This design comes from an exercise in tuning for small area and a short achievable clock period on the open sky130 flow, not from production work.
RTL that was checked went through simulation tests only; none was proved equivalent to the original.
Not every run is shown, and edits may drop behaviour that the tests do not exercise.
For runs 5 to 10, only the layout was checked, not whether the RTL still works.
Power figures rest on the tool's default switching activity, not on a simulated workload.

Figure 1. Wires after detailed routing (run 1).
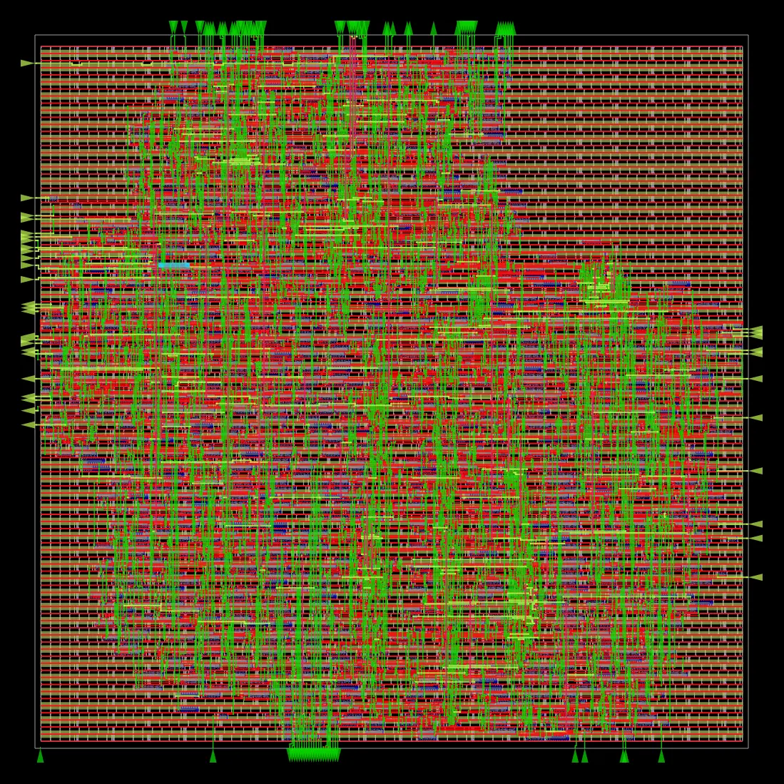
Figure 2. Close-up of the layout (run 1).
Window x 112 to 162, y 57 to 107 um. Cells in gray, sequential cells in the stronger gray; small squares are vias.
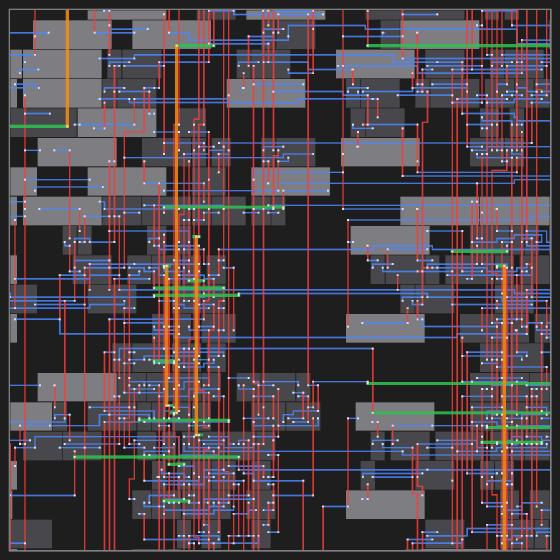
Figure 3. The worst timing path (run 1).
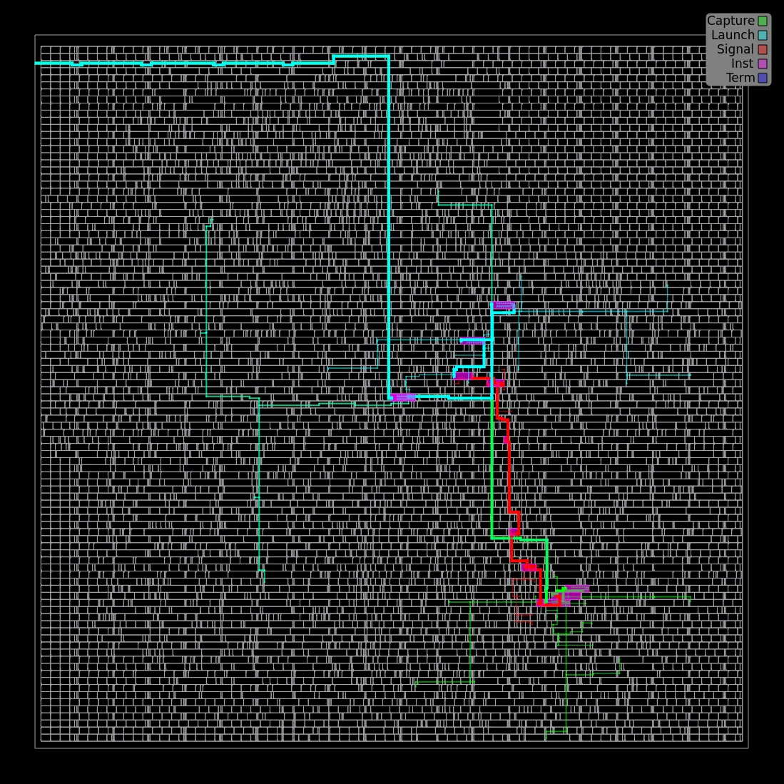
[design.v]
module randomiser #(
	parameter WIDTH = 32
)(
	input clk,
	input reset,
	input enable,
	input  [31:0] i_initial,
	output [31:0] o
);
	reg [31:0] r;
	always @(posedge clk) begin
		if (reset)
			r <= i_initial;
		else if (enable) begin
				r[31] <= r[0];
				r[29] <= r[30] ^ r[0];
				r[25] <= r[26] ^ r[0];
				r[24] <= r[25] ^ r[0];
				r[   30] <= r[   31];
				r[28:26] <= r[29:27];
				r[23: 0] <= r[24: 1];
			end
	end
	assign o = r;
endmodule
module driver #(
	parameter WIDTH = 32
)(
	input reset,
	input clk_dut,
	input  [WIDTH-1:0] i_rand_a,
	input  [WIDTH-1:0] i_rand_b,
	input  [WIDTH-1:0] i_dut_out,
	output      [31:0] o_dut_delay,
	input              i_fselect,
	input  [WIDTH-1:0] i_fmanual_a,
	input  [WIDTH-1:0] i_fmanual_b,
	input  [WIDTH-1:0] i_fbitset_a,
	input  [WIDTH-1:0] i_fbitset_b,
	input  [WIDTH-1:0] i_fbitclr_a,
	input  [WIDTH-1:0] i_fbitclr_b,
	output [WIDTH-1:0] o_drive_dut_a,
	output [WIDTH-1:0] o_drive_dut_b,
	output [WIDTH-1:0] o_drive_mon_a,
	output [WIDTH-1:0] o_drive_mon_b
);
	localparam K = 4;
	reg [K-1:0] delay_count;
	reg [K-1:0] out_count;
	reg [  3:0] test_state;
	localparam STATE_IDLE  = 4'b0001;
	localparam STATE_READY = 4'b0010;
	localparam STATE_COUNT = 4'b0100;
	localparam STATE_DONE  = 4'b1000;
	always @(posedge clk_dut)
		if (reset)
			test_state <= STATE_IDLE;
		else case (test_state)
			STATE_IDLE : if (~|i_dut_out) test_state <= STATE_READY;
			STATE_READY: if ( &out_count) test_state <= STATE_COUNT;
			STATE_COUNT: if (~|i_dut_out) test_state <= STATE_DONE;
			STATE_DONE :                  test_state <= STATE_DONE;
			default    :                  test_state <= STATE_IDLE;
		endcase
	always @(posedge clk_dut)
		if (reset)
			delay_count <= {K{1'b1}};
		else if(test_state == STATE_COUNT)
			delay_count <= delay_count + 1'b1;
	always @(posedge clk_dut)
		if (reset)
			out_count <= {K{1'b0}};
		else if (test_state == STATE_DONE || i_fselect == 1'b1)
			out_count <= {K{1'b0}};
		else
			out_count <= out_count + 1'b1;
	reg [WIDTH-1:0] a_0;
	reg [WIDTH-1:0] b_0;
	always @(posedge clk_dut)
		if (reset) begin
			a_0 <= {WIDTH{1'b0}};
			b_0 <= {WIDTH{1'b0}};
		end
		else if (&out_count) begin
			a_0 <= {WIDTH{1'b0}};
			b_0 <= {WIDTH{1'b0}};
		end
		else begin
			a_0 <= i_rand_a;
			b_0 <= i_rand_b;
		end
	assign o_dut_delay = (test_state == STATE_DONE) ? delay_count : {32{1'b1}};
	reg [WIDTH-1:0] sa_0;
	reg [WIDTH-1:0] sb_0;
	reg [WIDTH-1:0] fa_0;
	reg [WIDTH-1:0] fb_0;
	always @(posedge clk_dut)
		if (i_fselect == 1'b0) begin
			sa_0 <= a_0 | i_fbitset_a;
			sb_0 <= b_0 | i_fbitset_b;
			fa_0 <= sa_0 & (~i_fbitclr_a);
			fb_0 <= sb_0 & (~i_fbitclr_b);
		end
		else begin
			sa_0 <= i_fmanual_a;
			sb_0 <= i_fmanual_b;
			fa_0 <= sa_0;
			fb_0 <= sb_0;
		end
	reg [WIDTH-1:0] fa_1;
	reg [WIDTH-1:0] fa_2;
	reg [WIDTH-1:0] fb_1;
	reg [WIDTH-1:0] fb_2;
	always @(posedge clk_dut) begin
		fa_1 <= fa_0;
		fa_2 <= fa_1;
		fb_1 <= fb_0;
		fb_2 <= fb_1;
	end
	assign o_drive_dut_a = fa_0;
	assign o_drive_dut_b = fb_0;
	assign o_drive_mon_a = fa_2;
	assign o_drive_mon_b = fb_2;
endmodule
module sub_mon #(
	parameter WIDTH = 32
)(
	input clk,
	input en,
	input reset,
	input      [WIDTH-1:0] i_a,
	input      [WIDTH-1:0] i_b,
	input      [WIDTH-1:0] i_dut_o,
	output reg [WIDTH-1:0] o_mon_o,
	output reg [WIDTH-1:0] o_dtm_o
);
	always @(posedge clk)
		if (!en)
			o_mon_o <= o_mon_o;
		else if (i_a[0] && i_b[0])
			o_mon_o <= i_b;
		else
			o_mon_o <= i_a + i_b;
	always @(posedge clk)
		if (en)
			o_dtm_o <= i_dut_o;
endmodule
module monitor #(
	parameter WIDTH       = 32,
	parameter NUM_SUB_MON = 2
)(
	input clk,
	input reset,
	input  [WIDTH-1:0] i_dut_ia,
	input  [WIDTH-1:0] i_dut_ib,
	input  [WIDTH-1:0] i_dut_os,
	output             o_mon_ready,
	output [WIDTH-1:0] o_diff
);
	reg [NUM_SUB_MON-1:0] dist_ctr;
	reg [NUM_SUB_MON-1:0] dist_ctr_delayed;
	always @(posedge clk) begin
		if (reset) begin
			dist_ctr        [NUM_SUB_MON-1]   <= 1'b1;
			dist_ctr        [NUM_SUB_MON-2:0] <= {(NUM_SUB_MON-1){1'b0}};
			dist_ctr_delayed[NUM_SUB_MON-1:0] <= {NUM_SUB_MON{1'b0}};
		end
		else begin
			dist_ctr              [0] <= dist_ctr[NUM_SUB_MON-1];
			dist_ctr[NUM_SUB_MON-1:1] <= dist_ctr[NUM_SUB_MON-2:0];
			dist_ctr_delayed          <= dist_ctr;
		end
	end
	reg        [WIDTH-1:0] a       [NUM_SUB_MON-1:0];
	reg        [WIDTH-1:0] b       [NUM_SUB_MON-1:0];
	reg        [WIDTH-1:0] o_dut   [NUM_SUB_MON-1:0];
	wire       [WIDTH-1:0] o_mon   [NUM_SUB_MON-1:0];
	wire       [WIDTH-1:0] o_dtm   [NUM_SUB_MON-1:0];
	reg        [WIDTH-1:0] sub_diff[NUM_SUB_MON-1:0];
	reg        [WIDTH-1:0] diff;
	wire [NUM_SUB_MON-1:0] en_sub;
	wire [NUM_SUB_MON-1:0] mat_diff[WIDTH-1:0];
	reg [1:0] ready_ctr;
	always @(posedge clk) begin
		if (reset)
			ready_ctr <= 2'b00;
		else if (dist_ctr[0])
			case (ready_ctr)
				2'b00:   ready_ctr <= 2'b01;
				2'b01:   ready_ctr <= 2'b10;
				2'b10:   ready_ctr <= 2'b11;
				2'b11:	ready_ctr <= 2'b11;
				default: ready_ctr <= 2'b00;
			endcase
	end
	assign o_mon_ready = &ready_ctr;
	assign o_diff = (&ready_ctr) ? diff : {WIDTH{1'b0}};
	genvar gi, gj;
	generate
	for (gi=0; gi<NUM_SUB_MON; gi=gi+1) begin: gen_sub_mon
		always @(posedge clk)
			if (reset) begin
				a    [gi] <= {WIDTH{1'b0}};
				b    [gi] <= {WIDTH{1'b0}};
				o_dut[gi] <= {WIDTH{1'b0}};
			end
			else if (dist_ctr[gi]) begin
				a    [gi] <= i_dut_ia;
				b    [gi] <= i_dut_ib;
				o_dut[gi] <= i_dut_os;
			end
		always @(posedge clk)
			if (reset)
				sub_diff [gi] <= {WIDTH{1'b0}};
			else if (dist_ctr[gi])
				sub_diff [gi] <= o_dtm[gi] ^ o_mon[gi];
			else
				sub_diff [gi] <= {WIDTH{1'b0}};
		assign en_sub[gi] = dist_ctr_delayed[gi];
		sub_mon #(
			.WIDTH     ( WIDTH )
		) u_sub_mon (
			.clk       ( clk         ),
			.en        ( en_sub[gi]  ),
			.reset     ( reset    ),
			.i_a       ( a    [gi] ),
			.i_b       ( b    [gi] ),
			.i_dut_o   ( o_dut[gi] ),
			.o_mon_o   ( o_mon[gi] ),
			.o_dtm_o   ( o_dtm[gi] )
		);
	end
	for (gj=0; gj<WIDTH; gj=gj+1) begin: gen_mat_outer
		for (gi=0; gi<NUM_SUB_MON; gi=gi+1) begin: gen_mat_inner
			assign mat_diff[gj][gi] = sub_diff [gi][gj];
		end
	end
	for (gj=0; gj<WIDTH; gj=gj+1) begin: gen_diff
		always @(posedge clk)
			diff[gj] <= |mat_diff[gj];
	end
	endgenerate
endmodule
module scoreboard #(
	parameter WIDTH = 32
)(
	input clk,
	input reset,
	input  i_freeze,
	input  i_mon_ready,
	input  [WIDTH-1:0] i_diff,
	output [31:0] o_data_ctr,
	output [31:0] o_error_ctr,
	output [31:0] o_maxacc,
	output [31:0] o_minacc
);
	wire enable;
	assign enable = !i_freeze && i_mon_ready;
	reg [31:0] data_ctr;
	reg [31:0] error_ctr;
	always @(posedge clk)
		if (reset) begin
			error_ctr <= {32{1'b0}};
			data_ctr  <= {32{1'b0}};
		end
		else if (enable) begin
			data_ctr <= data_ctr + 1'b1;
			if (|i_diff)
				error_ctr <= error_ctr + 1'b1;
		end
	assign o_data_ctr = data_ctr;
	assign o_error_ctr = error_ctr;
	reg [5:0] acc;
	wire [31:0] padded_diff;
	assign padded_diff = {i_diff, {32-WIDTH{1'b0}}};
	always @(posedge clk)
		casex(padded_diff)
			32'b1xxxxxxxxxxxxxxxxxxxxxxxxxxxxxxx: acc <= 6'h00;
			32'b01xxxxxxxxxxxxxxxxxxxxxxxxxxxxxx: acc <= 6'h01;
			32'b001xxxxxxxxxxxxxxxxxxxxxxxxxxxxx: acc <= 6'h02;
			32'b0001xxxxxxxxxxxxxxxxxxxxxxxxxxxx: acc <= 6'h03;
			32'b00001xxxxxxxxxxxxxxxxxxxxxxxxxxx: acc <= 6'h04;
			32'b000001xxxxxxxxxxxxxxxxxxxxxxxxxx: acc <= 6'h05;
			32'b0000001xxxxxxxxxxxxxxxxxxxxxxxxx: acc <= 6'h06;
			32'b00000001xxxxxxxxxxxxxxxxxxxxxxxx: acc <= 6'h07;
			32'b000000001xxxxxxxxxxxxxxxxxxxxxxx: acc <= 6'h08;
			32'b0000000001xxxxxxxxxxxxxxxxxxxxxx: acc <= 6'h09;
			32'b00000000001xxxxxxxxxxxxxxxxxxxxx: acc <= 6'h0a;
			32'b000000000001xxxxxxxxxxxxxxxxxxxx: acc <= 6'h0b;
			32'b0000000000001xxxxxxxxxxxxxxxxxxx: acc <= 6'h0c;
			32'b00000000000001xxxxxxxxxxxxxxxxxx: acc <= 6'h0d;
			32'b000000000000001xxxxxxxxxxxxxxxxx: acc <= 6'h0e;
			32'b0000000000000001xxxxxxxxxxxxxxxx: acc <= 6'h0f;
			32'b00000000000000001xxxxxxxxxxxxxxx: acc <= 6'h10;
			32'b000000000000000001xxxxxxxxxxxxxx: acc <= 6'h11;
			32'b0000000000000000001xxxxxxxxxxxxx: acc <= 6'h12;
			32'b00000000000000000001xxxxxxxxxxxx: acc <= 6'h13;
			32'b000000000000000000001xxxxxxxxxxx: acc <= 6'h14;
			32'b0000000000000000000001xxxxxxxxxx: acc <= 6'h15;
			32'b00000000000000000000001xxxxxxxxx: acc <= 6'h16;
			32'b000000000000000000000001xxxxxxxx: acc <= 6'h17;
			32'b0000000000000000000000001xxxxxxx: acc <= 6'h18;
			32'b00000000000000000000000001xxxxxx: acc <= 6'h19;
			32'b000000000000000000000000001xxxxx: acc <= 6'h1a;
			32'b0000000000000000000000000001xxxx: acc <= 6'h1b;
			32'b00000000000000000000000000001xxx: acc <= 6'h1c;
			32'b000000000000000000000000000001xx: acc <= 6'h1d;
			32'b0000000000000000000000000000001x: acc <= 6'h1e;
			32'b00000000000000000000000000000001: acc <= 6'h1f;
			32'b00000000000000000000000000000000: acc <= 6'h20;
			default:                              acc <= 6'h00;
		endcase
	reg [5:0] maxacc;
	reg [5:0] minacc;
	always @(posedge clk)
		if (reset) begin
			maxacc <= 6'h00;
			minacc <= 6'h20;
		end
		else if (enable) begin
			if (acc > maxacc)
				maxacc <= acc;
			if (acc < minacc)
				minacc <= acc;
		end
	assign o_maxacc = {{32-WIDTH{1'b0}}, maxacc};
	assign o_minacc = {{32-WIDTH{1'b0}}, minacc};
endmodule
module testbench #(
	parameter WIDTH = 16,
	parameter NUM_SUB_MON = 3
)(
	input clk_dut,
	input reset,
	input enable,
	input freeze,
	output [31:0] o_data_ctr,
	output [31:0] o_error_ctr,
	output [31:0] o_dut_delay,
	input              i_fselect,
	input  [WIDTH-1:0] i_fmanual_a,
	input  [WIDTH-1:0] i_fmanual_b,
	input  [WIDTH-1:0] i_fbitset_a,
	input  [WIDTH-1:0] i_fbitset_b,
	input  [WIDTH-1:0] i_fbitclr_a,
	input  [WIDTH-1:0] i_fbitclr_b,
	output [31:0] o_maxacc,
	output [31:0] o_minacc,
	output [WIDTH-1:0] o_dut_a,
	output [WIDTH-1:0] o_dut_b,
	input  [WIDTH-1:0] i_dut_out
);
	wire      [31:0] rand_a;
	wire      [31:0] rand_b;
	wire [WIDTH-1:0] drive_mon_a;
	wire [WIDTH-1:0] drive_mon_b;
	wire [WIDTH-1:0] mnt_diff;
	wire             mon_ready;
	randomiser #(
		.WIDTH      ( WIDTH      )
	) u_randomiser_a (
	  .clk         ( clk_dut    ),
	  .reset       ( reset      ),
	  .enable      ( enable     ),
	  .i_initial   (32'hCAFEF00D),
	  .o           ( rand_a     )
	);
	randomiser #(
		.WIDTH      ( WIDTH      )
	) u_randomiser_b (
	  .clk         ( clk_dut    ),
	  .reset       ( reset      ),
	  .enable      ( enable     ),
	  .i_initial   (32'hFEEDC0DE),
	  .o           ( rand_b     )
	);
	driver #(
		.WIDTH      ( WIDTH      )
	) u_driver (
		.reset      ( reset      ),
		.clk_dut    ( clk_dut    ),
		.i_rand_a   ( rand_a[WIDTH-1:0]),
		.i_rand_b   ( rand_b[WIDTH-1:0]),
		.i_dut_out  ( i_dut_out  ),
		.i_fselect    ( i_fselect  ),
		.i_fmanual_a  ( i_fmanual_a  ),
		.i_fmanual_b  ( i_fmanual_b  ),
		.i_fbitset_a  ( i_fbitset_a  ),
		.i_fbitset_b  ( i_fbitset_b  ),
		.i_fbitclr_a  ( i_fbitclr_a  ),
		.i_fbitclr_b  ( i_fbitclr_b  ),
		.o_dut_delay   ( o_dut_delay ),
		.o_drive_dut_a ( o_dut_a     ),
		.o_drive_dut_b ( o_dut_b     ),
		.o_drive_mon_a ( drive_mon_a ),
		.o_drive_mon_b ( drive_mon_b )
	);
	monitor #(
		.WIDTH      ( WIDTH      ),
		.NUM_SUB_MON( NUM_SUB_MON)
	) u_monitor (
		.clk        ( clk_dut    ),
		.reset      ( reset      ),
		.i_dut_ia   ( drive_mon_a),
		.i_dut_ib   ( drive_mon_b),
		.i_dut_os   ( i_dut_out  ),
		.o_mon_ready( mon_ready  ),
		.o_diff     ( mnt_diff   )
	);
	scoreboard #(
		.WIDTH      ( WIDTH      )
	) u_scoreboard (
		.clk        ( clk_dut    ),
		.reset      ( reset      ),
		.i_freeze   ( freeze     ),
		.i_mon_ready( mon_ready  ),
		.i_diff     ( mnt_diff   ),
		.o_error_ctr( o_error_ctr),
		.o_data_ctr ( o_data_ctr ),
		.o_maxacc   ( o_maxacc   ),
		.o_minacc   ( o_minacc   )
	);
endmodule
module test_wrapper #(
	parameter SYS_VERSION = 41,
	parameter WIDTH = 16,
	parameter NUM_SUB_MON = 3
)(
	input clk,
	input reset,
	input       [5:0] slave_address,
	input             slave_read,
	input             slave_write,
	input      [31:0] slave_writedata,
	output reg [31:0] slave_readdata,
	output [WIDTH-1:0] dut_a,
	output [WIDTH-1:0] dut_b,
	input  [WIDTH-1:0] dut_out
);
	reg  [31:0] d_hpc_ctrl;
	wire [31:0] o_hpc_datctr;
	wire [31:0] o_hpc_errctr;
	wire [31:0] o_hpc_sysver;
	wire [31:0] o_hpc_dutdelay;
	reg  [31:0] i_hpc_fselect;
	reg  [31:0] i_hpc_fmanual_a;
	reg  [31:0] i_hpc_fmanual_b;
	reg  [31:0] i_hpc_fbitset_a;
	reg  [31:0] i_hpc_fbitset_b;
	reg  [31:0] i_hpc_fbitclr_a;
	reg  [31:0] i_hpc_fbitclr_b;
	reg  [31:0] o_hpc_maxacc;
	reg  [31:0] o_hpc_minacc;
	localparam D_CTRL_ADDR     = 6'h00;
	localparam O_SYSVER_ADDR   = 6'h04;
	localparam I_FSELECT_ADDR    = 6'h10;
	localparam I_FMANUAL_A_ADDR  = 6'h14;
	localparam I_FMANUAL_B_ADDR  = 6'h18;
	localparam I_FBITSET_A_ADDR  = 6'h1C;
	localparam I_FBITSET_B_ADDR  = 6'h20;
	localparam I_FBITCLR_A_ADDR  = 6'h24;
	localparam I_FBITCLR_B_ADDR  = 6'h28;
	localparam O_DUTDELAY_ADDR   = 6'h2C;
	localparam O_DATCTR_ADDR   = 6'h30;
	localparam O_ERRCTR_ADDR   = 6'h34;
	localparam O_MAXACC_ADDR   = 6'h38;
	localparam O_MINACC_ADDR   = 6'h3C;
	wire writing = ~slave_read && slave_write;
	wire reading = slave_read && ~slave_write;
	always @(posedge clk) begin
		case (slave_address)
			D_CTRL_ADDR:
				if (writing)
					d_hpc_ctrl <= slave_writedata;
				else if (reading)
					slave_readdata <= d_hpc_ctrl;
			O_DATCTR_ADDR:
				if (reading)
					slave_readdata <= o_hpc_datctr;
			O_ERRCTR_ADDR:
				if (reading)
					slave_readdata <= o_hpc_errctr;
			O_SYSVER_ADDR:
				if (reading)
					slave_readdata <= o_hpc_sysver;
			O_DUTDELAY_ADDR:
				if (reading)
					slave_readdata <= o_hpc_dutdelay;
			O_MAXACC_ADDR:
				if (reading)
					slave_readdata <= o_hpc_maxacc;
			O_MINACC_ADDR:
				if (reading)
					slave_readdata <= o_hpc_minacc;
			I_FSELECT_ADDR:
				if (writing)
					i_hpc_fselect <= slave_writedata;
			I_FMANUAL_A_ADDR:
				if (writing)
					i_hpc_fmanual_a <= slave_writedata;
			I_FMANUAL_B_ADDR:
				if (writing)
					i_hpc_fmanual_b <= slave_writedata;
			I_FBITSET_A_ADDR:
				if (writing)
					i_hpc_fbitset_a <= slave_writedata;
			I_FBITSET_B_ADDR:
				if (writing)
					i_hpc_fbitset_b <= slave_writedata;
			I_FBITCLR_A_ADDR:
				if (writing)
					i_hpc_fbitclr_a <= slave_writedata;
			I_FBITCLR_B_ADDR:
				if (writing)
					i_hpc_fbitclr_b <= slave_writedata;
		endcase
	end
	assign o_hpc_sysver = SYS_VERSION;
	testbench #(
		.WIDTH      ( WIDTH      ),
		.NUM_SUB_MON( NUM_SUB_MON)
	) u_testbench (
		.clk_dut    ( clk        ),
		.reset      ( d_hpc_ctrl[0] ),
		.enable     ( d_hpc_ctrl[1] ),
		.freeze     ( d_hpc_ctrl[2] ),
		.o_data_ctr ( o_hpc_datctr  ),
		.o_error_ctr( o_hpc_errctr  ),
		.o_dut_delay( o_hpc_dutdelay),
		.i_fselect    ( i_hpc_fselect[0] ),
		.i_fmanual_a  ( i_hpc_fmanual_a[WIDTH-1:0] ),
		.i_fmanual_b  ( i_hpc_fmanual_b[WIDTH-1:0] ),
		.i_fbitset_a  ( i_hpc_fbitset_a[WIDTH-1:0] ),
		.i_fbitset_b  ( i_hpc_fbitset_b[WIDTH-1:0] ),
		.i_fbitclr_a  ( i_hpc_fbitclr_a[WIDTH-1:0] ),
		.i_fbitclr_b  ( i_hpc_fbitclr_b[WIDTH-1:0] ),
		.o_maxacc   ( o_hpc_maxacc  ),
		.o_minacc   ( o_hpc_minacc  ),
		.o_dut_a    ( dut_a      ),
		.o_dut_b    ( dut_b      ),
		.i_dut_out  ( dut_out    )
	);
endmodule
[run.sh]
#!/bin/bash
# synth_recipe.tcl (not shown) runs the flow's synth.tcl, then flattens the netlist and writes it again
# the make line also repeats each setting of config.mk as NAME=value (left out here)
make -C /OpenROAD-flow-scripts/flow DESIGN_CONFIG=/design/flow/config.mk WORK_HOME=/design/flow/orfs CLKGATE_MAP_FILE= SYNTH_SCRIPT=/design/flow/synth_recipe.tcl finish
[config.mk]
export PLATFORM = sky130hd
export DESIGN_NAME = test_wrapper
export DESIGN_NICKNAME = test_wrapper
export VERILOG_FILES = /design/flow/design.v
export SDC_FILE = /design/flow/constraint.sdc
export NUM_CORES = 4
export LEC_CHECK = 0
export CAP_MARGIN = 20
export CORE_MARGIN = 2
export CORE_UTILIZATION = 40
export SLEW_MARGIN = 20
[constraint.sdc]
create_clock -name core_clock -period 3.0 [get_ports {clk}]
set_input_delay 0.6000 -clock core_clock [delete_from_list [all_inputs] [get_ports {clk}]]
set_output_delay 0.6000 -clock core_clock [all_outputs]
set_load 0.01 [all_outputs]
==> results.sh, run 1 <==
export IMPL_status="timing/DRC/antenna clean"
export IMPL_first_pass_iters=5
export IMPL_die_h_um=273.7
export IMPL_holdPathEnd="u_testbench.u_driver.fa_2[8]$_DFF_P_"
export IMPL_fp_dieW_um=273.7
export IMPL_p_sw_share_pct=20.11
export IMPL_hp_start="u_testbench.u_driver.fa_1[8]$_DFF_P_"
export IMPL_worst_pin_slew_ps=1086
export IMPL_place_gp_congestion=0.8968
export IMPL_synth_area_leaders="dfxtp_1 36%, edfxtp_1 27%, mux2i_1 6.1%"
export IMPL_cts_resized=0
export IMPL_most_common_layout_cells="526 x dfxtp_1, 383 x nor2_1, 257 x edfxtp_1"
export IMPL_cp_arrival_ps=3080
export IMPL_fill_cells=6349
export IMPL_hold_depth=0
export IMPL_start_util_pct=40.55
export IMPL_synth_avg_cell_area_um2=11.47
export IMPL_synth_cell_area_mm2=0.02909
export IMPL_io_buffer_count=120
export IMPL_drive_gt1_share_pct=7.518
export IMPL_skew_ps=32.62
export IMPL_tritoncts="done"
export IMPL_cts_root_buf="clkbuf_16"
export IMPL_critical_path_class="reg -> reg"
export IMPL_place_hpwl_um=45970
export IMPL_max_freq_mhz=377.9
export IMPL_worstPathMaxFanout=6
export IMPL_rrSetupSlack_ps=350
export IMPL_design_portCount=122
export IMPL_syn_inst=2536
export IMPL_cts_buffers=84
export IMPL_clockPowerShare_pct=47.7
export IMPL_min_period_ps=2646
export IMPL_grt_max_degree=154
export IMPL_rr_startpoint="u_testbench.u_monitor.a[1][2]$_SDFFE_PP0P_"
export IMPL_syn_to_final_growth_pct=17.92
export IMPL_yosysMostFrequentCell="dfxtp_1"
export IMPL_p_leak_nw=13.05
export IMPL_yosys_warnings=14
export IMPL_p_int_mw=17.28
export IMPL_final_common_cell="dfxtp_1"
export IMPL_maxCapViolations=0
export IMPL_grt_pass1_vias=18190
export IMPL_worst_r2r_cell_count=7
export IMPL_rows=98
export IMPL_synth_top_area_share_pct=36.41
export IMPL_async_reset_ff_share_pct=0
export IMPL_utilization_pct=47.81
export IMPL_fin_area_mm2=0.03430
export IMPL_fin_crit_sh_pct=88.21
export IMPL_synth_edf_count=257
export IMPL_hold_violations=0
export IMPL_clk_insertion_delay_late_ps=640
export IMPL_min_path_type="reg -> reg"
export IMPL_synth_main_ff_cell="dfxtp_1"
export IMPL_num_vias=18620
export IMPL_multi_input_area_mm2=0.01023
export IMPL_dieArea_mm2=0.07489
export IMPL_ys_ff_latch=786
export IMPL_finalSetupViolations=0
export IMPL_startpoint_type="register"
export IMPL_ant_nets=0
export IMPL_p_comb_share_pct=1.3
export IMPL_cp_end_kind="register"
-- Figure 1 (at the start) --
Avg WL per Cell: 18.19 um
global-route usage over all layers: 17.90%
Post-Route WL: 67,130 um
Max Used Layer: met5
met2 WL: 31,770 um

-- Figure 2 (at the start) --
legend:
  met3:
    color: green
  met2:
    color: red
  met4:
    color: orange
  met1:
    color: blue
cells with their middle in the window: 154
most frequent: nor2_1 (28), mux2i_1 (21), dfxtp_1 (21)
sequential cells in the window: 21
netlist names of flops here include: u_testbench.u_monitor.a (9), u_testbench.u_monitor.b (7), u_testbench.u_driver.fa_2 (2)

-- Figure 3 (at the start) --
Final Non-Filler Cells: 3,690
Setup TNS Final: 0 ps
worst setup margin: 353.6 ps

-- run 1: critical path, stage by stage (launching register included) --
cell and delay, ps:
dfxtp_1 320, ha_1 340, a21oi_1 290, a21oi_1 200, o2111ai_1 550, a21boi_0 270
o21a_1 250, o31ai_1 240
-- run 1: power groups by stage --
stage	combinational (mW)	clock, mW	sequential (mW)
after floorplan	0.108	0	11.3
after global placement	0.281	0	11.3
after detailed placement	0.286	0	11.3
after CTS	0.288	10.6	11.0
after global routing	0.309	11.0	11.0
final	0.283	10.3	11.0
-- run 1: logic make-up (layout without fill, tap and decap cells) --
family,Yosys count,count (layout),synth area share (%)
muxes,181,181,6.246
buffers and inverters,148,352,1.992
AOI/OAI and AO/OA,352,352,8.251
xor gates and xnor gates,143,143,4.306
adders and majority gates,55,55,2.366
and+or+nand+nor,871,871,13.89
DFF,786,786,62.94
-- run 1: area by class of cell --
| type | instances | share of cell area, % |
|---|---|---|
| flip-flops and latches | 786 | 53.41 |
| well taps | 950 | 3.466 |
| multi-input cells | 1602 | 29.82 |
| clock inverters | 36 | 1.189 |
| clock buffers | 121 | 7.023 |
| repair buffers | 161 | 4.728 |
| inverters | 34 | 0.3721 |
Figure 4. Cell area per tile (run 1).
Scale: 1.5 px per um. The die is cut into 27 by 27 equal tiles; dark blue is low, red is high, 0 to 100% covered.
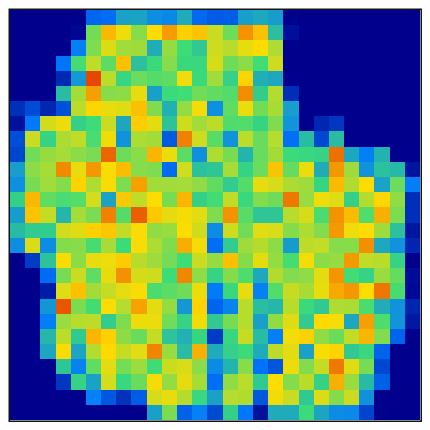

## Run 2: files that changed since run 1, shown whole
==> design.v <==
module test_wrapper #(
	parameter SYS_VERSION = 41,
	parameter WIDTH = 16,
	parameter NUM_SUB_MON = 3
)(
	input clk,
	input reset,
	input       [5:0] slave_address,
	input             slave_read,
	input             slave_write,
	input      [31:0] slave_writedata,
	output reg [31:0] slave_readdata,
	output [15:0] dut_a,
	output [15:0] dut_b,
	input  [15:0] dut_out
);
	wire writing = ~slave_read && slave_write;
	wire reading = slave_read && ~slave_write;
	reg [31:0] ctrl;
	reg        fsel;
	reg [15:0] man_a, man_b, set_a, set_b, clr_a, clr_b;
	always @(posedge clk)
		if (writing) begin
			if (slave_address == 6'h00) ctrl  <= slave_writedata;
			if (slave_address == 6'h10) fsel  <= slave_writedata[0];
			if (slave_address == 6'h14) man_a <= slave_writedata[15:0];
			if (slave_address == 6'h18) man_b <= slave_writedata[15:0];
			if (slave_address == 6'h1C) set_a <= slave_writedata[15:0];
			if (slave_address == 6'h20) set_b <= slave_writedata[15:0];
			if (slave_address == 6'h24) clr_a <= slave_writedata[15:0];
			if (slave_address == 6'h28) clr_b <= slave_writedata[15:0];
		end
	wire rst    = ctrl[0];
	wire en     = ctrl[1];
	wire freeze = ctrl[2];
	reg [31:0] ra, rb;
	function [31:0] lfsr_step(input [31:0] r);
		lfsr_step = {r[0], r[31], r[30] ^ r[0], r[29:27], r[26] ^ r[0], r[25] ^ r[0], r[24:1]};
	endfunction
	always @(posedge clk)
		if (rst) begin
			ra <= 32'hCAFEF00D;
			rb <= 32'hFEEDC0DE;
		end else if (en) begin
			ra <= lfsr_step(ra);
			rb <= lfsr_step(rb);
		end
	localparam S_IDLE = 2'd0, S_READY = 2'd1, S_COUNT = 2'd2, S_DONE = 2'd3;
	reg [1:0] tstate;
	reg [3:0] delay_count;
	reg [3:0] out_count;
	wire dut_zero = ~|dut_out;
	always @(posedge clk)
		if (rst)
			tstate <= S_IDLE;
		else case (tstate)
			S_IDLE : if (dut_zero)   tstate <= S_READY;
			S_READY: if (&out_count) tstate <= S_COUNT;
			S_COUNT: if (dut_zero)   tstate <= S_DONE;
			default:                 tstate <= S_DONE;
		endcase
	always @(posedge clk)
		if (rst)
			delay_count <= 4'hF;
		else if (tstate == S_COUNT)
			delay_count <= delay_count + 1'b1;
	always @(posedge clk)
		if (rst || tstate == S_DONE || fsel)
			out_count <= 4'h0;
		else
			out_count <= out_count + 1'b1;
	reg [15:0] a_0, b_0, sa_0, sb_0, fa_0, fb_0;
	always @(posedge clk)
		if (rst || &out_count) begin
			a_0 <= 16'h0;
			b_0 <= 16'h0;
		end else begin
			a_0 <= ra[15:0];
			b_0 <= rb[15:0];
		end
	always @(posedge clk)
		if (!fsel) begin
			sa_0 <= a_0 | set_a;
			sb_0 <= b_0 | set_b;
			fa_0 <= sa_0 & ~clr_a;
			fb_0 <= sb_0 & ~clr_b;
		end else begin
			sa_0 <= man_a;
			sb_0 <= man_b;
			fa_0 <= sa_0;
			fb_0 <= sb_0;
		end
	assign dut_a = fa_0;
	assign dut_b = fb_0;
	reg [15:0] ref1, ref2;
	always @(posedge clk) begin
		ref1 <= (fa_0[0] & fb_0[0]) ? fb_0 : fa_0 + fb_0;
		ref2 <= ref1;
	end
	reg [15:0] x;
	always @(posedge clk)
		x <= dut_out ^ ref2;
	integer i;
	reg [4:0] lzc;
	always @(*) begin
		lzc = 5'd16;
		for (i = 0; i < 16; i = i + 1)
			if (x[i]) lzc = 5'd15 - i;
	end
	reg [4:0] lz1, lz2, lz3, lz4;
	always @(posedge clk) begin
		lz1 <= lzc;
		lz2 <= lz1;
		lz3 <= lz2;
		lz4 <= lz3;
	end
	reg [3:0] rdy_ctr;
	always @(posedge clk)
		if (rst)
			rdy_ctr <= 4'd0;
		else if (!rdy_ctr[3])
			rdy_ctr <= rdy_ctr + 1'b1;
	wire ready = rdy_ctr[3];
	wire sb_en = !freeze && ready;
	reg [31:0] data_ctr, error_ctr;
	reg [4:0]  acc, maxacc, minacc;
	always @(posedge clk)
		if (rst) begin
			data_ctr  <= 32'h0;
			error_ctr <= 32'h0;
		end else if (sb_en) begin
			data_ctr <= data_ctr + 1'b1;
			if (lz4 != 5'd16)
				error_ctr <= error_ctr + 1'b1;
		end
	always @(posedge clk)
		acc <= ready ? lz4 : 5'd16;
	always @(posedge clk)
		if (rst) begin
			maxacc <= 5'd0;
			minacc <= 5'd16;
		end else if (sb_en) begin
			if (acc > maxacc) maxacc <= acc;
			if (acc < minacc) minacc <= acc;
		end
	wire [31:0] dut_delay = (tstate == S_DONE) ? {28'h0, delay_count} : 32'hFFFFFFFF;
	always @(posedge clk)
		if (reading)
			case (slave_address)
				6'h00: slave_readdata <= ctrl;
				6'h04: slave_readdata <= SYS_VERSION;
				6'h2C: slave_readdata <= dut_delay;
				6'h30: slave_readdata <= data_ctr;
				6'h34: slave_readdata <= error_ctr;
				6'h38: slave_readdata <= {26'h0, maxacc[4], 1'b0, maxacc[3:0]};
				6'h3C: slave_readdata <= {26'h0, minacc[4], 1'b0, minacc[3:0]};
				default: ;
			endcase
endmodule
==> config.mk <==
export PLATFORM = sky130hd
export DESIGN_NAME = test_wrapper
export DESIGN_NICKNAME = test_wrapper
export VERILOG_FILES = /design/flow/design.v
export SDC_FILE = /design/flow/constraint.sdc
export NUM_CORES = 4
export LEC_CHECK = 0
export CAP_MARGIN = 20
export CORE_MARGIN = 2
export CORE_UTILIZATION = 40
export SETUP_SLACK_MARGIN = 1.3
export SLEW_MARGIN = 20
Figure 5. Cell area per tile (run 2).
Scale: 2 px per um. The die is cut into 21 by 21 equal tiles; dark blue is low, red is high, 0 to 100% covered.
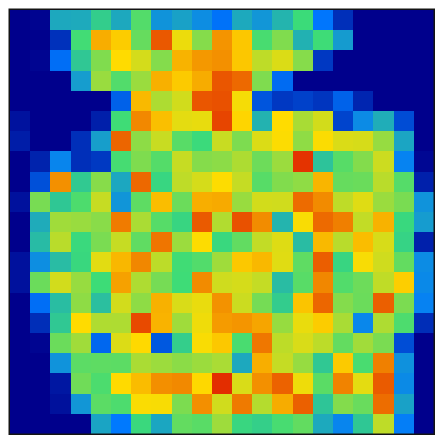
nearly empty tiles: 15%
fullest tile: 95%
tiles over 75% full: 19%
emptiest ninth of the die: top right
Initial Utilization: 40.26%
core area: 0.04289 mm^2
post-layout util: 52.54%

Figure 6. Close-up of the layout (run 2).
Window x 81 to 131, y 39 to 89 um. Cells in gray, sequential cells in the stronger gray; small squares are vias.
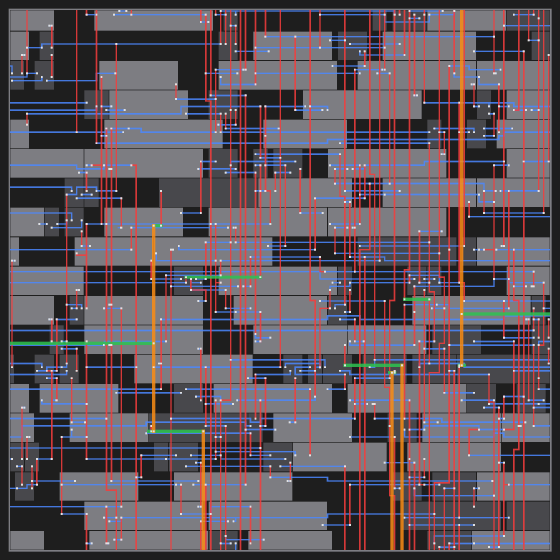
legend:
  met3:
    color: green
  met1:
    color: blue
  met4:
    color: orange
  met2:
    color: red
most frequent: edfxtp_1 (26)
cells with their middle in the window: 112
netlist names of flops here include: clr_a (9), sa_0 (9), fa_0 (6)
sequential cells in the window: 50

==> results.sh, run 2 <==
export IMPL_status="timing/DRC/antenna clean"
export IMPL_grt_max_degree=151
export IMPL_dieArea_mm2=0.04484
export IMPL_grt_usage_pct=18.22
export IMPL_die_h_um=211.8
export IMPL_synth_xor_area_share_pct=4.616
export IMPL_p_int_mw=10.68
export IMPL_place_gp_congestion=0.8271
export IMPL_clk_insertion_delay_late_ps=600
export IMPL_synth_compound_area_share_pct=10.47
export IMPL_p_clk_mw=6.36
export IMPL_yosysMostFrequentCell="dfxtp_1"
export IMPL_ys_ff_latch=482
export IMPL_synth_area_leaders="dfxtp_1 37%, edfxtp_1 28%, nor2_1 4.2%"
export IMPL_min_period_ps=2016
export IMPL_synth_main_ff_cell="dfxtp_1"
export IMPL_yosys_warnings=1
export IMPL_place_hpwl_um=25800
export IMPL_ant_nets=0
export IMPL_critical_path_class="reg -> reg"
export IMPL_hold_violations=0
export IMPL_power_leader="registers"
export IMPL_num_vias=11450
export IMPL_min_path_type="reg -> reg"
export IMPL_slowest_delay_ps=440
export IMPL_cp_arrival_ps=2460
export IMPL_startpoint_type="register"
export IMPL_syn_to_final_growth_pct=30.51
export IMPL_fin_area_mm2=0.02253
export IMPL_fin_crit_sh_pct=67.21
export IMPL_most_common_layout_cells="276 x dfxtp_1, 177 x nor2_1, 161 x edfxtp_1"
export IMPL_tritoncts="done"
export IMPL_tns_ps=0
export IMPL_wirelength_um=41910
export IMPL_cts_resized=446
export IMPL_p_leak_nw=8.471
export IMPL_rr_startpoint="ctrl[2]$_DFFE_PP_"
export IMPL_finalSetupViolations=0
export IMPL_synth_fa_ha_area_share_pct=2.029
export IMPL_cts_buffers=50
export IMPL_skew_ps=21.39
export IMPL_io_buffer_count=120
export IMPL_p_seq_mw=6.80
export IMPL_design_portCount=122
export IMPL_hp_start="ref1[10]$_DFF_P_"
export IMPL_synth_edf_count=161
export IMPL_holdPathEnd="ref2[10]$_DFF_P_"
export IMPL_max_freq_mhz=496.0
export IMPL_cts_root_buf="clkbuf_16"
export IMPL_maxCapViolations=0
export IMPL_hold_depth=0
export IMPL_clockPowerShare_pct=47.3
export IMPL_p_comb_mw=0.295
export IMPL_cp_end_kind="register"
export IMPL_worst_r2r_cell_count=7
export IMPL_synth_top_family_by_area="simple AND/OR/NAND/NOR gates"
export IMPL_synth_mux_area_share_pct=2.029
export IMPL_p_sw_share_pct=20.63
export IMPL_cp_cell_sequence="nand2b_4 -> a21oi_4 -> and4_4 -> and2_4 -> nand4_1 -> xor2_1 -> nor2_1"
export IMPL_timing_final_ws_setup_ps=983.7
export IMPL_synth_cell_area_mm2=0.01727
export IMPL_worstPathMaxFanout=7
export IMPL_first_pass_iters=5
export IMPL_fp_dieW_um=211.8
export IMPL_p_comb_share_pct=2.2
export IMPL_cpMaxStageDelayCell="edfxtp_1"
export IMPL_worst_pin_slew_ps=758.9
run 2: cell type report:
class | count | area [um^2] | area share [%]
well taps | 585 | 732.0 | 3.248
clock inverters | 24 | 341.6 | 1.516
clock buffers | 70 | 1378 | 6.113
repair buffers | 231 | 2255 | 10.01
flip-flops and latches | 482 | 11380 | 50.49
inverters | 23 | 86.33 | 0.3831
multi-input cells | 895 | 6365 | 28.25
run 2: stage by stage:
stage / power (mW) / instances / hold slack (ps)
global placement: 7.226 / 2127 / 312.5
global route: 13.90 / 2310 / 325.0
detailed placement: 7.231 / 2127 / 312.1
CTS: 13.60 / 2278 / 321.7
floorplan: 7.064 / 1466 / 309.5
finish: 13.45 / 2310 / 321.5
run 2: metal layers:
metal	vias to the layer above	wire (um)	part of all wire [%]
li1	5583	-	-
met1	5534	19300	46
met2	268	19330	46
met3	67	2269	5.4
met4	0	1011	2.4
met5	-	0	0
run 2: worst max-delay path: cells and delay by family, from the launching register on:
kind,cells,cell delay [ps]
AO/OA/AOI/OAI,1,200
flip-flops,1,440
XOR/XNOR,1,180
AND/OR/NAND/NOR,5,1040
==> run 2 -> run 3 <==
--- a/config.mk
+++ b/config.mk
@@ -5,6 +5,7 @@
 export SDC_FILE = /design/flow/constraint.sdc
 export NUM_CORES = 4
 export LEC_CHECK = 0
+export ABC_CLOCK_PERIOD_IN_PS = 1500
 export CAP_MARGIN = 20
 export CORE_MARGIN = 2
 export CORE_UTILIZATION = 40
Figure 7. The worst timing path (run 3).
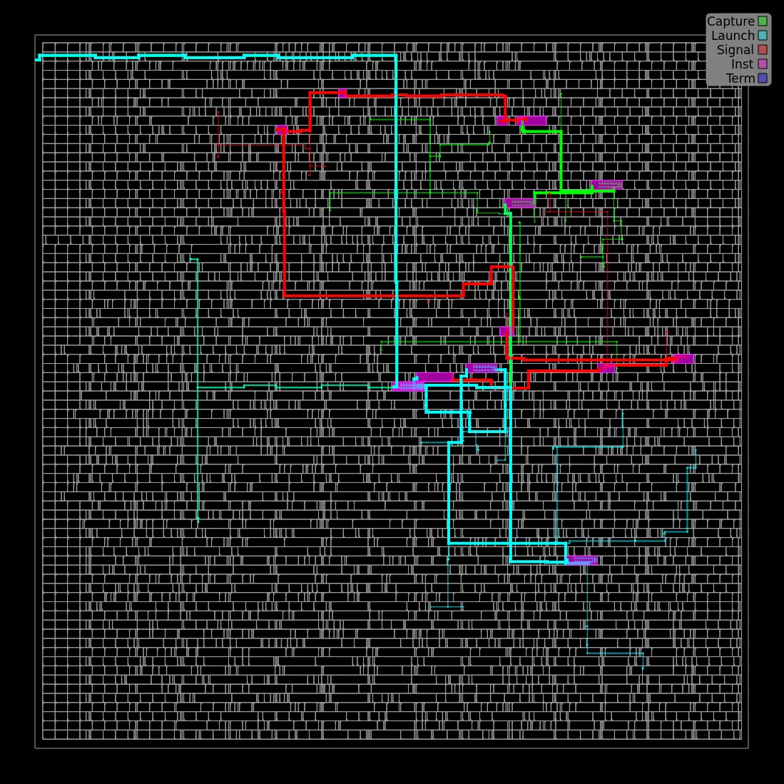
Final Non-Filler Cells: 2,310
min Tclk post-route: 2016 ps

Figure 8. The metal 2 layer (run 3).
Scale: 4 px per um.
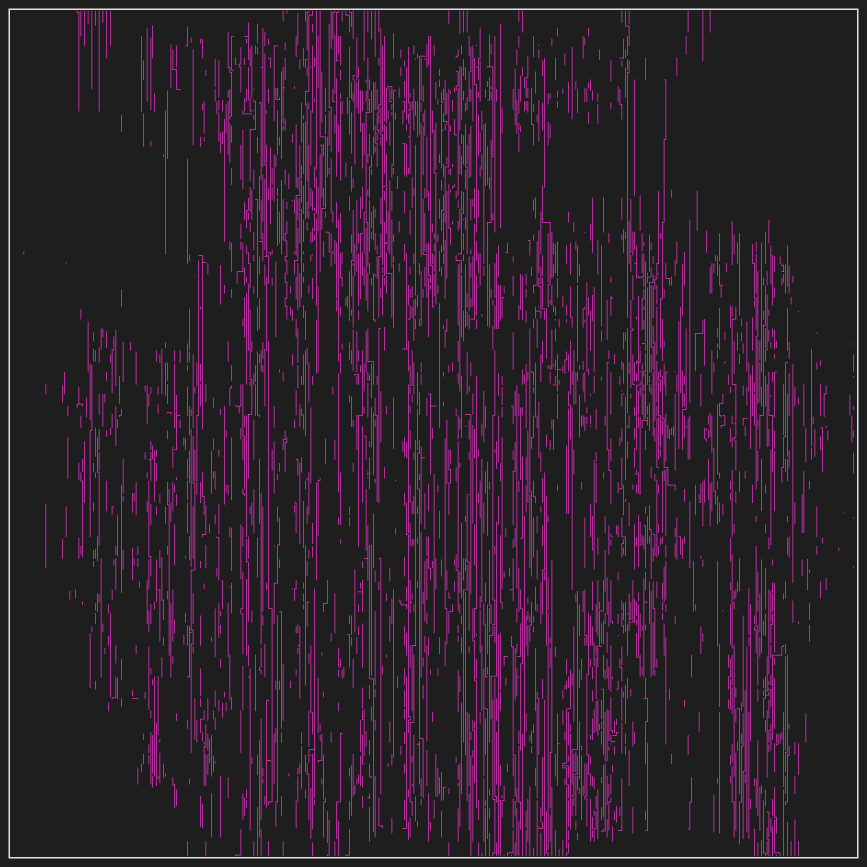
share of all routed wire: 46%
wire length on this layer: 19,300 um
longest straight run: 66.9 um
main direction: vertical
nets with wire on the layer: 1,431

==> results.sh, run 3 <==
export IMPL_status="timing/DRC/antenna clean"
export IMPL_place_gp_congestion=0.8271
export IMPL_path_delay_family="simple AND/OR/NAND/NOR gates"
export IMPL_utilization_pct=52.54
export IMPL_hold_depth=0
export IMPL_tns_ps=0
export IMPL_power_leader="registers"
export IMPL_fin_area_mm2=0.02253
export IMPL_fin_crit_sh_pct=67.21
export IMPL_m1WireLength_um=19300
export IMPL_max_freq_mhz=496.0
export IMPL_cpMaxStageDelayCell="edfxtp_1"
export IMPL_syn_to_final_growth_pct=30.51
export IMPL_num_vias=11450
export IMPL_maxCapViolations=0
export IMPL_fp_dieW_um=211.8
export IMPL_startpoint_type="register"
export IMPL_clockPowerShare_pct=47.3
export IMPL_cts_buffers=50
export IMPL_hp_start="ref1[10]$_DFF_P_"
export IMPL_timing_final_ws_setup_ps=983.7
export IMPL_die_h_um=211.8
export IMPL_power_mw=13.45
export IMPL_fin_hold_ws_ps=321.5
export IMPL_p_sw_share_pct=20.63
export IMPL_synth_compound_area_share_pct=10.47
export IMPL_hold_violations=0
export IMPL_synth_fa_ha_area_share_pct=2.029
export IMPL_yosys_warnings=1
export IMPL_critical_path_class="reg -> reg"
export IMPL_p_comb_share_pct=2.2
export IMPL_yosysMostFrequentCell="dfxtp_1"
export IMPL_finalSetupViolations=0
export IMPL_skew_ps=21.39
export IMPL_core_mm2=0.04289
export IMPL_synth_xor_area_share_pct=4.616
export IMPL_worst_r2r_cell_count=7
export IMPL_place_hpwl_um=25800
export IMPL_routed_top_layer="met4"
export IMPL_most_common_layout_cells="276 x dfxtp_1, 177 x nor2_1, 161 x edfxtp_1"
export IMPL_holdPathEnd="ref2[10]$_DFF_P_"
export IMPL_dieArea_mm2=0.04484
export IMPL_tritoncts="done"
export IMPL_wirelength_um=41910
export IMPL_synth_top_family_by_area="simple AND/OR/NAND/NOR gates"
export IMPL_first_pass_iters=5
export IMPL_routed_wl_met3_um=2269
export IMPL_cp_arrival_ps=2460
export IMPL_grt_usage_pct=18.22
export IMPL_critPathBufInv=0
export IMPL_cts_root_buf="clkbuf_16"
export IMPL_synth_edf_count=161
export IMPL_p_seq_mw=6.80
export IMPL_met2WireLength_um=19330
export IMPL_synth_main_ff_cell="dfxtp_1"
export IMPL_p_leak_nw=8.471
export IMPL_dp_cells=2127
export IMPL_slowest_delay_ps=440
export IMPL_p_comb_mw=0.295
-- run 3: cell counts after synthesis --
No cell type changed its count.
-- run 3: timing repair --
item / CTS / global route
setup buffers: 55 / 28
pin swaps: 50 / 41
endpoints found under the hold margin: 0 / 0
resized for setup: 446 / 78
cloned: 2 / 4
setup endpoints to repair: 322 / 310
-- run 3: cell type report --
cell class | count | area, um^2 | area share (%)
Timing Repair Buffer | 231 | 2255 | 10.01
Multi-Input combinational cell | 895 | 6365 | 28.25
Clock inverter | 24 | 341.6 | 1.516
Tap cell | 585 | 732.0 | 3.248
Clock buffer | 70 | 1378 | 6.113
Sequential cell | 482 | 11380 | 50.49
Inverter | 23 | 86.33 | 0.3831
-- run 3: worst max path at each step --
stage	endpoint	slack [ps]	cells past startpoint
final	error_ctr[31]$_SDFFE_PP0P_	980	7
after global routing	error_ctr[31]$_SDFFE_PP0P_	850	7
after CTS	ref1[15]$_DFF_P_	1020	7
after detailed placement	slave_readdata[3]$_DFFE_PP_	330	7
after floorplan	ctrl[0]$_DFFE_PP_	190	3
after global placement	slave_readdata[0]$_DFFE_PP_	370	7
Figure 9. Wires after detailed routing (run 3).
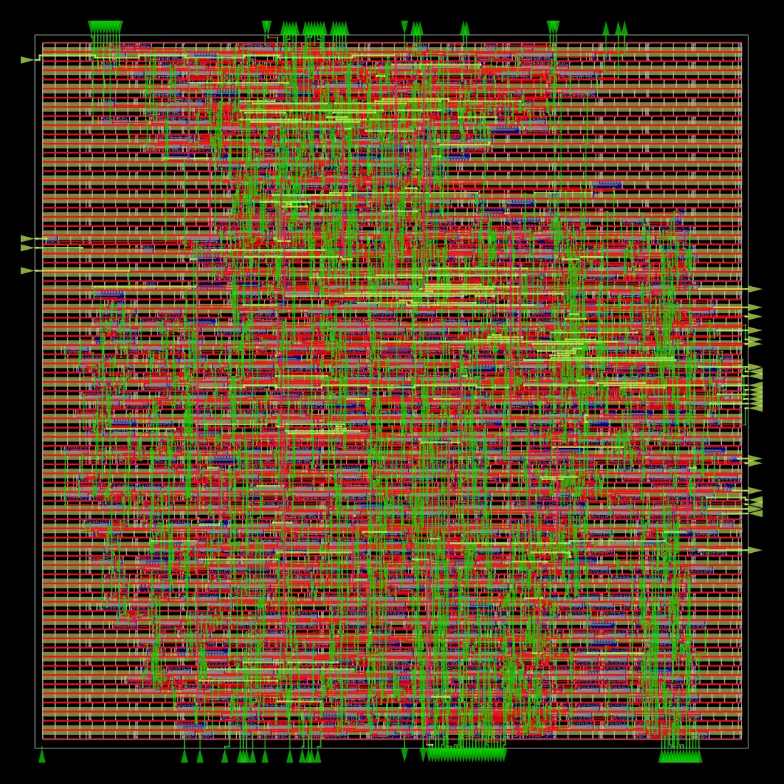

==> run 3 -> run 4 <==
--- a/config.mk
+++ b/config.mk
@@ -5,9 +5,7 @@
 export SDC_FILE = /design/flow/constraint.sdc
 export NUM_CORES = 4
 export LEC_CHECK = 0
-export ABC_CLOCK_PERIOD_IN_PS = 1500
 export CAP_MARGIN = 20
 export CORE_MARGIN = 2
 export CORE_UTILIZATION = 40
-export SETUP_SLACK_MARGIN = 1.3
 export SLEW_MARGIN = 20
Figure 10. Wires after detailed routing (run 4).
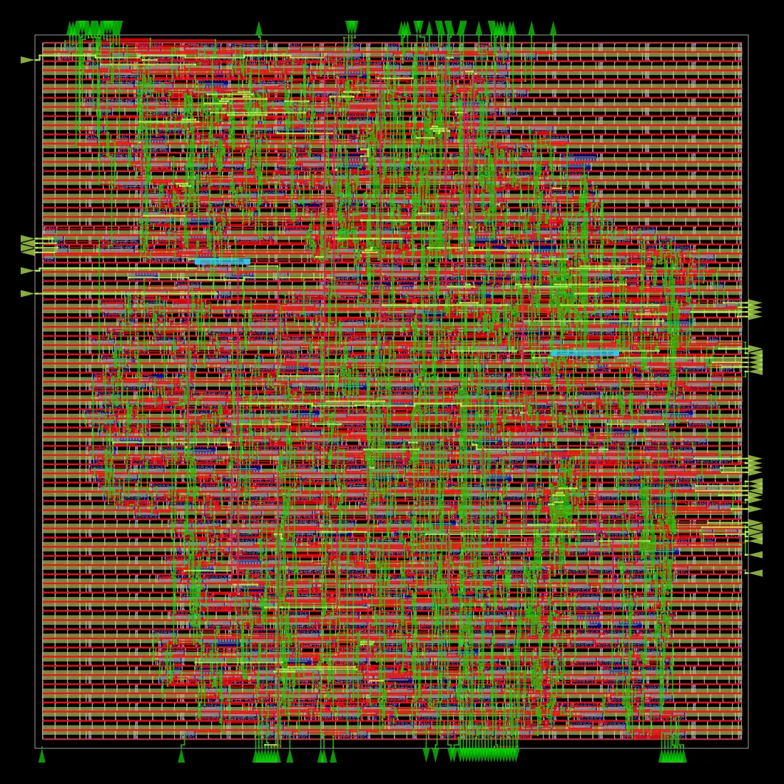
WL met1: 17,850 um
Post-Route WL: 37,680 um
via count: 10,820

Figure 11. The worst timing path (run 4).
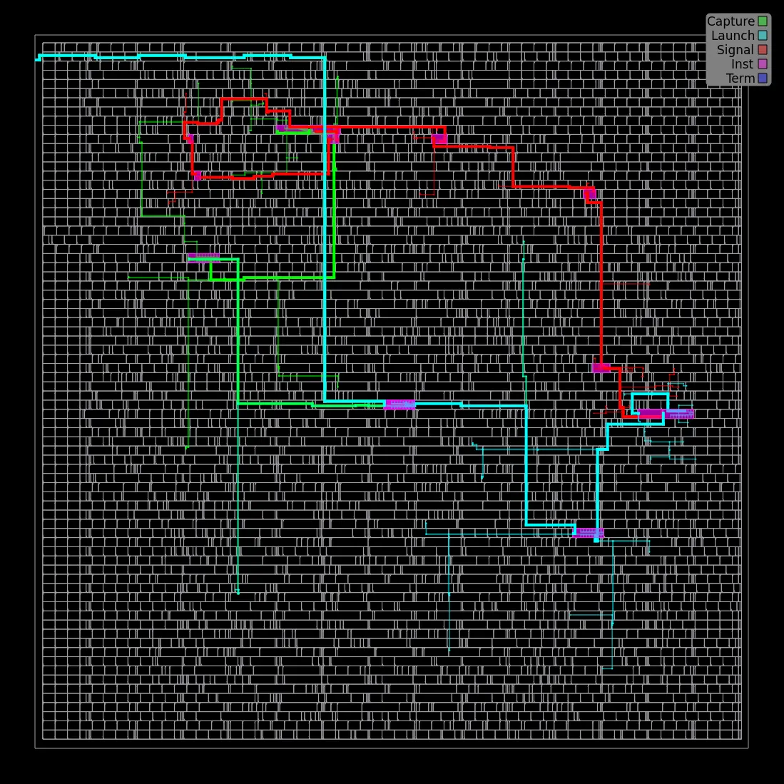
min Tclk post-route: 2463 ps
post-layout util: 48.52%
Final Non-Filler Cells: 2,219
worst setup margin: 537.5 ps

==> results.sh, run 4 <==
export IMPL_startpoint_type="register"
export IMPL_tns_ps=0
export IMPL_fin_area_mm2=0.02081
export IMPL_ctsHoldBuffers=0
export IMPL_core_mm2=0.04289
export IMPL_worst_r2r_cell_count=7
export IMPL_fin_crit_sh_pct=82.08
export IMPL_synth_main_ff_cell="dfxtp_1"
export IMPL_grt_util_met3_pct=3.011
export IMPL_hold_depth=0
export IMPL_dp_cells=2129
export IMPL_cts_buffers=47
export IMPL_clkCellAreaFrac_pct=7.588
export IMPL_first_pass_iters=5
export IMPL_max_freq_mhz=406.1
export IMPL_met2WireLength_um=17080
export IMPL_ys_ff_latch=482
export IMPL_dieArea_mm2=0.04484
export IMPL_holdPathEnd="ref2[9]$_DFF_P_"
export IMPL_multi_input_area_share_pct=27.34
export IMPL_async_reset_ff_share_pct=0
export IMPL_path_clk_slew_ps=60
export IMPL_cts_setup_buffers=0
export IMPL_multi_input_area_mm2=0.005690
export IMPL_finalSetupViolations=0
export IMPL_critical_path_class="reg -> reg"
export IMPL_tritoncts="done"
export IMPL_multi_input_cells=895
export IMPL_critPathBufInv=0
export IMPL_p_comb_mw=0.253
export IMPL_slowest_delay_ps=590
export IMPL_yosys_warnings=1
export IMPL_synth_edf_count=161
export IMPL_fin_nets=1679
export IMPL_hold_violations=0
export IMPL_clockPowerShare_pct=45.7
export IMPL_inv_count=23
export IMPL_place_gp_congestion=0.8353
export IMPL_syn_to_final_growth_pct=20.52
export IMPL_drc_errors=0
export IMPL_die_h_um=211.8
export IMPL_yosys_area_top_type="dfxtp_1"
export IMPL_rr_startpoint="rdy_ctr[3]$_SDFF_PP0_"
export IMPL_power_mw=13.02
export IMPL_buf_share_pct=6.999
export IMPL_num_antenna_cells=2
export IMPL_drt_initial_drc_count=822
export IMPL_seq_cells=482
export IMPL_cp_arrival_ps=2920
export IMPL_routed_wl_met3_um=1645
export IMPL_clkbuf_count=66
export IMPL_grt_pass1_wl_um=59170
export IMPL_yosysMostFrequentCell="dfxtp_1"
export IMPL_p_seq_mw=6.82
export IMPL_power_leader="registers"
export IMPL_p_clk_mw=5.95
export IMPL_fin_hold_ws_ps=324.0
export IMPL_p_leak_nw=7.652
export IMPL_largest_class="flip-flops and latches"
export IMPL_grt_max_degree=92
export IMPL_worstPathMaxFanout=11
export IMPL_place_hpwl_um=25460
export IMPL_n_all_buffers=144
export IMPL_htreeDepth=2
export IMPL_skew_ps=19.80
export IMPL_status="timing/DRC/antenna clean"
export IMPL_synth_cell_area_mm2=0.01727
export IMPL_path_delay_family="simple AND/OR/NAND/NOR gates"
export IMPL_cpMaxStageDelayCell="dfxtp_1"
export IMPL_busiest_layer="met2"
export IMPL_maxCapViolations=0
export IMPL_cp_end_kind="register"
export IMPL_dpl_cell_area_mm2=0.01923
export IMPL_ant_nets=0
export IMPL_fill_cells=3766
export IMPL_n_tap_cell=585
export IMPL_p_sw_share_pct=20.02
export IMPL_synth_top_area_share_pct=37.22
export IMPL_viasPerCell=4.878
export IMPL_cts_resized=0
export IMPL_hp_start="ref1[9]$_DFF_P_"
export IMPL_most_common_layout_cells="321 x dfxtp_1, 192 x nor2_1, 161 x edfxtp_1"
export IMPL_rows=76
export IMPL_p_comb_share_pct=1.9
export IMPL_seq_share_pct=54.11
export IMPL_fp_dieW_um=211.8
export IMPL_grt_usage_pct=17.13
export IMPL_cts_root_buf="clkbuf_16"
export IMPL_ff_latch_area_mm2=0.01126
export IMPL_routed_top_layer="met5"
## run 4: cell types whose count changed in the layout (fill, tap and decap cells not counted), moves of 15 or more
cell | previous run | this run
dfxtp_2 | 21 | 0
buf_6 | 65 | 0
buf_2 | 37 | 0
nor2_1 | 177 | 192
dfxtp_1 | 276 | 321
clkdlybuf4s50_1 | 49 | 120
buf_4 | 57 | 18
dfxtp_4 | 24 | 0
## run 4: worst max path at each step
stage	from	to	slack, ps	cells past startpoint
after floorplan	slave_address[1]	ctrl[0]$_DFFE_PP_	150	3
after global placement	slave_address[1]	slave_readdata[30]$_DFFE_PP_	280	7
after detailed placement	slave_address[1]	slave_readdata[29]$_DFFE_PP_	200	7
after CTS	rdy_ctr[3]$_SDFF_PP0_	data_ctr[31]$_SDFFE_PP0P_	560	7
after global routing	rdy_ctr[3]$_SDFF_PP0_	data_ctr[31]$_SDFFE_PP0P_	310	7
final	rdy_ctr[3]$_SDFF_PP0_	data_ctr[31]$_SDFFE_PP0P_	540	7
## run 4: cell families after synthesis
kind of cell,Yosys count,synth area share [%]
flops,482,65.22
compound gates,265,10.47
simple gates,476,13.50
mux,35,2.029
buf+inv,89,2.138
fa+ha+maj,28,2.029
xor+xnor,91,4.616
Figure 12. Cell area per tile (run 4).
Scale: 2 px per um. The die is cut into 21 by 21 equal tiles; dark blue is low, red is high, 0 to 100% covered.
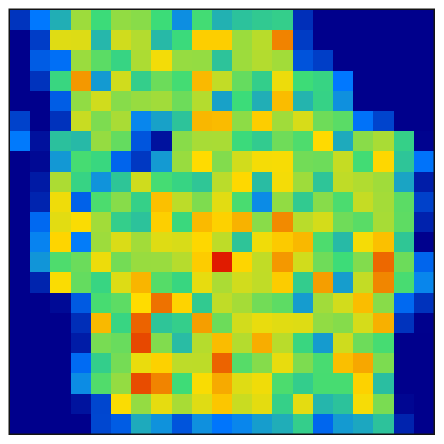

==> run 4 -> run 5 <==
--- a/design.v
+++ b/design.v
@@ -17,11 +17,13 @@
 	wire writing = ~slave_read && slave_write;
 	wire reading = slave_read && ~slave_write;
 	reg [31:0] ctrl;
+	wire [31:0] ctrl_next = (writing && slave_address == 6'h00) ? slave_writedata : ctrl;
 	reg        fsel;
 	reg [15:0] man_a, man_b, set_a, set_b, clr_a, clr_b;
 	always @(posedge clk)
+		ctrl <= ctrl_next;
+	always @(posedge clk)
 		if (writing) begin
-			if (slave_address == 6'h00) ctrl  <= slave_writedata;
 			if (slave_address == 6'h10) fsel  <= slave_writedata[0];
 			if (slave_address == 6'h14) man_a <= slave_writedata[15:0];
 			if (slave_address == 6'h18) man_b <= slave_writedata[15:0];
@@ -34,14 +36,19 @@
 	wire en     = ctrl[1];
 	wire freeze = ctrl[2];
 	reg [31:0] ra, rb;
+	reg        rst_d, en_d, zero_d;
 	function [31:0] lfsr_step(input [31:0] r);
 		lfsr_step = {r[0], r[31], r[30] ^ r[0], r[29:27], r[26] ^ r[0], r[25] ^ r[0], r[24:1]};
 	endfunction
+	always @(posedge clk) begin
+		rst_d <= rst;
+		en_d  <= en;
+	end
 	always @(posedge clk)
-		if (rst) begin
+		if (rst_d) begin
 			ra <= 32'hCAFEF00D;
 			rb <= 32'hFEEDC0DE;
-		end else if (en) begin
+		end else if (en_d) begin
 			ra <= lfsr_step(ra);
 			rb <= lfsr_step(rb);
 		end
@@ -69,15 +76,11 @@
 			out_count <= 4'h0;
 		else
 			out_count <= out_count + 1'b1;
-	reg [15:0] a_0, b_0, sa_0, sb_0, fa_0, fb_0;
+	reg [15:0] sa_0, sb_0, fa_0, fb_0;
 	always @(posedge clk)
-		if (rst || &out_count) begin
-			a_0 <= 16'h0;
-			b_0 <= 16'h0;
-		end else begin
-			a_0 <= ra[15:0];
-			b_0 <= rb[15:0];
-		end
+		zero_d <= rst || &out_count;
+	wire [15:0] a_0 = zero_d ? 16'h0 : ra[15:0];
+	wire [15:0] b_0 = zero_d ? 16'h0 : rb[15:0];
 	always @(posedge clk)
 		if (!fsel) begin
 			sa_0 <= a_0 | set_a;
@@ -97,9 +100,7 @@
 		ref1 <= (fa_0[0] & fb_0[0]) ? fb_0 : fa_0 + fb_0;
 		ref2 <= ref1;
 	end
-	reg [15:0] x;
-	always @(posedge clk)
-		x <= dut_out ^ ref2;
+	wire [15:0] x = dut_out ^ ref2;
 	integer i;
 	reg [4:0] lzc;
 	always @(*) begin
@@ -107,12 +108,13 @@
 		for (i = 0; i < 16; i = i + 1)
 			if (x[i]) lzc = 5'd15 - i;
 	end
-	reg [4:0] lz1, lz2, lz3, lz4;
+	reg [4:0] lz1, lz2, lz3, lz4, lz5;
 	always @(posedge clk) begin
 		lz1 <= lzc;
 		lz2 <= lz1;
 		lz3 <= lz2;
 		lz4 <= lz3;
+		lz5 <= lz4;
 	end
 	reg [3:0] rdy_ctr;
 	always @(posedge clk)
@@ -121,7 +123,9 @@
 		else if (!rdy_ctr[3])
 			rdy_ctr <= rdy_ctr + 1'b1;
 	wire ready = rdy_ctr[3];
-	wire sb_en = !freeze && ready;
+	reg sb_en;
+	always @(posedge clk)
+		sb_en <= !ctrl_next[2] && !rst && (rdy_ctr[3] || &rdy_ctr[2:0]);
 	reg [31:0] data_ctr, error_ctr;
 	reg [4:0]  acc, maxacc, minacc;
 	always @(posedge clk)
@@ -130,11 +134,11 @@
 			error_ctr <= 32'h0;
 		end else if (sb_en) begin
 			data_ctr <= data_ctr + 1'b1;
-			if (lz4 != 5'd16)
+			if (!lz5[4])
 				error_ctr <= error_ctr + 1'b1;
 		end
 	always @(posedge clk)
-		acc <= ready ? lz4 : 5'd16;
+		acc <= ready ? lz5 : 5'd16;
 	always @(posedge clk)
 		if (rst) begin
 			maxacc <= 5'd0;
--- a/config.mk
+++ b/config.mk
@@ -8,4 +8,5 @@
 export CAP_MARGIN = 20
 export CORE_MARGIN = 2
 export CORE_UTILIZATION = 40
+export SETUP_SLACK_MARGIN = 1.5
 export SLEW_MARGIN = 20
Figure 13. Cell area per tile (run 5).
Scale: 2 px per um. The die is cut into 21 by 21 equal tiles; dark blue is low, red is high, 0 to 100% covered.
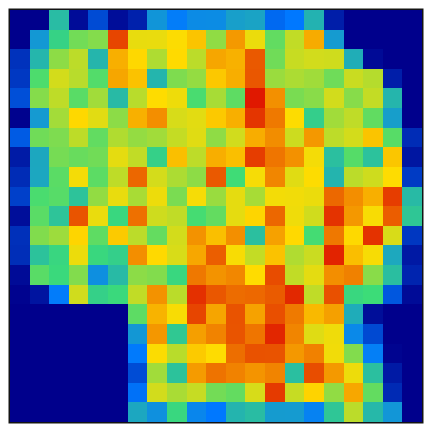
emptiest ninth of the die: bottom left
mean over tiles: 52%
fullest tile: 97%
tiles over 75% full: 26%
nearly empty tiles: 14%
core area: 0.04001 mm^2
Initial Utilization: 40.78%
post-layout util: 56.92%

Figure 14. The metal 2 layer (run 5).
Scale: 4 px per um.
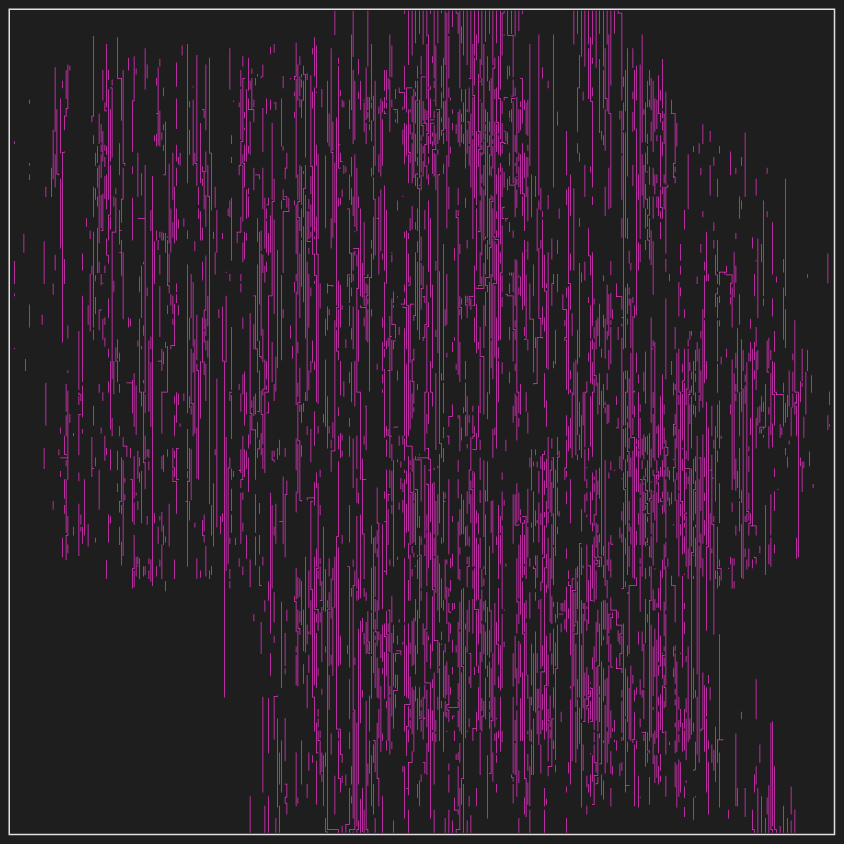
wire length on this layer: 21.4 mm
nets with wire on the layer: 1,540
share of all routed wire: 49%
longest straight run: 102 um

==> results.sh, run 5 <==
export IMPL_cp_end_kind="register"
export IMPL_tritoncts="done"
export IMPL_die_h_um=206.0
export IMPL_grt_util_met3_pct=3.374
export IMPL_p_comb_share_pct=2.6
export IMPL_maxCapViolations=0
export IMPL_worst_r2r_cell_count=7
export IMPL_power_leader="registers"
export IMPL_tns_ps=0
export IMPL_ctsHoldBuffers=0
export IMPL_most_common_layout_cells="210 x dfxtp_1, 160 x edfxtp_1, 134 x nand2_1"
export IMPL_rr_startpoint="fa_0[8]$_DFF_P_"
export IMPL_busiest_layer="met2"
export IMPL_synth_xor_area_share_pct=4.563
export IMPL_met2WireLength_um=21380
export IMPL_p_leak_nw=8.687
export IMPL_wirelength_um=44050
export IMPL_grt_pass1_wl_um=66320
export IMPL_p_seq_mw=6.24
export IMPL_holdPathEnd="lz4[0]$_DFF_P_"
export IMPL_ff_latch_area_mm2=0.01068
export IMPL_status="timing/DRC/antenna clean"
export IMPL_synth_fa_ha_area_share_pct=2.224
export IMPL_hp_start="lz3[0]$_DFF_P_"
export IMPL_rows=73
export IMPL_yosysMostFrequentCell="dfxtp_1"
export IMPL_dpl_cell_area_mm2=0.01860
export IMPL_fill_cells=3232
export IMPL_synth_top_area_share_pct=34.73
export IMPL_drt_initial_drc_count=813
export IMPL_max_freq_mhz=461.5
export IMPL_fin_hold_ws_ps=321.2
export IMPL_path_clk_slew_ps=60
export IMPL_place_hpwl_um=25550
export IMPL_synth_mux_area_share_pct=2.301
export IMPL_skew_ps=20.43
export IMPL_grt_usage_pct=20.31
export IMPL_htreeDepth=2
export IMPL_grt_max_degree=65
export IMPL_routed_top_layer="met4"
export IMPL_startpoint_type="register"
export IMPL_cts_resized=561
export IMPL_ant_nets=0
export IMPL_synth_top_family_by_area="simple AND/OR/NAND/NOR gates"
export IMPL_cts_root_buf="clkbuf_16"
export IMPL_finalSetupViolations=0
export IMPL_finalNonFillerCells=2260
export IMPL_fin_nets=1783
export IMPL_p_comb_mw=0.321
export IMPL_critical_path_class="reg -> reg"
export IMPL_power_mw=12.24
export IMPL_viasPerCell=5.256
export IMPL_cts_buffers=46
export IMPL_ys_ff_latch=443
export IMPL_yosys_warnings=1
export IMPL_synth_compound_area_share_pct=11.24
export IMPL_syn_to_final_growth_pct=39.58
export IMPL_slowest_delay_ps=380
export IMPL_yosys_area_share_simple_pct=13.46
export IMPL_cts_setup_buffers=101
export IMPL_dp_cells=2024
export IMPL_dieArea_mm2=0.04242
export IMPL_yosys_area_top_type="dfxtp_1"
export IMPL_timing_final_ws_setup_ps=833.3
export IMPL_first_pass_iters=5
export IMPL_critPathBufInv=1
[run 5: changes by cell type after synthesis, sizes merged, moves of 24 or more]
| cell | change |
|---|---|
| dfxtp | -38 |
| a22oi | -26 |
| nor2 | -65 |
| nand2 | +63 |
| a221oi | +24 |
| and2 | -32 |
[run 5: worst max path at each step]
stage / startpoint / to / depth (start not counted)
after floorplan: slave_address[1] / sb_en$_DFF_P_ / 5
after global placement: slave_address[0] / ctrl[26]$_DFFE_PP_ / 5
after detailed placement: slave_address[1] / slave_readdata[5]$_DFFE_PP_ / 7
after CTS: fa_0[8]$_DFF_P_ / ref1[13]$_DFF_P_ / 7
after global routing: fa_0[8]$_DFF_P_ / ref1[12]$_DFF_P_ / 7
final: fa_0[8]$_DFF_P_ / ref1[12]$_DFF_P_ / 7
[run 5: cell type report]
| cell class | count | share of cell area (%) |
|---|---|---|
| Sequential cell | 443 | 46.90 |
| Multi-Input combinational cell | 886 | 29.80 |
| Timing Repair Buffer | 296 | 13.22 |
| Clock buffer | 71 | 5.956 |
| Tap cell | 525 | 2.885 |
| Clock inverter | 15 | 0.7857 |
| Inverter | 21 | 0.3791 |
| Timing Repair inverter | 2 | 0.06593 |
| Antenna cell | 1 | 0.01099 |
Figure 15. Signal metal coverage by tile (run 5).
Scale: 2 px per um. The die is cut into 21 by 21 equal tiles; dark blue is low, red is high, scaled to the fullest tile. Values are wire area over tile area, all layers added.
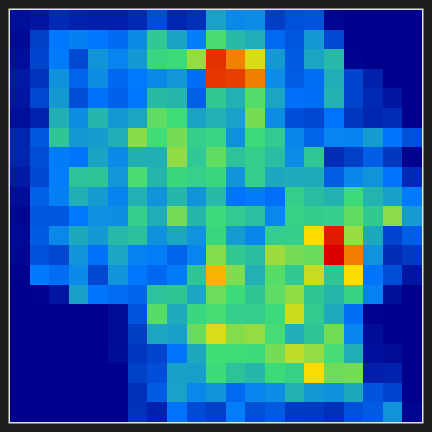

==> run 5 -> run 6 <==
--- a/config.mk
+++ b/config.mk
@@ -8,5 +8,5 @@
 export CAP_MARGIN = 20
 export CORE_MARGIN = 2
 export CORE_UTILIZATION = 40
-export SETUP_SLACK_MARGIN = 1.5
+export SETUP_SLACK_MARGIN = 1.2
 export SLEW_MARGIN = 20
Figure 16. Signal metal coverage by tile (run 6).
Scale: 2 px per um. The die is cut into 21 by 21 equal tiles; dark blue is low, red is high, scaled to the fullest tile. Values are wire area over tile area, all layers added.
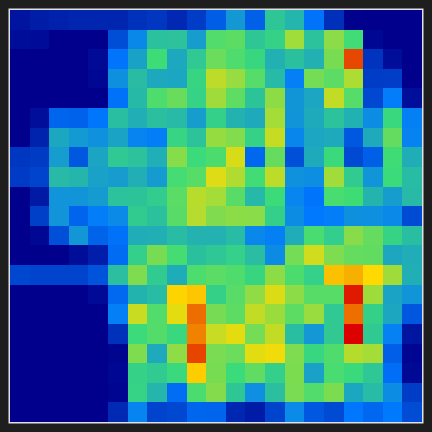
tiles over half the peak: 27%
fullest tile: 0.44
mean over tiles: 0.15
nearly empty tiles: 17%
emptiest ninth of the die: bottom left

==> results.sh, run 6 <==
export IMPL_fin_nets=1681
export IMPL_finalNonFillerCells=2156
export IMPL_start_util_pct=40.78
export IMPL_grt_max_degree=78
export IMPL_cp_end_kind="register"
export IMPL_first_pass_iters=7
export IMPL_place_hpwl_um=25350
export IMPL_dp_cells=2017
export IMPL_worstSetupStartpoint="fb_0[6]$_DFF_P_"
export IMPL_critical_path_class="reg -> reg"
export IMPL_ant_nets=0
export IMPL_viasPerCell=5.134
export IMPL_slowest_delay_ps=370
export IMPL_yosys_area_top_type="dfxtp_1"
export IMPL_die_h_um=206.0
export IMPL_path_clk_slew_ps=60
export IMPL_p_seq_mw=6.26
export IMPL_fin_hold_ws_ps=315.9
export IMPL_maxCapViolations=0
export IMPL_dpl_cell_area_mm2=0.01828
export IMPL_grt_usage_pct=18.49
export IMPL_core_mm2=0.04001
export IMPL_worst_r2r_cell_count=8
export IMPL_p_comb_mw=0.275
export IMPL_num_antenna_cells=0
export IMPL_cts_resized=256
export IMPL_dieArea_mm2=0.04242
export IMPL_cts_setup_buffers=29
export IMPL_tritoncts="done"
export IMPL_p_leak_nw=7.752
export IMPL_rr_startpoint="fb_0[6]$_DFF_P_"
export IMPL_hp_start="ref1[1]$_DFF_P_"
export IMPL_ctsHoldBuffers=0
export IMPL_ys_ff_latch=443
export IMPL_cts_root_buf="clkbuf_16"
export IMPL_cts_buffers=46
export IMPL_most_common_layout_cells="226 x dfxtp_1, 160 x edfxtp_1, 142 x nand2_1"
export IMPL_power_leader="registers"
export IMPL_yosysMostFrequentCell="dfxtp_1"
export IMPL_timing_final_ws_setup_ps=846.4
export IMPL_power_mw=12.04
export IMPL_htreeDepth=2
export IMPL_grt_pass1_wl_um=60130
export IMPL_status="timing/DRC/antenna clean"
export IMPL_startpoint_type="register"
export IMPL_synth_top_area_share_pct=34.73
export IMPL_tns_ps=0
Figure 17. Cell area per tile (run 6).
Scale: 2 px per um. The die is cut into 21 by 21 equal tiles; dark blue is low, red is high, 0 to 100% covered.
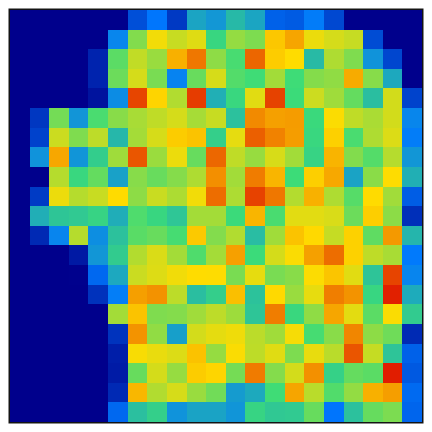
fullest tile: 97%
tiles over 75% full: 16%
emptiest ninth of the die: bottom left
mean over tiles: 47%
post-layout util: 51.79%

## run 6: cell count changes in the layout (fill, tap and decap cells not counted), sizes merged
cell / delta
buf: -149
bufinv: -2
clkbuf: +7
clkdlybuf4s15: +41
clkdlybuf4s50: +10
clkinv: +4
clkinvlp: -4
diode: -1
dlygate4sd2: -5
dlymetal6s2s: -3
nand2: -1
nor2: -1
## run 6: cells by family (layout without fill, tap and decap cells)
group	after synthesis	after routing	synth area share, %
buffers and inverters	83	304	2.040
AND/OR/NAND/NOR	459	459	13.46
flip-flops	443	443	64.18
AO/OA/AOI/OAI	274	274	11.24
adder cells (fa/ha/maj)	29	29	2.224
XOR/XNOR	85	85	4.563
multiplexers	37	37	2.301
## run 6: layout make-up
type,instances,area (um^2)
sequential,443,10590
fill,3445,19290
clock buffer,70,1395
tap,525,656.9
clock inverter,15,102.6
timing repair buffer,198,1986
multi-input combinational,884,5901
inverter,21,82.58
## run 6: routing by layer
metal | wire length [um] | up-vias | track usage (%)
met2 | 18510 | 289 | 29.77
met4 | 1006 | 0 | 5.893
met3 | 2445 | 59 | 3.169
met1 | 17840 | 5314 | 25.39
li1 | - | 5406 | -
met5 | 0 | - | 0
Figure 18. The worst timing path (run 6).
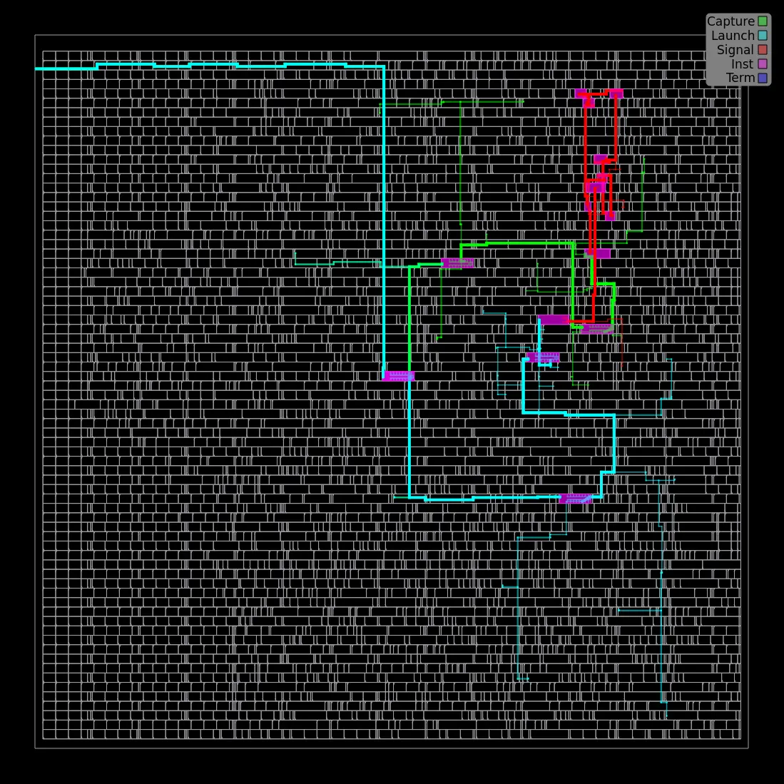

==> run 6 -> run 7 <==
--- a/design.v
+++ b/design.v
@@ -95,9 +95,24 @@
 		end
 	assign dut_a = fa_0;
 	assign dut_b = fb_0;
+	function [15:0] add16(input [15:0] a, input [15:0] b);
+		reg [15:0] g, p;
+		integer l, k;
+		begin
+			g = a & b;
+			p = a ^ b;
+			for (l = 0; l < 4; l = l + 1)
+				for (k = 0; k < 16; k = k + 1)
+					if (k[l]) begin
+						g[k] = g[k] | (p[k] & g[((k >> l) << l) - 1]);
+						p[k] = p[k] & p[((k >> l) << l) - 1];
+					end
+			add16 = (a ^ b) ^ {g[14:0], 1'b0};
+		end
+	endfunction
 	reg [15:0] ref1, ref2;
 	always @(posedge clk) begin
-		ref1 <= (fa_0[0] & fb_0[0]) ? fb_0 : fa_0 + fb_0;
+		ref1 <= (fa_0[0] & fb_0[0]) ? fb_0 : add16(fa_0, fb_0);
 		ref2 <= ref1;
 	end
 	wire [15:0] x = dut_out ^ ref2;
Figure 19. The worst timing path (run 7).
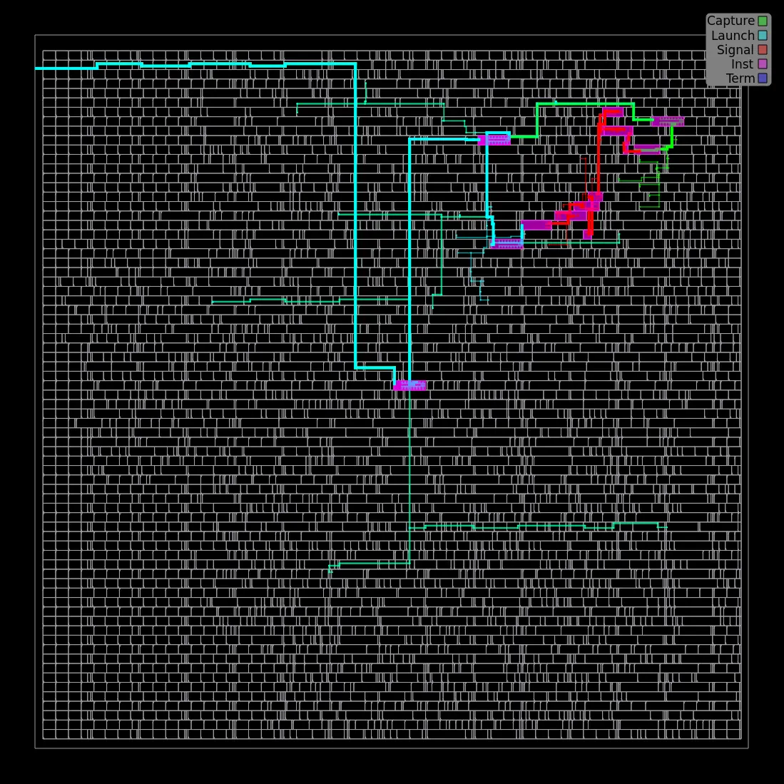
worst setup margin: 813.8 ps
post-layout util: 52.71%
min Tclk post-route: 2186 ps
Final Non-Filler Cells: 2,178

Figure 20. Close-up of the layout (run 7).
Window x 78 to 128, y 37 to 87 um. Cells in gray, sequential cells in the stronger gray; small squares are vias.
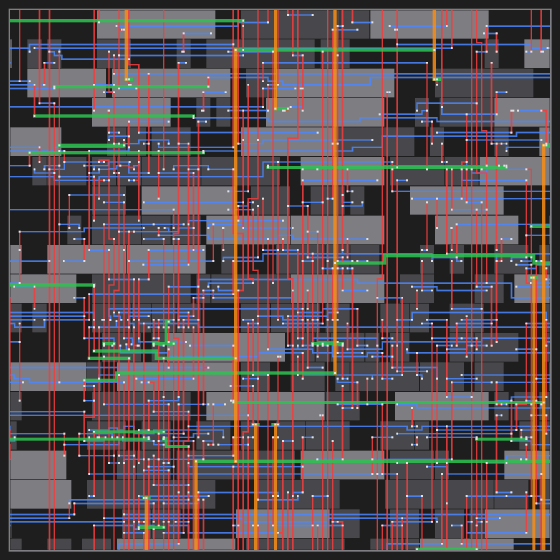
legend:
  met3:
    color: green
  met1:
    color: blue
  met4:
    color: orange
  met2:
    color: red
cells with their middle in the window: 138
most frequent: nand2_1 (13), buf_4 (13)
sequential cells in the window: 31
netlist names of flops here include: error_ctr (10), ctrl (7), delay_count (4)

==> results.sh, run 7 <==
export IMPL_status="timing/DRC/antenna clean"
export IMPL_dpl_cell_area_mm2=0.01835
export IMPL_report_final_slew_viol_count=0
export IMPL_largest_class="flip-flops and latches"
export IMPL_cts_root_buf="clkbuf_16"
export IMPL_grt_usage_pct=18.70
export IMPL_num_antenna_cells=0
export IMPL_ctsHoldBuffers=0
export IMPL_min_path_type="reg -> reg"
export IMPL_fill_cells=3473
export IMPL_n_all_buffers=224
export IMPL_synth_top_area_share_pct=34.77
export IMPL_yosys_warnings=1
export IMPL_grt_pass1_vias=10860
export IMPL_die_h_um=205.8
export IMPL_grt_max_degree=79
export IMPL_synth_cell_area_mm2=0.01629
export IMPL_worst_r2r_cell_count=9
export IMPL_critical_path_class="reg -> reg"
export IMPL_tns_ps=0
export IMPL_tritoncts="done"
export IMPL_multi_input_cells=874
export IMPL_rr_startpoint="fa_0[4]$_DFF_P_"
export IMPL_p_leak_nw=8.081
export IMPL_ff_latch_area_mm2=0.01065
export IMPL_dieArea_mm2=0.04237
export IMPL_clkCellAreaFrac_pct=7.351
export IMPL_fin_nets=1705
export IMPL_seq_share_pct=50.51
export IMPL_htreeDepth=2
export IMPL_ys_ff_latch=443
export IMPL_viasPerCell=5.100
export IMPL_yosys_area_top_type="dfxtp_1"
export IMPL_clkbuf_count=65
export IMPL_dp_cells=2013
export IMPL_holdPathEnd="lz4[0]$_DFF_P_"
export IMPL_cts_buffers=47
export IMPL_buf_share_pct=9.915
export IMPL_path_clk_slew_ps=60
export IMPL_multi_input_area_mm2=0.006041
export IMPL_most_common_layout_cells="218 x dfxtp_1, 160 x edfxtp_1, 142 x nand2_1"
export IMPL_ant_nets=0
export IMPL_cp_end_kind="register"
export IMPL_start_util_pct=40.73
export IMPL_multi_input_area_share_pct=28.65
export IMPL_grt_pass1_wl_um=60530
export IMPL_first_pass_iters=5
export IMPL_maxCapViolations=0
export IMPL_maxSlewHeadroom_pct=43.44
export IMPL_place_hpwl_um=25720
export IMPL_inv_count=25
export IMPL_power_mw=12.24
export IMPL_startpoint_type="register"
export IMPL_seq_cells=443
export IMPL_cts_setup_buffers=48
export IMPL_worstSetupStartpoint="fa_0[4]$_DFF_P_"
export IMPL_n_tap_cell=525
export IMPL_yosysMostFrequentCell="dfxtp_1"
export IMPL_synth_avg_cell_area_um2=11.61
export IMPL_fin_hold_ws_ps=325.4
export IMPL_cts_resized=375
export IMPL_core_mm2=0.04001
export IMPL_hp_start="lz3[0]$_DFF_P_"
export IMPL_fp_dieW_um=205.8
## run 7: power breakdown
| part | switching, mW | internal (mW) | total (mW) |
|---|---|---|---|
| registers | 0.0235 | 6.22 | 6.25 |
| logic | 0.138 | 0.132 | 0.270 |
| clock network | 2.33 | 3.39 | 5.73 |
| total | 2.49 | 9.75 | 12.2 |
## run 7: metal layers
metal / vias to the layer above / routed length, um / track usage [%]
met5: - / 0 / 0
met4: 0 / 1034 / 5.510
met3: 68 / 1989 / 3.706
met2: 254 / 19410 / 31.48
met1: 5397 / 17950 / 24.40
li1: 5389 / - / -
## run 7: cells by family after synthesis
| group | synth area share [%] |
|---|---|
| AND/OR/NAND/NOR | 13.41 |
| flip-flops | 64.26 |
| AO/OA/AOI/OAI | 10.47 |
| XOR/XNOR | 4.838 |
| buffers and inverters | 2.019 |
| multiplexers | 2.403 |
| adder cells (fa/ha/maj) | 2.595 |
## run 7: worst max-delay path: stages, from the launching register on
cell      delay [ps]
dfxtp_4          350
ha_4             250
a211oi_4         250
nor2_2            70
or3_4            360
a21oi_4          170
inv_2             50
fa_2             510
nand2_1           50
nand2_1           70
Figure 21. Signal metal coverage by tile (run 7).
Scale: 2 px per um. The die is cut into 21 by 21 equal tiles; dark blue is low, red is high, scaled to the fullest tile. Values are wire area over tile area, all layers added.
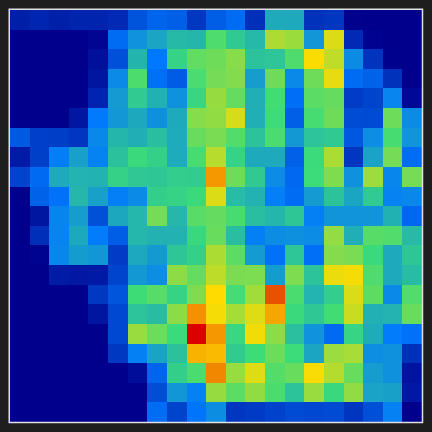

==> run 7 -> run 8 <==
--- a/config.mk
+++ b/config.mk
@@ -5,6 +5,7 @@
 export SDC_FILE = /design/flow/constraint.sdc
 export NUM_CORES = 4
 export LEC_CHECK = 0
+export ABC_AREA = 1
 export CAP_MARGIN = 20
 export CORE_MARGIN = 2
 export CORE_UTILIZATION = 40
Figure 22. Signal metal coverage by tile (run 8).
Scale: 2 px per um. The die is cut into 21 by 21 equal tiles; dark blue is low, red is high, scaled to the fullest tile. Values are wire area over tile area, all layers added.
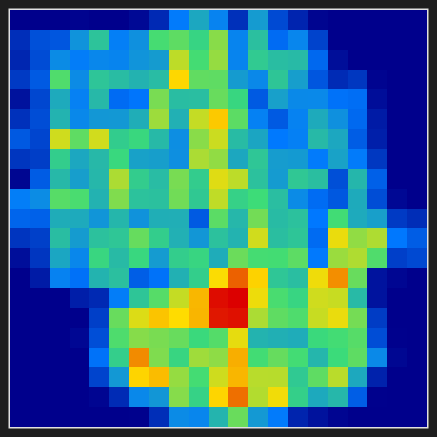
densest ninth of the die: bottom middle
emptiest ninth of the die: top right
tiles over half the peak: 25%
nearly empty tiles: 20%
mean over tiles: 0.16
fullest tile: 0.50

==> results.sh, run 8 <==
export IMPL_p_switching_mw=2.507
export IMPL_grt_usage_pct=20.13
export IMPL_ys_ff_latch=443
export IMPL_path_clk_slew_ps=60
export IMPL_p_comb_mw=0.287
export IMPL_critical_path_class="reg -> reg"
export IMPL_most_common_layout_cells="294 x nand2_1, 226 x dfxtp_1, 160 x edfxtp_1"
export IMPL_dieArea_mm2=0.04346
export IMPL_synth_xor_area_share_pct=1.885
export IMPL_power_leader="registers"
export IMPL_first_pass_iters=5
export IMPL_core_mm2=0.04102
export IMPL_power_mw=12.19
export IMPL_dpl_cell_area_mm2=0.01876
export IMPL_synth_top_area_share_pct=33.87
export IMPL_maxCapViolations=0
export IMPL_synth_top_family_by_area="simple AND/OR/NAND/NOR gates"
export IMPL_path_delay_family="adder cells"
export IMPL_viasPerCell=5.141
export IMPL_maxSlewHeadroom_pct=50.52
export IMPL_synth_cell_area_mm2=0.01672
export IMPL_fill_cells=3561
export IMPL_ant_nets=0
export IMPL_tns_ps=0
export IMPL_yosys_warnings=1
export IMPL_synth_avg_cell_area_um2=9.943
export IMPL_cp_cell_sequence="ha_4 -> a21oi_2 -> nand2_2 -> nand2_2 -> nand2_4 -> nand3_4 -> nand2_4 -> fa_2 -> xnor2_1 -> o21ai_1"
export IMPL_startpoint_type="register"
export IMPL_status="timing/DRC/antenna clean"
export IMPL_p_clk_mw=5.65
export IMPL_cts_root_buf="clkbuf_16"
export IMPL_cp_end_kind="register"
export IMPL_p_sw_share_pct=20.57
export IMPL_yosys_area_share_simple_pct=18.25
export IMPL_critPathBufInv=0
export IMPL_grt_util_met3_pct=3.562
export IMPL_tritoncts="done"
export IMPL_grt_pass1_vias=12230
export IMPL_htreeDepth=2
export IMPL_p_leak_nw=8.609
export IMPL_fin_nets=1992
export IMPL_globalRouteMet1Util_pct=28.06
export IMPL_met2_usage_pct=31.60
export IMPL_p_seq_mw=6.25
export IMPL_min_path_type="reg -> reg"
export IMPL_busiest_layer="met2"
export IMPL_synth_fa_ha_area_share_pct=2.529
Figure 23. The worst timing path (run 8).
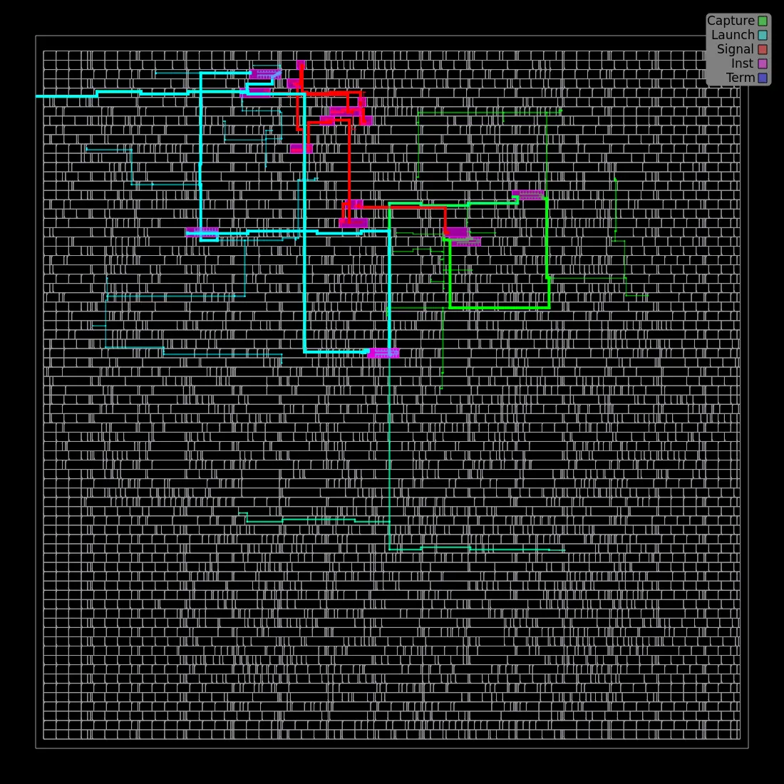
post-layout util: 52.32%
Final Non-Filler Cells: 2,472
worst setup margin: 1104 ps
min Tclk post-route: 1896 ps

-- run 8: cell count changes after synthesis, sizes merged, moves of 24 or more --
cell    previous run  this run
a221oi            27         3
o21ai             62       110
xor2              51        13
nor3              11        44
nand2            146       324
inv               25       117
nand3             28       107
mux2i             38         0
nor2b             46         0
nor2             135       164
a21oi             63       102
a211o             36         0
-- run 8: cell type report --
type                       count  area (um^2)  share of cell area (%)
antenna                        1        2.502                 0.01166
sequential                   443        10610                   49.46
clock inverter                19        202.7                  0.9445
timing repair buffer         233         1974                   9.200
inverter                     118        466.7                   2.175
multi-input combinational   1060         6223                   29.00
tap                          532        665.6                   3.102
clock buffer                  66         1311                   6.110
-- run 8: worst paths after layout --
check	startpoint	end	cells past startpoint
hold reg to reg	lz3[3]$_DFF_P_	lz4[3]$_DFF_P_	0
hold / removal	lz3[3]$_DFF_P_	lz4[3]$_DFF_P_	0
setup reg to reg	fb_0[3]$_DFF_P_	ref1[9]$_DFF_P_	10
setup / recovery	fb_0[3]$_DFF_P_	ref1[9]$_DFF_P_	10
-- run 8: layer usage --
metal / part of all wire [%] / vias up
li1: - / 6189
met1: 46 / 6065
met2: 46 / 380
met3: 5.8 / 75
met4: 3.0 / 0
met5: 0 / -
Figure 24. The metal 2 layer (run 8).
Scale: 4 px per um.
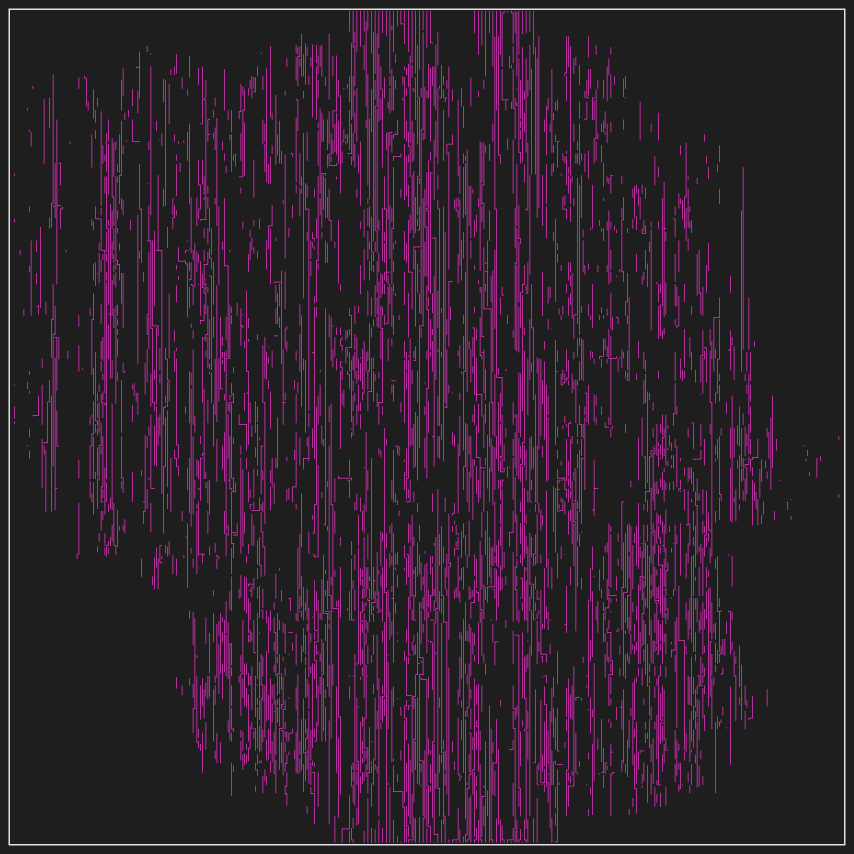

==> run 8 -> run 9 <==
--- a/design.v
+++ b/design.v
@@ -96,17 +96,22 @@
 	assign dut_a = fa_0;
 	assign dut_b = fb_0;
 	function [15:0] add16(input [15:0] a, input [15:0] b);
-		reg [15:0] g, p;
+		reg [15:0] g, p, gn, pn;
 		integer l, k;
 		begin
 			g = a & b;
 			p = a ^ b;
-			for (l = 0; l < 4; l = l + 1)
+			for (l = 0; l < 4; l = l + 1) begin
+				gn = g;
+				pn = p;
 				for (k = 0; k < 16; k = k + 1)
-					if (k[l]) begin
-						g[k] = g[k] | (p[k] & g[((k >> l) << l) - 1]);
-						p[k] = p[k] & p[((k >> l) << l) - 1];
+					if (k >= (1 << l)) begin
+						gn[k] = g[k] | (p[k] & g[k - (1 << l)]);
+						pn[k] = p[k] & p[k - (1 << l)];
 					end
+				g = gn;
+				p = pn;
+			end
 			add16 = (a ^ b) ^ {g[14:0], 1'b0};
 		end
 	endfunction
--- a/config.mk
+++ b/config.mk
@@ -5,7 +5,6 @@
 export SDC_FILE = /design/flow/constraint.sdc
 export NUM_CORES = 4
 export LEC_CHECK = 0
-export ABC_AREA = 1
 export CAP_MARGIN = 20
 export CORE_MARGIN = 2
 export CORE_UTILIZATION = 40
Figure 25. The metal 2 layer (run 9).
Scale: 4 px per um.
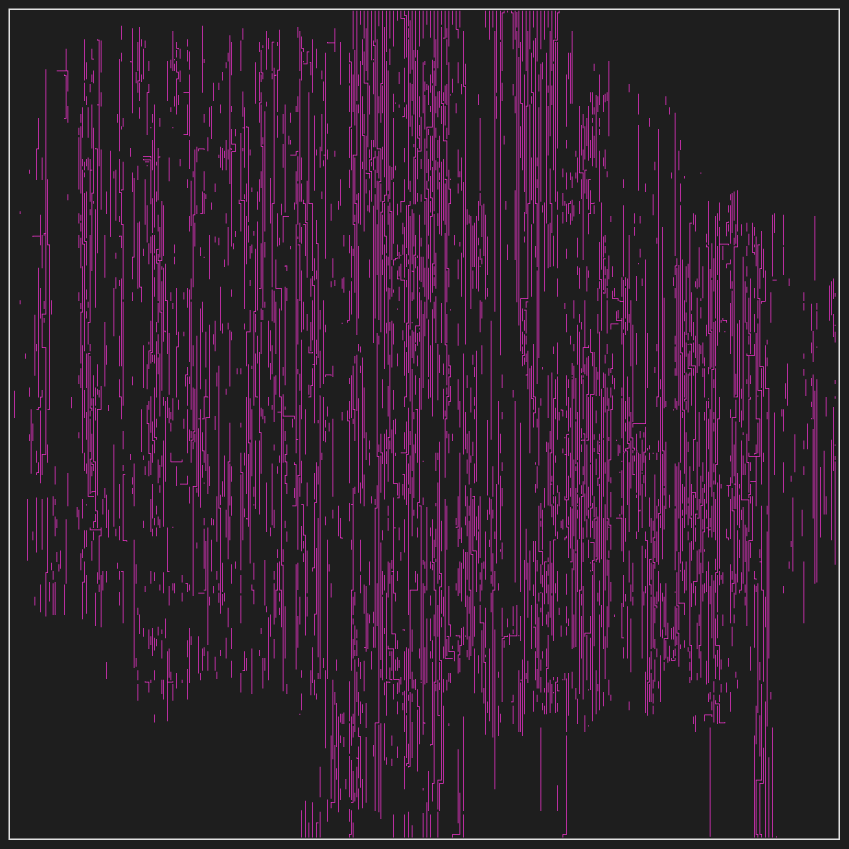
longest straight run: 78.2 um
wire length on this layer: 20.9 mm

==> results.sh, run 9 <==
export IMPL_synth_avg_cell_area_um2=11.53
export IMPL_multi_input_area_share_pct=28.84
export IMPL_path_clk_slew_ps=60
export IMPL_rows=74
export IMPL_globalRouteMet1Util_pct=23.23
export IMPL_critPathBufInv=0
export IMPL_core_mm2=0.04074
export IMPL_worstSetupStartpoint="fa_0[2]$_DFF_P_"
export IMPL_ir_worst_vdd_mv=0.4176
export IMPL_report_final_slew_viol_count=0
export IMPL_startpoint_type="register"
export IMPL_maxSlewHeadroom_pct=42.94
export IMPL_p_switching_mw=2.483
export IMPL_m1WireLength_um=17530
export IMPL_syn_to_final_growth_pct=29.98
export IMPL_seq_share_pct=49.63
export IMPL_viasPerCell=5.123
export IMPL_cpMaxStageDelayCell="or4b_1"
export IMPL_htreeDepth=2
export IMPL_gr_total_overflow=0
export IMPL_most_common_layout_cells="218 x dfxtp_1, 160 x edfxtp_1, 146 x nand2_1"
export IMPL_cp_required_ps=3490
export IMPL_ys_types=62
export IMPL_worst_r2r_cell_count=7
export IMPL_grt_pass1_vias=11170
export IMPL_power_mw=12.10
export IMPL_ff_latch_area_mm2=0.01065
export IMPL_seq_cells=443
export IMPL_min_path_type="reg -> reg"
export IMPL_finalNonFillerCells=2227
export IMPL_buf_share_pct=10.95
export IMPL_skew_ps=18.19
export IMPL_cts_root_buf="clkbuf_16"
export IMPL_p_leak_nw=8.094
export IMPL_n_tap_cell=532
export IMPL_met2WireLength_um=20870
export IMPL_p_seq_mw=6.25
export IMPL_tritoncts="done"
export IMPL_worstPathMaxFanout=4
export IMPL_tns_ps=0
export IMPL_utilization_pct=52.66
export IMPL_critical_path_class="reg -> reg"
export IMPL_clkCellAreaFrac_pct=6.993
export IMPL_routed_wl_met3_um=1843
export IMPL_final_common_cell="dfxtp_1"
export IMPL_p_clk_mw=5.57
export IMPL_grt_pass1_wl_um=63600
export IMPL_cp_cell_sequence="ha_4 -> nand4_1 -> a21oi_2 -> a311oi_2 -> o21a_2 -> or4b_1 -> nand3_1"
export IMPL_crit_end="ref1[12]$_DFF_P_"
export IMPL_grt_usage_pct=18.86
export IMPL_status="timing/DRC/antenna clean"
export IMPL_min_period_ps=2022
export IMPL_p_comb_mw=0.282
export IMPL_first_pass_iters=5
export IMPL_power_leader="registers"
export IMPL_num_antenna_cells=0
export IMPL_ant_nets=0
export IMPL_finalSetupViolations=0
export IMPL_yosysMostFrequentCell="dfxtp_1"
export IMPL_path_delay_family="simple AND/OR/NAND/NOR gates"
export IMPL_synth_top_area_share_pct=34.33
export IMPL_dpl_cell_area_mm2=0.01849
export IMPL_p_comb_share_pct=2.3
export IMPL_busiest_layer="met2"
export IMPL_timing_final_ws_setup_ps=978.0
export IMPL_grt_util_met3_pct=3.123
export IMPL_fin_nets=1745
export IMPL_rr_startpoint="fa_0[2]$_DFF_P_"
export IMPL_dieArea_mm2=0.04290
export IMPL_drive_gt1_share_pct=24.37
export IMPL_n_all_buffers=243
export IMPL_cp_end_kind="register"
export IMPL_ctsHoldBuffers=0
export IMPL_largest_class="flip-flops and latches"
export IMPL_yosys_warnings=1
export IMPL_inv_count=27
export IMPL_synth_edf_count=160
export IMPL_maxCapViolations=0
export IMPL_multi_input_area_mm2=0.006187
export IMPL_clkbuf_count=63
export IMPL_crit_cells=7
export IMPL_reg2reg_to="ref1[12]$_DFF_P_"
export IMPL_met2_usage_pct=32.87
export IMPL_p_sw_share_pct=20.52
export IMPL_ys_ff_latch=443
export IMPL_fill_cells=3480
export IMPL_hold_violations=0
export IMPL_multi_input_cells=898
export IMPL_synth_cell_area_mm2=0.01650
export IMPL_antenna_found_initial=2
export IMPL_routed_top_layer="met5"
Figure 26. Close-up of the layout (run 9).
Window x 79 to 129, y 37 to 87 um. Cells in gray, sequential cells in the stronger gray; small squares are vias.
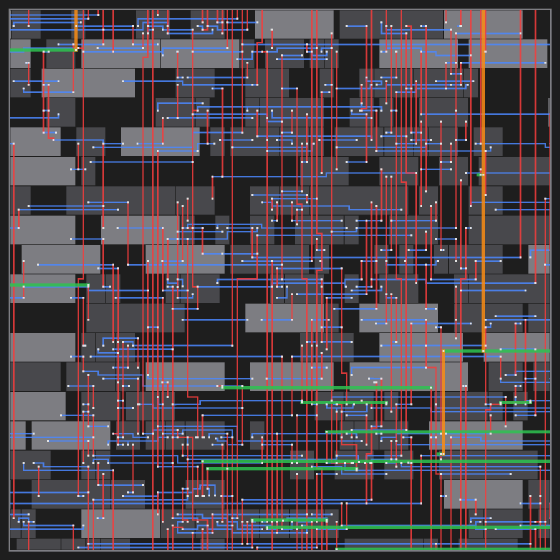
legend:
  met3:
    color: green
  met2:
    color: red
  met4:
    color: orange
  met1:
    color: blue
cells with their middle in the window: 149
netlist names of flops here include: maxacc (5), minacc (5), ctrl (4)
sequential cells in the window: 26
most frequent: nand2_1 (22), dfxtp_1 (16), mux2i_1 (13)

[run 9: worst min path at each step]
stage / startpoint / to / slack, ps / cells after the start
global placement: ref1[11]$_DFF_P_ / ref2[11]$_DFF_P_ / 310 / 0
detailed placement: lz1[0]$_SDFF_PP0_ / lz2[0]$_DFF_P_ / 310 / 0
finish: lz2[3]$_DFF_P_ / lz3[3]$_DFF_P_ / 320 / 0
CTS: ref1[11]$_DFF_P_ / ref2[11]$_DFF_P_ / 330 / 0
floorplan: lz1[0]$_SDFF_PP0_ / lz2[0]$_DFF_P_ / 310 / 0
global route: lz1[2]$_SDFF_PP0_ / lz2[2]$_DFF_P_ / 330 / 0
[run 9: kinds of logic after synthesis]
group	count (synthesis)	synth area share, %
AND/OR/NAND/NOR	476	14.21
adder cells (fa/ha/maj)	29	2.198
AO/OA/AOI/OAI	265	10.91
multiplexers	38	2.335
XOR/XNOR	90	4.776
buffers and inverters	90	2.130
flip-flops	443	63.44
[run 9: worst reg2reg max path, delay by kind of cell (launching register included)]
| family | cells | cell delay [ps] |
|---|---|---|
| and+or+nand+nor | 3 | 670 |
| AOI/OAI and AO/OA | 3 | 610 |
| adders and majority gates | 1 | 300 |
| DFF | 1 | 370 |
Figure 27. Cell area per tile (run 9).
Scale: 2 px per um. The die is cut into 21 by 21 equal tiles; dark blue is low, red is high, 0 to 100% covered.
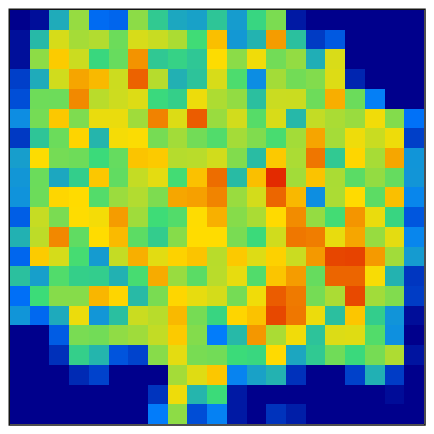

==> run 9 -> run 10 <==
--- a/config.mk
+++ b/config.mk
@@ -5,6 +5,7 @@
 export SDC_FILE = /design/flow/constraint.sdc
 export NUM_CORES = 4
 export LEC_CHECK = 0
+export ABC_AREA = 1
 export CAP_MARGIN = 20
 export CORE_MARGIN = 2
 export CORE_UTILIZATION = 40
Figure 28. Cell area per tile (run 10).
Scale: 2 px per um. The die is cut into 21 by 21 equal tiles; dark blue is low, red is high, 0 to 100% covered.
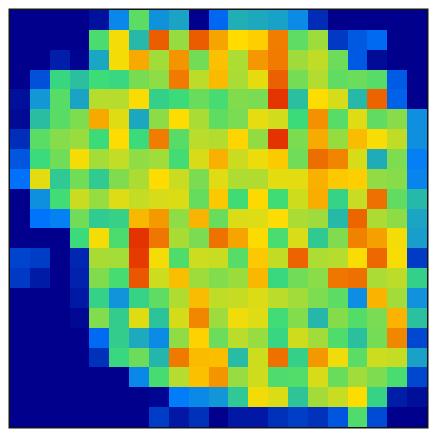
tiles over 75% full: 15%
mean over tiles: 47%
nearly empty tiles: 16%
fullest tile: 94%
emptiest ninth of the die: bottom left

Figure 29. Signal metal coverage by tile (run 10).
Scale: 2 px per um. The die is cut into 21 by 21 equal tiles; dark blue is low, red is high, scaled to the fullest tile. Values are wire area over tile area, all layers added.
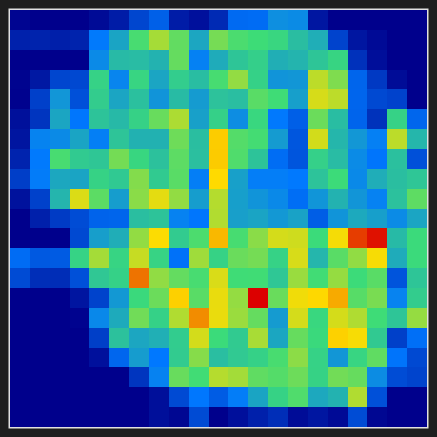
fullest tile: 0.47
nearly empty tiles: 15%
mean over tiles: 0.16
tiles over half the peak: 26%
emptiest ninth of the die: bottom left

==> results.sh, run 10 <==
export IMPL_status="timing/DRC/antenna clean"
export IMPL_ff_latch_area_mm2=0.01057
export IMPL_critPathBufInv=1
export IMPL_cts_root_buf="clkbuf_16"
export IMPL_viasPerCell=5.070
export IMPL_tritoncts="done"
export IMPL_skew_ps=8.892
export IMPL_num_antenna_cells=0
export IMPL_power_mw=12.21
export IMPL_n_tap_cell=532
export IMPL_clkbuf_count=71
export IMPL_rows=74
export IMPL_syn_to_final_growth_pct=27.25
export IMPL_multi_input_area_share_pct=28.88
export IMPL_inv_count=126
export IMPL_gr_total_overflow=0
export IMPL_synth_edf_count=160
export IMPL_path_clk_slew_ps=60
export IMPL_synth_compound_area_share_pct=11.83
export IMPL_cp_required_ps=3440
export IMPL_drive_gt1_share_pct=21.53
export IMPL_fin_nets=1982
export IMPL_ant_nets=0
export IMPL_min_period_ps=1899
export IMPL_power_leader="registers"
export IMPL_timing_final_ws_setup_ps=1101
export IMPL_ir_worst_vdd_mv=0.3942
export IMPL_p_seq_mw=6.27
export IMPL_yosys_area_share_simple_pct=17.67
export IMPL_min_path_type="reg -> reg"
export IMPL_ctsHoldBuffers=0
export IMPL_yosys_warnings=1
export IMPL_first_pass_iters=5
export IMPL_p_comb_mw=0.285
export IMPL_final_common_cell="nand2_1"
export IMPL_p_leak_nw=8.359
export IMPL_seq_cells=443
export IMPL_crit_cells=10
export IMPL_report_final_slew_viol_count=0
export IMPL_grt_pass1_wl_um=65090
export IMPL_hold_depth=0
export IMPL_multi_input_area_mm2=0.006151
export IMPL_core_mm2=0.04111
export IMPL_n_all_buffers=213
export IMPL_cp_end_kind="register"
export IMPL_buf_share_pct=8.930
export IMPL_clkCellAreaFrac_pct=7.144
export IMPL_hold_violations=0
export IMPL_maxCapViolations=0
export IMPL_synth_top_area_share_pct=33.85
export IMPL_utilization_pct=51.80
export IMPL_worst_r2r_cell_count=10
export IMPL_ys_types=55
export IMPL_tns_ps=0
export IMPL_p_comb_share_pct=2.3
export IMPL_p_clk_mw=5.66
export IMPL_grt_usage_pct=19.16
export IMPL_critical_path_class="reg -> reg"
export IMPL_path_delay_family="simple AND/OR/NAND/NOR gates"
export IMPL_synth_cell_area_mm2=0.01674
export IMPL_synth_fa_ha_area_share_pct=2.168
run 10: changes by cell type after synthesis, moves of 37 or more:
cell,before,now
nand3_1,32,100
nand2_1,152,329
mux2i_1,37,0
inv_1,27,125
a21oi_1,64,118
nor2b_1,42,0
o21ai_0,54,115
run 10: worst paths after layout:
| check | start | endpoint | slack (ps) |
|---|---|---|---|
| setup / recovery | sb_en$_DFF_P_ | error_ctr[27]$_SDFFE_PP0P_ | 1100 |
| hold reg to reg | ref1[7]$_DFF_P_ | ref2[7]$_DFF_P_ | 320 |
| hold / removal | ref1[7]$_DFF_P_ | ref2[7]$_DFF_P_ | 320 |
| setup reg to reg | sb_en$_DFF_P_ | error_ctr[27]$_SDFFE_PP0P_ | 1100 |
run 10: per-stage QoR:
step | instances | instance area [um^2] | hold slack, ps
floorplan | 1696 | 16880 | 309.6
global placement | 2306 | 18710 | 311.4
detailed placement | 2306 | 18710 | 312.8
CTS | 2424 | 20710 | 322.4
global route | 2464 | 21300 | 325.5
finish | 2464 | 21300 | 321.7
run 10: routing by layer:
metal	GRT usage, %	vias up	share of wire (%)
li1	-	6196	-
met1	27.15	5895	47
met2	29.63	348	44
met3	4.408	51	6.4
met4	4.926	2	1.7
met5	0	-	0.030
Figure 30. The worst timing path (run 10).
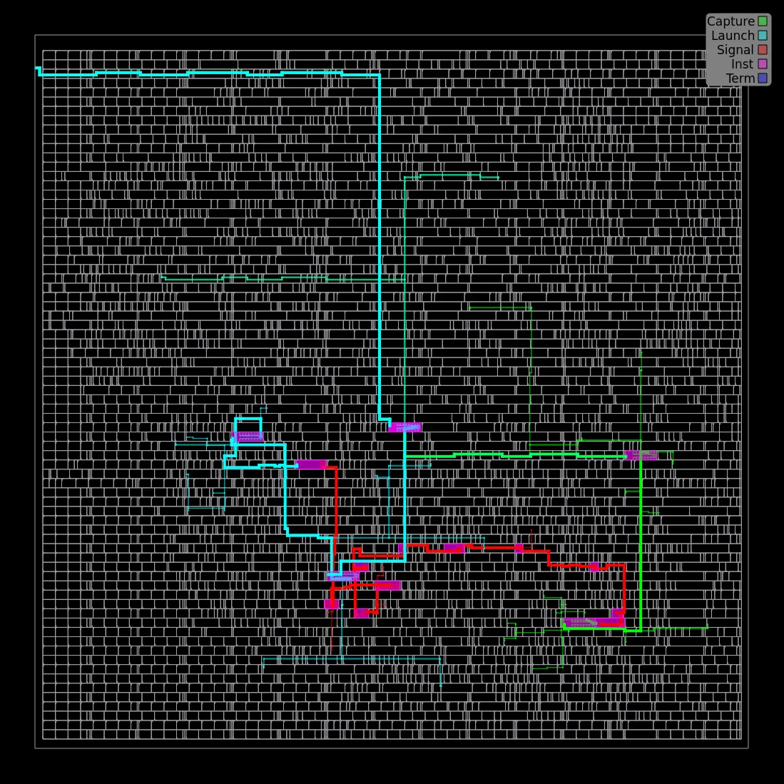

==> run 10 -> run 11 <==
--- a/design.v
+++ b/design.v
@@ -95,16 +95,29 @@
 		end
 	assign dut_a = fa_0;
 	assign dut_b = fb_0;
-	function [15:0] add16(input [15:0] a, input [15:0] b);
-		reg [15:0] g, p, gn, pn;
+	wire       sel = fa_0[0] & fb_0[0];
+	wire [7:0] lo_p = fa_0[7:0] ^ fb_0[7:0];
+	wire [7:0] lo_g = fa_0[7:0] & fb_0[7:0];
+	wire [8:0] lo_c;
+	wire [8:0] lo_sum = {lo_c[8], lo_p ^ lo_c[7:0]};
+	reg  [7:0] r1_lo, r1_p, r1_g;
+	reg        r1_c;
+	always @(posedge clk) begin
+		r1_lo <= sel ? fb_0[7:0]  : lo_sum[7:0];
+		r1_c  <= sel ? 1'b0       : lo_sum[8];
+		r1_p  <= sel ? fb_0[15:8] : fa_0[15:8] ^ fb_0[15:8];
+		r1_g  <= sel ? 8'h00      : fa_0[15:8] & fb_0[15:8];
+	end
+	function [8:0] carries(input [7:0] g_in, input [7:0] p_in, input c_in);
+		reg [7:0] g, p, gn, pn;
 		integer l, k;
 		begin
-			g = a & b;
-			p = a ^ b;
-			for (l = 0; l < 4; l = l + 1) begin
+			g = g_in;
+			p = p_in;
+			for (l = 0; l < 3; l = l + 1) begin
 				gn = g;
 				pn = p;
-				for (k = 0; k < 16; k = k + 1)
+				for (k = 0; k < 8; k = k + 1)
 					if (k >= (1 << l)) begin
 						gn[k] = g[k] | (p[k] & g[k - (1 << l)]);
 						pn[k] = p[k] & p[k - (1 << l)];
@@ -112,14 +125,14 @@
 				g = gn;
 				p = pn;
 			end
-			add16 = (a ^ b) ^ {g[14:0], 1'b0};
+			carries = {g | (p & {8{c_in}}), c_in};
 		end
 	endfunction
-	reg [15:0] ref1, ref2;
-	always @(posedge clk) begin
-		ref1 <= (fa_0[0] & fb_0[0]) ? fb_0 : add16(fa_0, fb_0);
-		ref2 <= ref1;
-	end
+	assign lo_c = carries(lo_g, lo_p, 1'b0);
+	wire [8:0] hi_c = carries(r1_g, r1_p, r1_c);
+	reg [15:0] ref2;
+	always @(posedge clk)
+		ref2 <= {r1_p ^ hi_c[7:0], r1_lo};
 	wire [15:0] x = dut_out ^ ref2;
 	integer i;
 	reg [4:0] lzc;
@@ -144,18 +157,39 @@
 			rdy_ctr <= rdy_ctr + 1'b1;
 	wire ready = rdy_ctr[3];
 	reg sb_en;
-	always @(posedge clk)
-		sb_en <= !ctrl_next[2] && !rst && (rdy_ctr[3] || &rdy_ctr[2:0]);
+	wire sb_en_next = !ctrl_next[2] && !rst && (rdy_ctr[3] || &rdy_ctr[2:0]);
+	always @(posedge clk)
+		sb_en <= sb_en_next;
 	reg [31:0] data_ctr, error_ctr;
 	reg [4:0]  acc, maxacc, minacc;
+	reg err_en;
+	always @(posedge clk)
+		err_en <= sb_en_next && !lz4[4];
+	reg [2:0] data_f, error_f;
+	always @(posedge clk)
+		if (rst) begin
+			data_f  <= 3'b000;
+			error_f <= 3'b000;
+		end else begin
+			data_f  <= {&data_ctr[23:1],  &data_ctr[15:1],  &data_ctr[7:1]}  & {3{data_ctr[0]  ^ sb_en}};
+			error_f <= {&error_ctr[23:1], &error_ctr[15:1], &error_ctr[7:1]} & {3{error_ctr[0] ^ err_en}};
+		end
+	integer j;
 	always @(posedge clk)
 		if (rst) begin
 			data_ctr  <= 32'h0;
 			error_ctr <= 32'h0;
-		end else if (sb_en) begin
-			data_ctr <= data_ctr + 1'b1;
-			if (!lz5[4])
-				error_ctr <= error_ctr + 1'b1;
+		end else begin
+			if (sb_en)
+				data_ctr[7:0] <= data_ctr[7:0] + 1'b1;
+			if (err_en)
+				error_ctr[7:0] <= error_ctr[7:0] + 1'b1;
+			for (j = 1; j < 4; j = j + 1) begin
+				if (sb_en && data_f[j - 1])
+					data_ctr[8 * j +: 8] <= data_ctr[8 * j +: 8] + 1'b1;
+				if (err_en && error_f[j - 1])
+					error_ctr[8 * j +: 8] <= error_ctr[8 * j +: 8] + 1'b1;
+			end
 		end
 	always @(posedge clk)
 		acc <= ready ? lz5 : 5'd16;
--- a/config.mk
+++ b/config.mk
@@ -5,7 +5,6 @@
 export SDC_FILE = /design/flow/constraint.sdc
 export NUM_CORES = 4
 export LEC_CHECK = 0
-export ABC_AREA = 1
 export CAP_MARGIN = 20
 export CORE_MARGIN = 2
 export CORE_UTILIZATION = 40
Figure 31. The worst timing path (run 11).
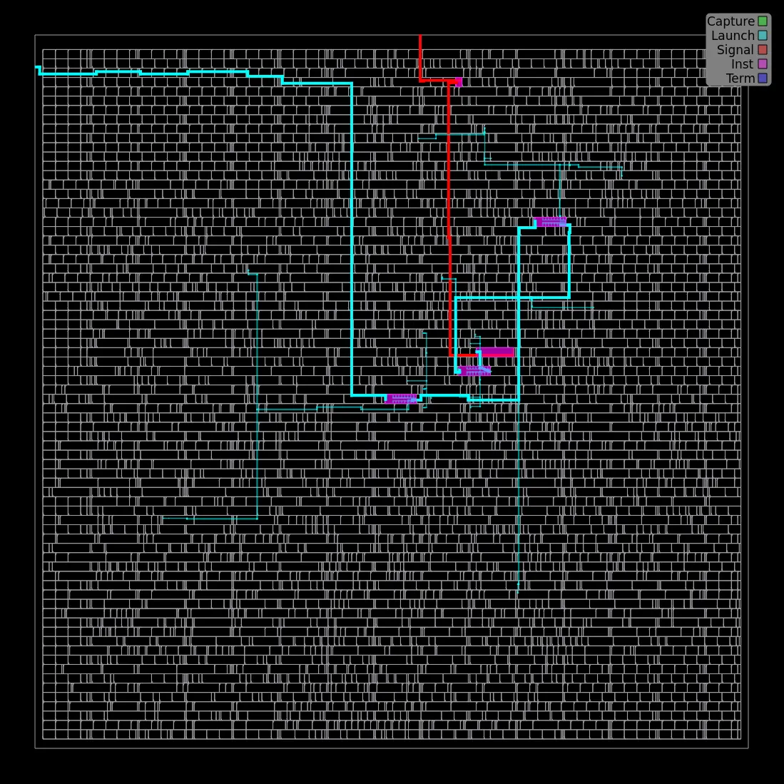
Final Non-Filler Cells: 2,159
min Tclk post-route: 1824 ps
worst setup margin: 1176 ps
post-layout util: 49.55%

==> results.sh, run 11 <==
export IMPL_status="timing/DRC/antenna clean"
export IMPL_maxCapViolations=0
export IMPL_routed_top_layer="met4"
export IMPL_min_path_type="reg -> reg"
export IMPL_final_common_cell="dfxtp_1"
export IMPL_syn_to_final_growth_pct=21.80
export IMPL_p_clk_mw=5.91
export IMPL_path_clk_slew_ps=60
export IMPL_tns_ps=0
export IMPL_ys_ff_latch=458
export IMPL_yosys_area_top_type="dfxtp_1"
export IMPL_routed_wl_met3_um=1603
export IMPL_busiest_layer="met2"
export IMPL_synth_top_area_share_pct=35.75
export IMPL_m1WireLength_um=17750
export IMPL_fin_hold_ws_ps=320.8
export IMPL_cp_required_ps=2400
export IMPL_first_pass_iters=6
export IMPL_tritoncts="done"
export IMPL_cp_end_kind="output port"
export IMPL_report_final_slew_viol_count=0
export IMPL_dpl_cell_area_mm2=0.01853
export IMPL_yosys_warnings=1
export IMPL_grt_usage_pct=18.13
export IMPL_synth_edf_count=160
export IMPL_p_comb_share_pct=2.1
export IMPL_cts_root_buf="clkbuf_16"
export IMPL_globalRouteMet1Util_pct=23.80
export IMPL_p_seq_mw=6.46
export IMPL_critical_path_class="reg -> out"
export IMPL_power_mw=12.64
export IMPL_power_leader="registers"
export IMPL_gr_total_overflow=0
export IMPL_core_mm2=0.04102
export IMPL_path_delay_family="flip-flops"
export IMPL_p_comb_mw=0.271
export IMPL_skew_ps=23.66
export IMPL_fin_nets=1680
export IMPL_synth_cell_area_mm2=0.01669
export IMPL_dp_cells=2052
export IMPL_met2_usage_pct=29.65
export IMPL_ir_worst_vdd_mv=0.4618
export IMPL_ys_types=53
export IMPL_rows=74
export IMPL_rrSetupSlack_ps=1290
export IMPL_p_leak_nw=7.509
export IMPL_hold_violations=0
export IMPL_viasPerCell=5.036
export IMPL_clockPowerShare_pct=46.7
export IMPL_critPathBufInv=1
export IMPL_place_hpwl_um=25620
Figure 32. Signal metal coverage by tile (run 11).
Scale: 2 px per um. The die is cut into 21 by 21 equal tiles; dark blue is low, red is high, scaled to the fullest tile. Values are wire area over tile area, all layers added.
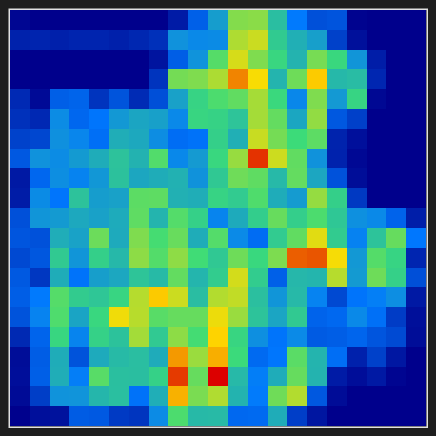
nearly empty tiles: 15%
tiles over half the peak: 22%
densest ninth of the die: bottom middle
mean over tiles: 0.14
fullest tile: 0.45
emptiest ninth of the die: top left
via count: 10,870
Post-Route WL: 39,110 um
Avg WL per Cell: 18.12 um

-- run 11: final timing paths --
| check | startpoint | depth (start not counted) | to |
|---|---|---|---|
| max | slave_readdata[6]$_DFFE_PP_ | 1 | slave_readdata[6] |
| min | r1_lo[0]$_DFF_P_ | 0 | ref2[0]$_DFF_P_ |
| max reg2reg | fa_0[3]$_DFF_P_ | 6 | r1_lo[6]$_DFF_P_ |
| min reg2reg | r1_lo[0]$_DFF_P_ | 0 | ref2[0]$_DFF_P_ |
-- run 11: kinds of logic after synthesis --
logic type,count (synthesis),share of synthesized area (%)
flops,458,64.54
simple gates,444,12.67
compound gates,294,11.35
buf+inv,90,2.159
xor+xnor,83,4.356
mux,37,2.219
fa+ha+maj,36,2.699
-- run 11: what timing repair did --
action                                  4_1_cts  5_1_grt
setup buffers                                12        1
resized for setup                           310       31
endpoints found under the setup margin      190      111
pin swaps                                     6        6
gates cloned                                  3        0
hold buffers                                  0        0
-- run 11: final cells by class --
type	instances	area, um^2
antenna	2	5.005
clock buffer	67	1385
clock inverter	22	220.2
fill	3645	20690
inverter	27	105.1
multi-input combinational	894	5733
sequential	458	10850
tap	532	665.6
timing repair buffer	157	1364

==> notes/layouts.md <==
Pictures saved along the way, in no particular order.

Cell area per tile.
Scale: 2 px per um. The die is cut into 21 by 21 equal tiles; dark blue is low, red is high, 0 to 100% covered.
(a)
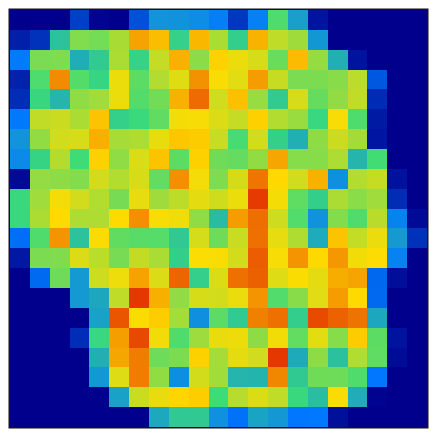
(b)
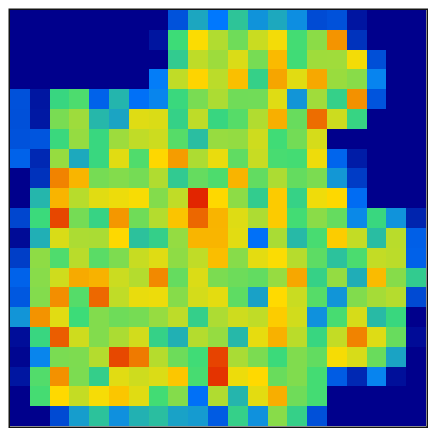
(c)
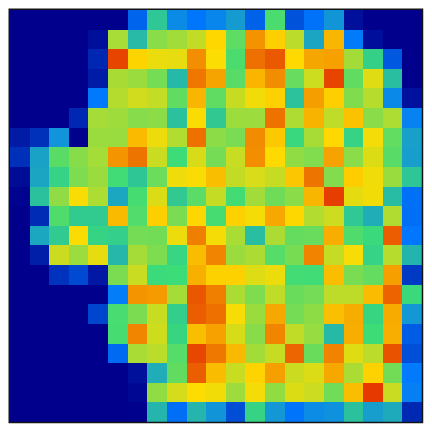
run 7 -> (c)
run 8 -> (a)
run 11 -> (b)

-- port drivers added, routing unchanged --
No port has a modelled driver above. Below, the same layouts with a new extraction and two added sets of constraints.
Step 1 (the two cells are an assumption about what drives the block):
set clk [get_ports {clk}]
set_driving_cell -lib_cell sky130_fd_sc_hd__clkbuf_16 $clk
set_driving_cell -lib_cell sky130_fd_sc_hd__buf_2 [delete_from_list [all_inputs] $clk]
Step 2 moves the port delays by t, midway between the first and last clock arrival at a register: inputs arrive t later, outputs are due t later. That takes back most of the time a late clock gives input paths.
a / b / c = ideal / step 1 / step 2; a / b = the first two.
run	shift t [ns]	setup WS [ns]	cell pins on the clock port's net
run 1	0.688	0.354 / 0.354 / 0.205	1
run 2	0.645	0.984 / 0.984 / 0.695	1
run 3	0.645	0.984 / 0.984 / 0.695	1
run 4	0.630	0.537 / 0.537 / 0.197	1
run 5	0.627	0.833 / 0.833 / 0.338	1
run 6	0.595	0.846 / 0.846 / 0.349	1
run 7	0.617	0.814 / 0.814 / 0.425	1
run 8	0.620	1.104 / 1.104 / 0.651	1
run 9	0.613	0.978 / 0.978 / 0.434	1
run 10	0.622	1.101 / 1.101 / 0.641	1
run 11	0.633	1.176 / 1.125 / 0.611	1
After both steps every run listed still meets setup and hold. For run 11, which loses most, drivers alone change the setup slack by -0.051 ns; drivers and shift together by -0.565 ns.
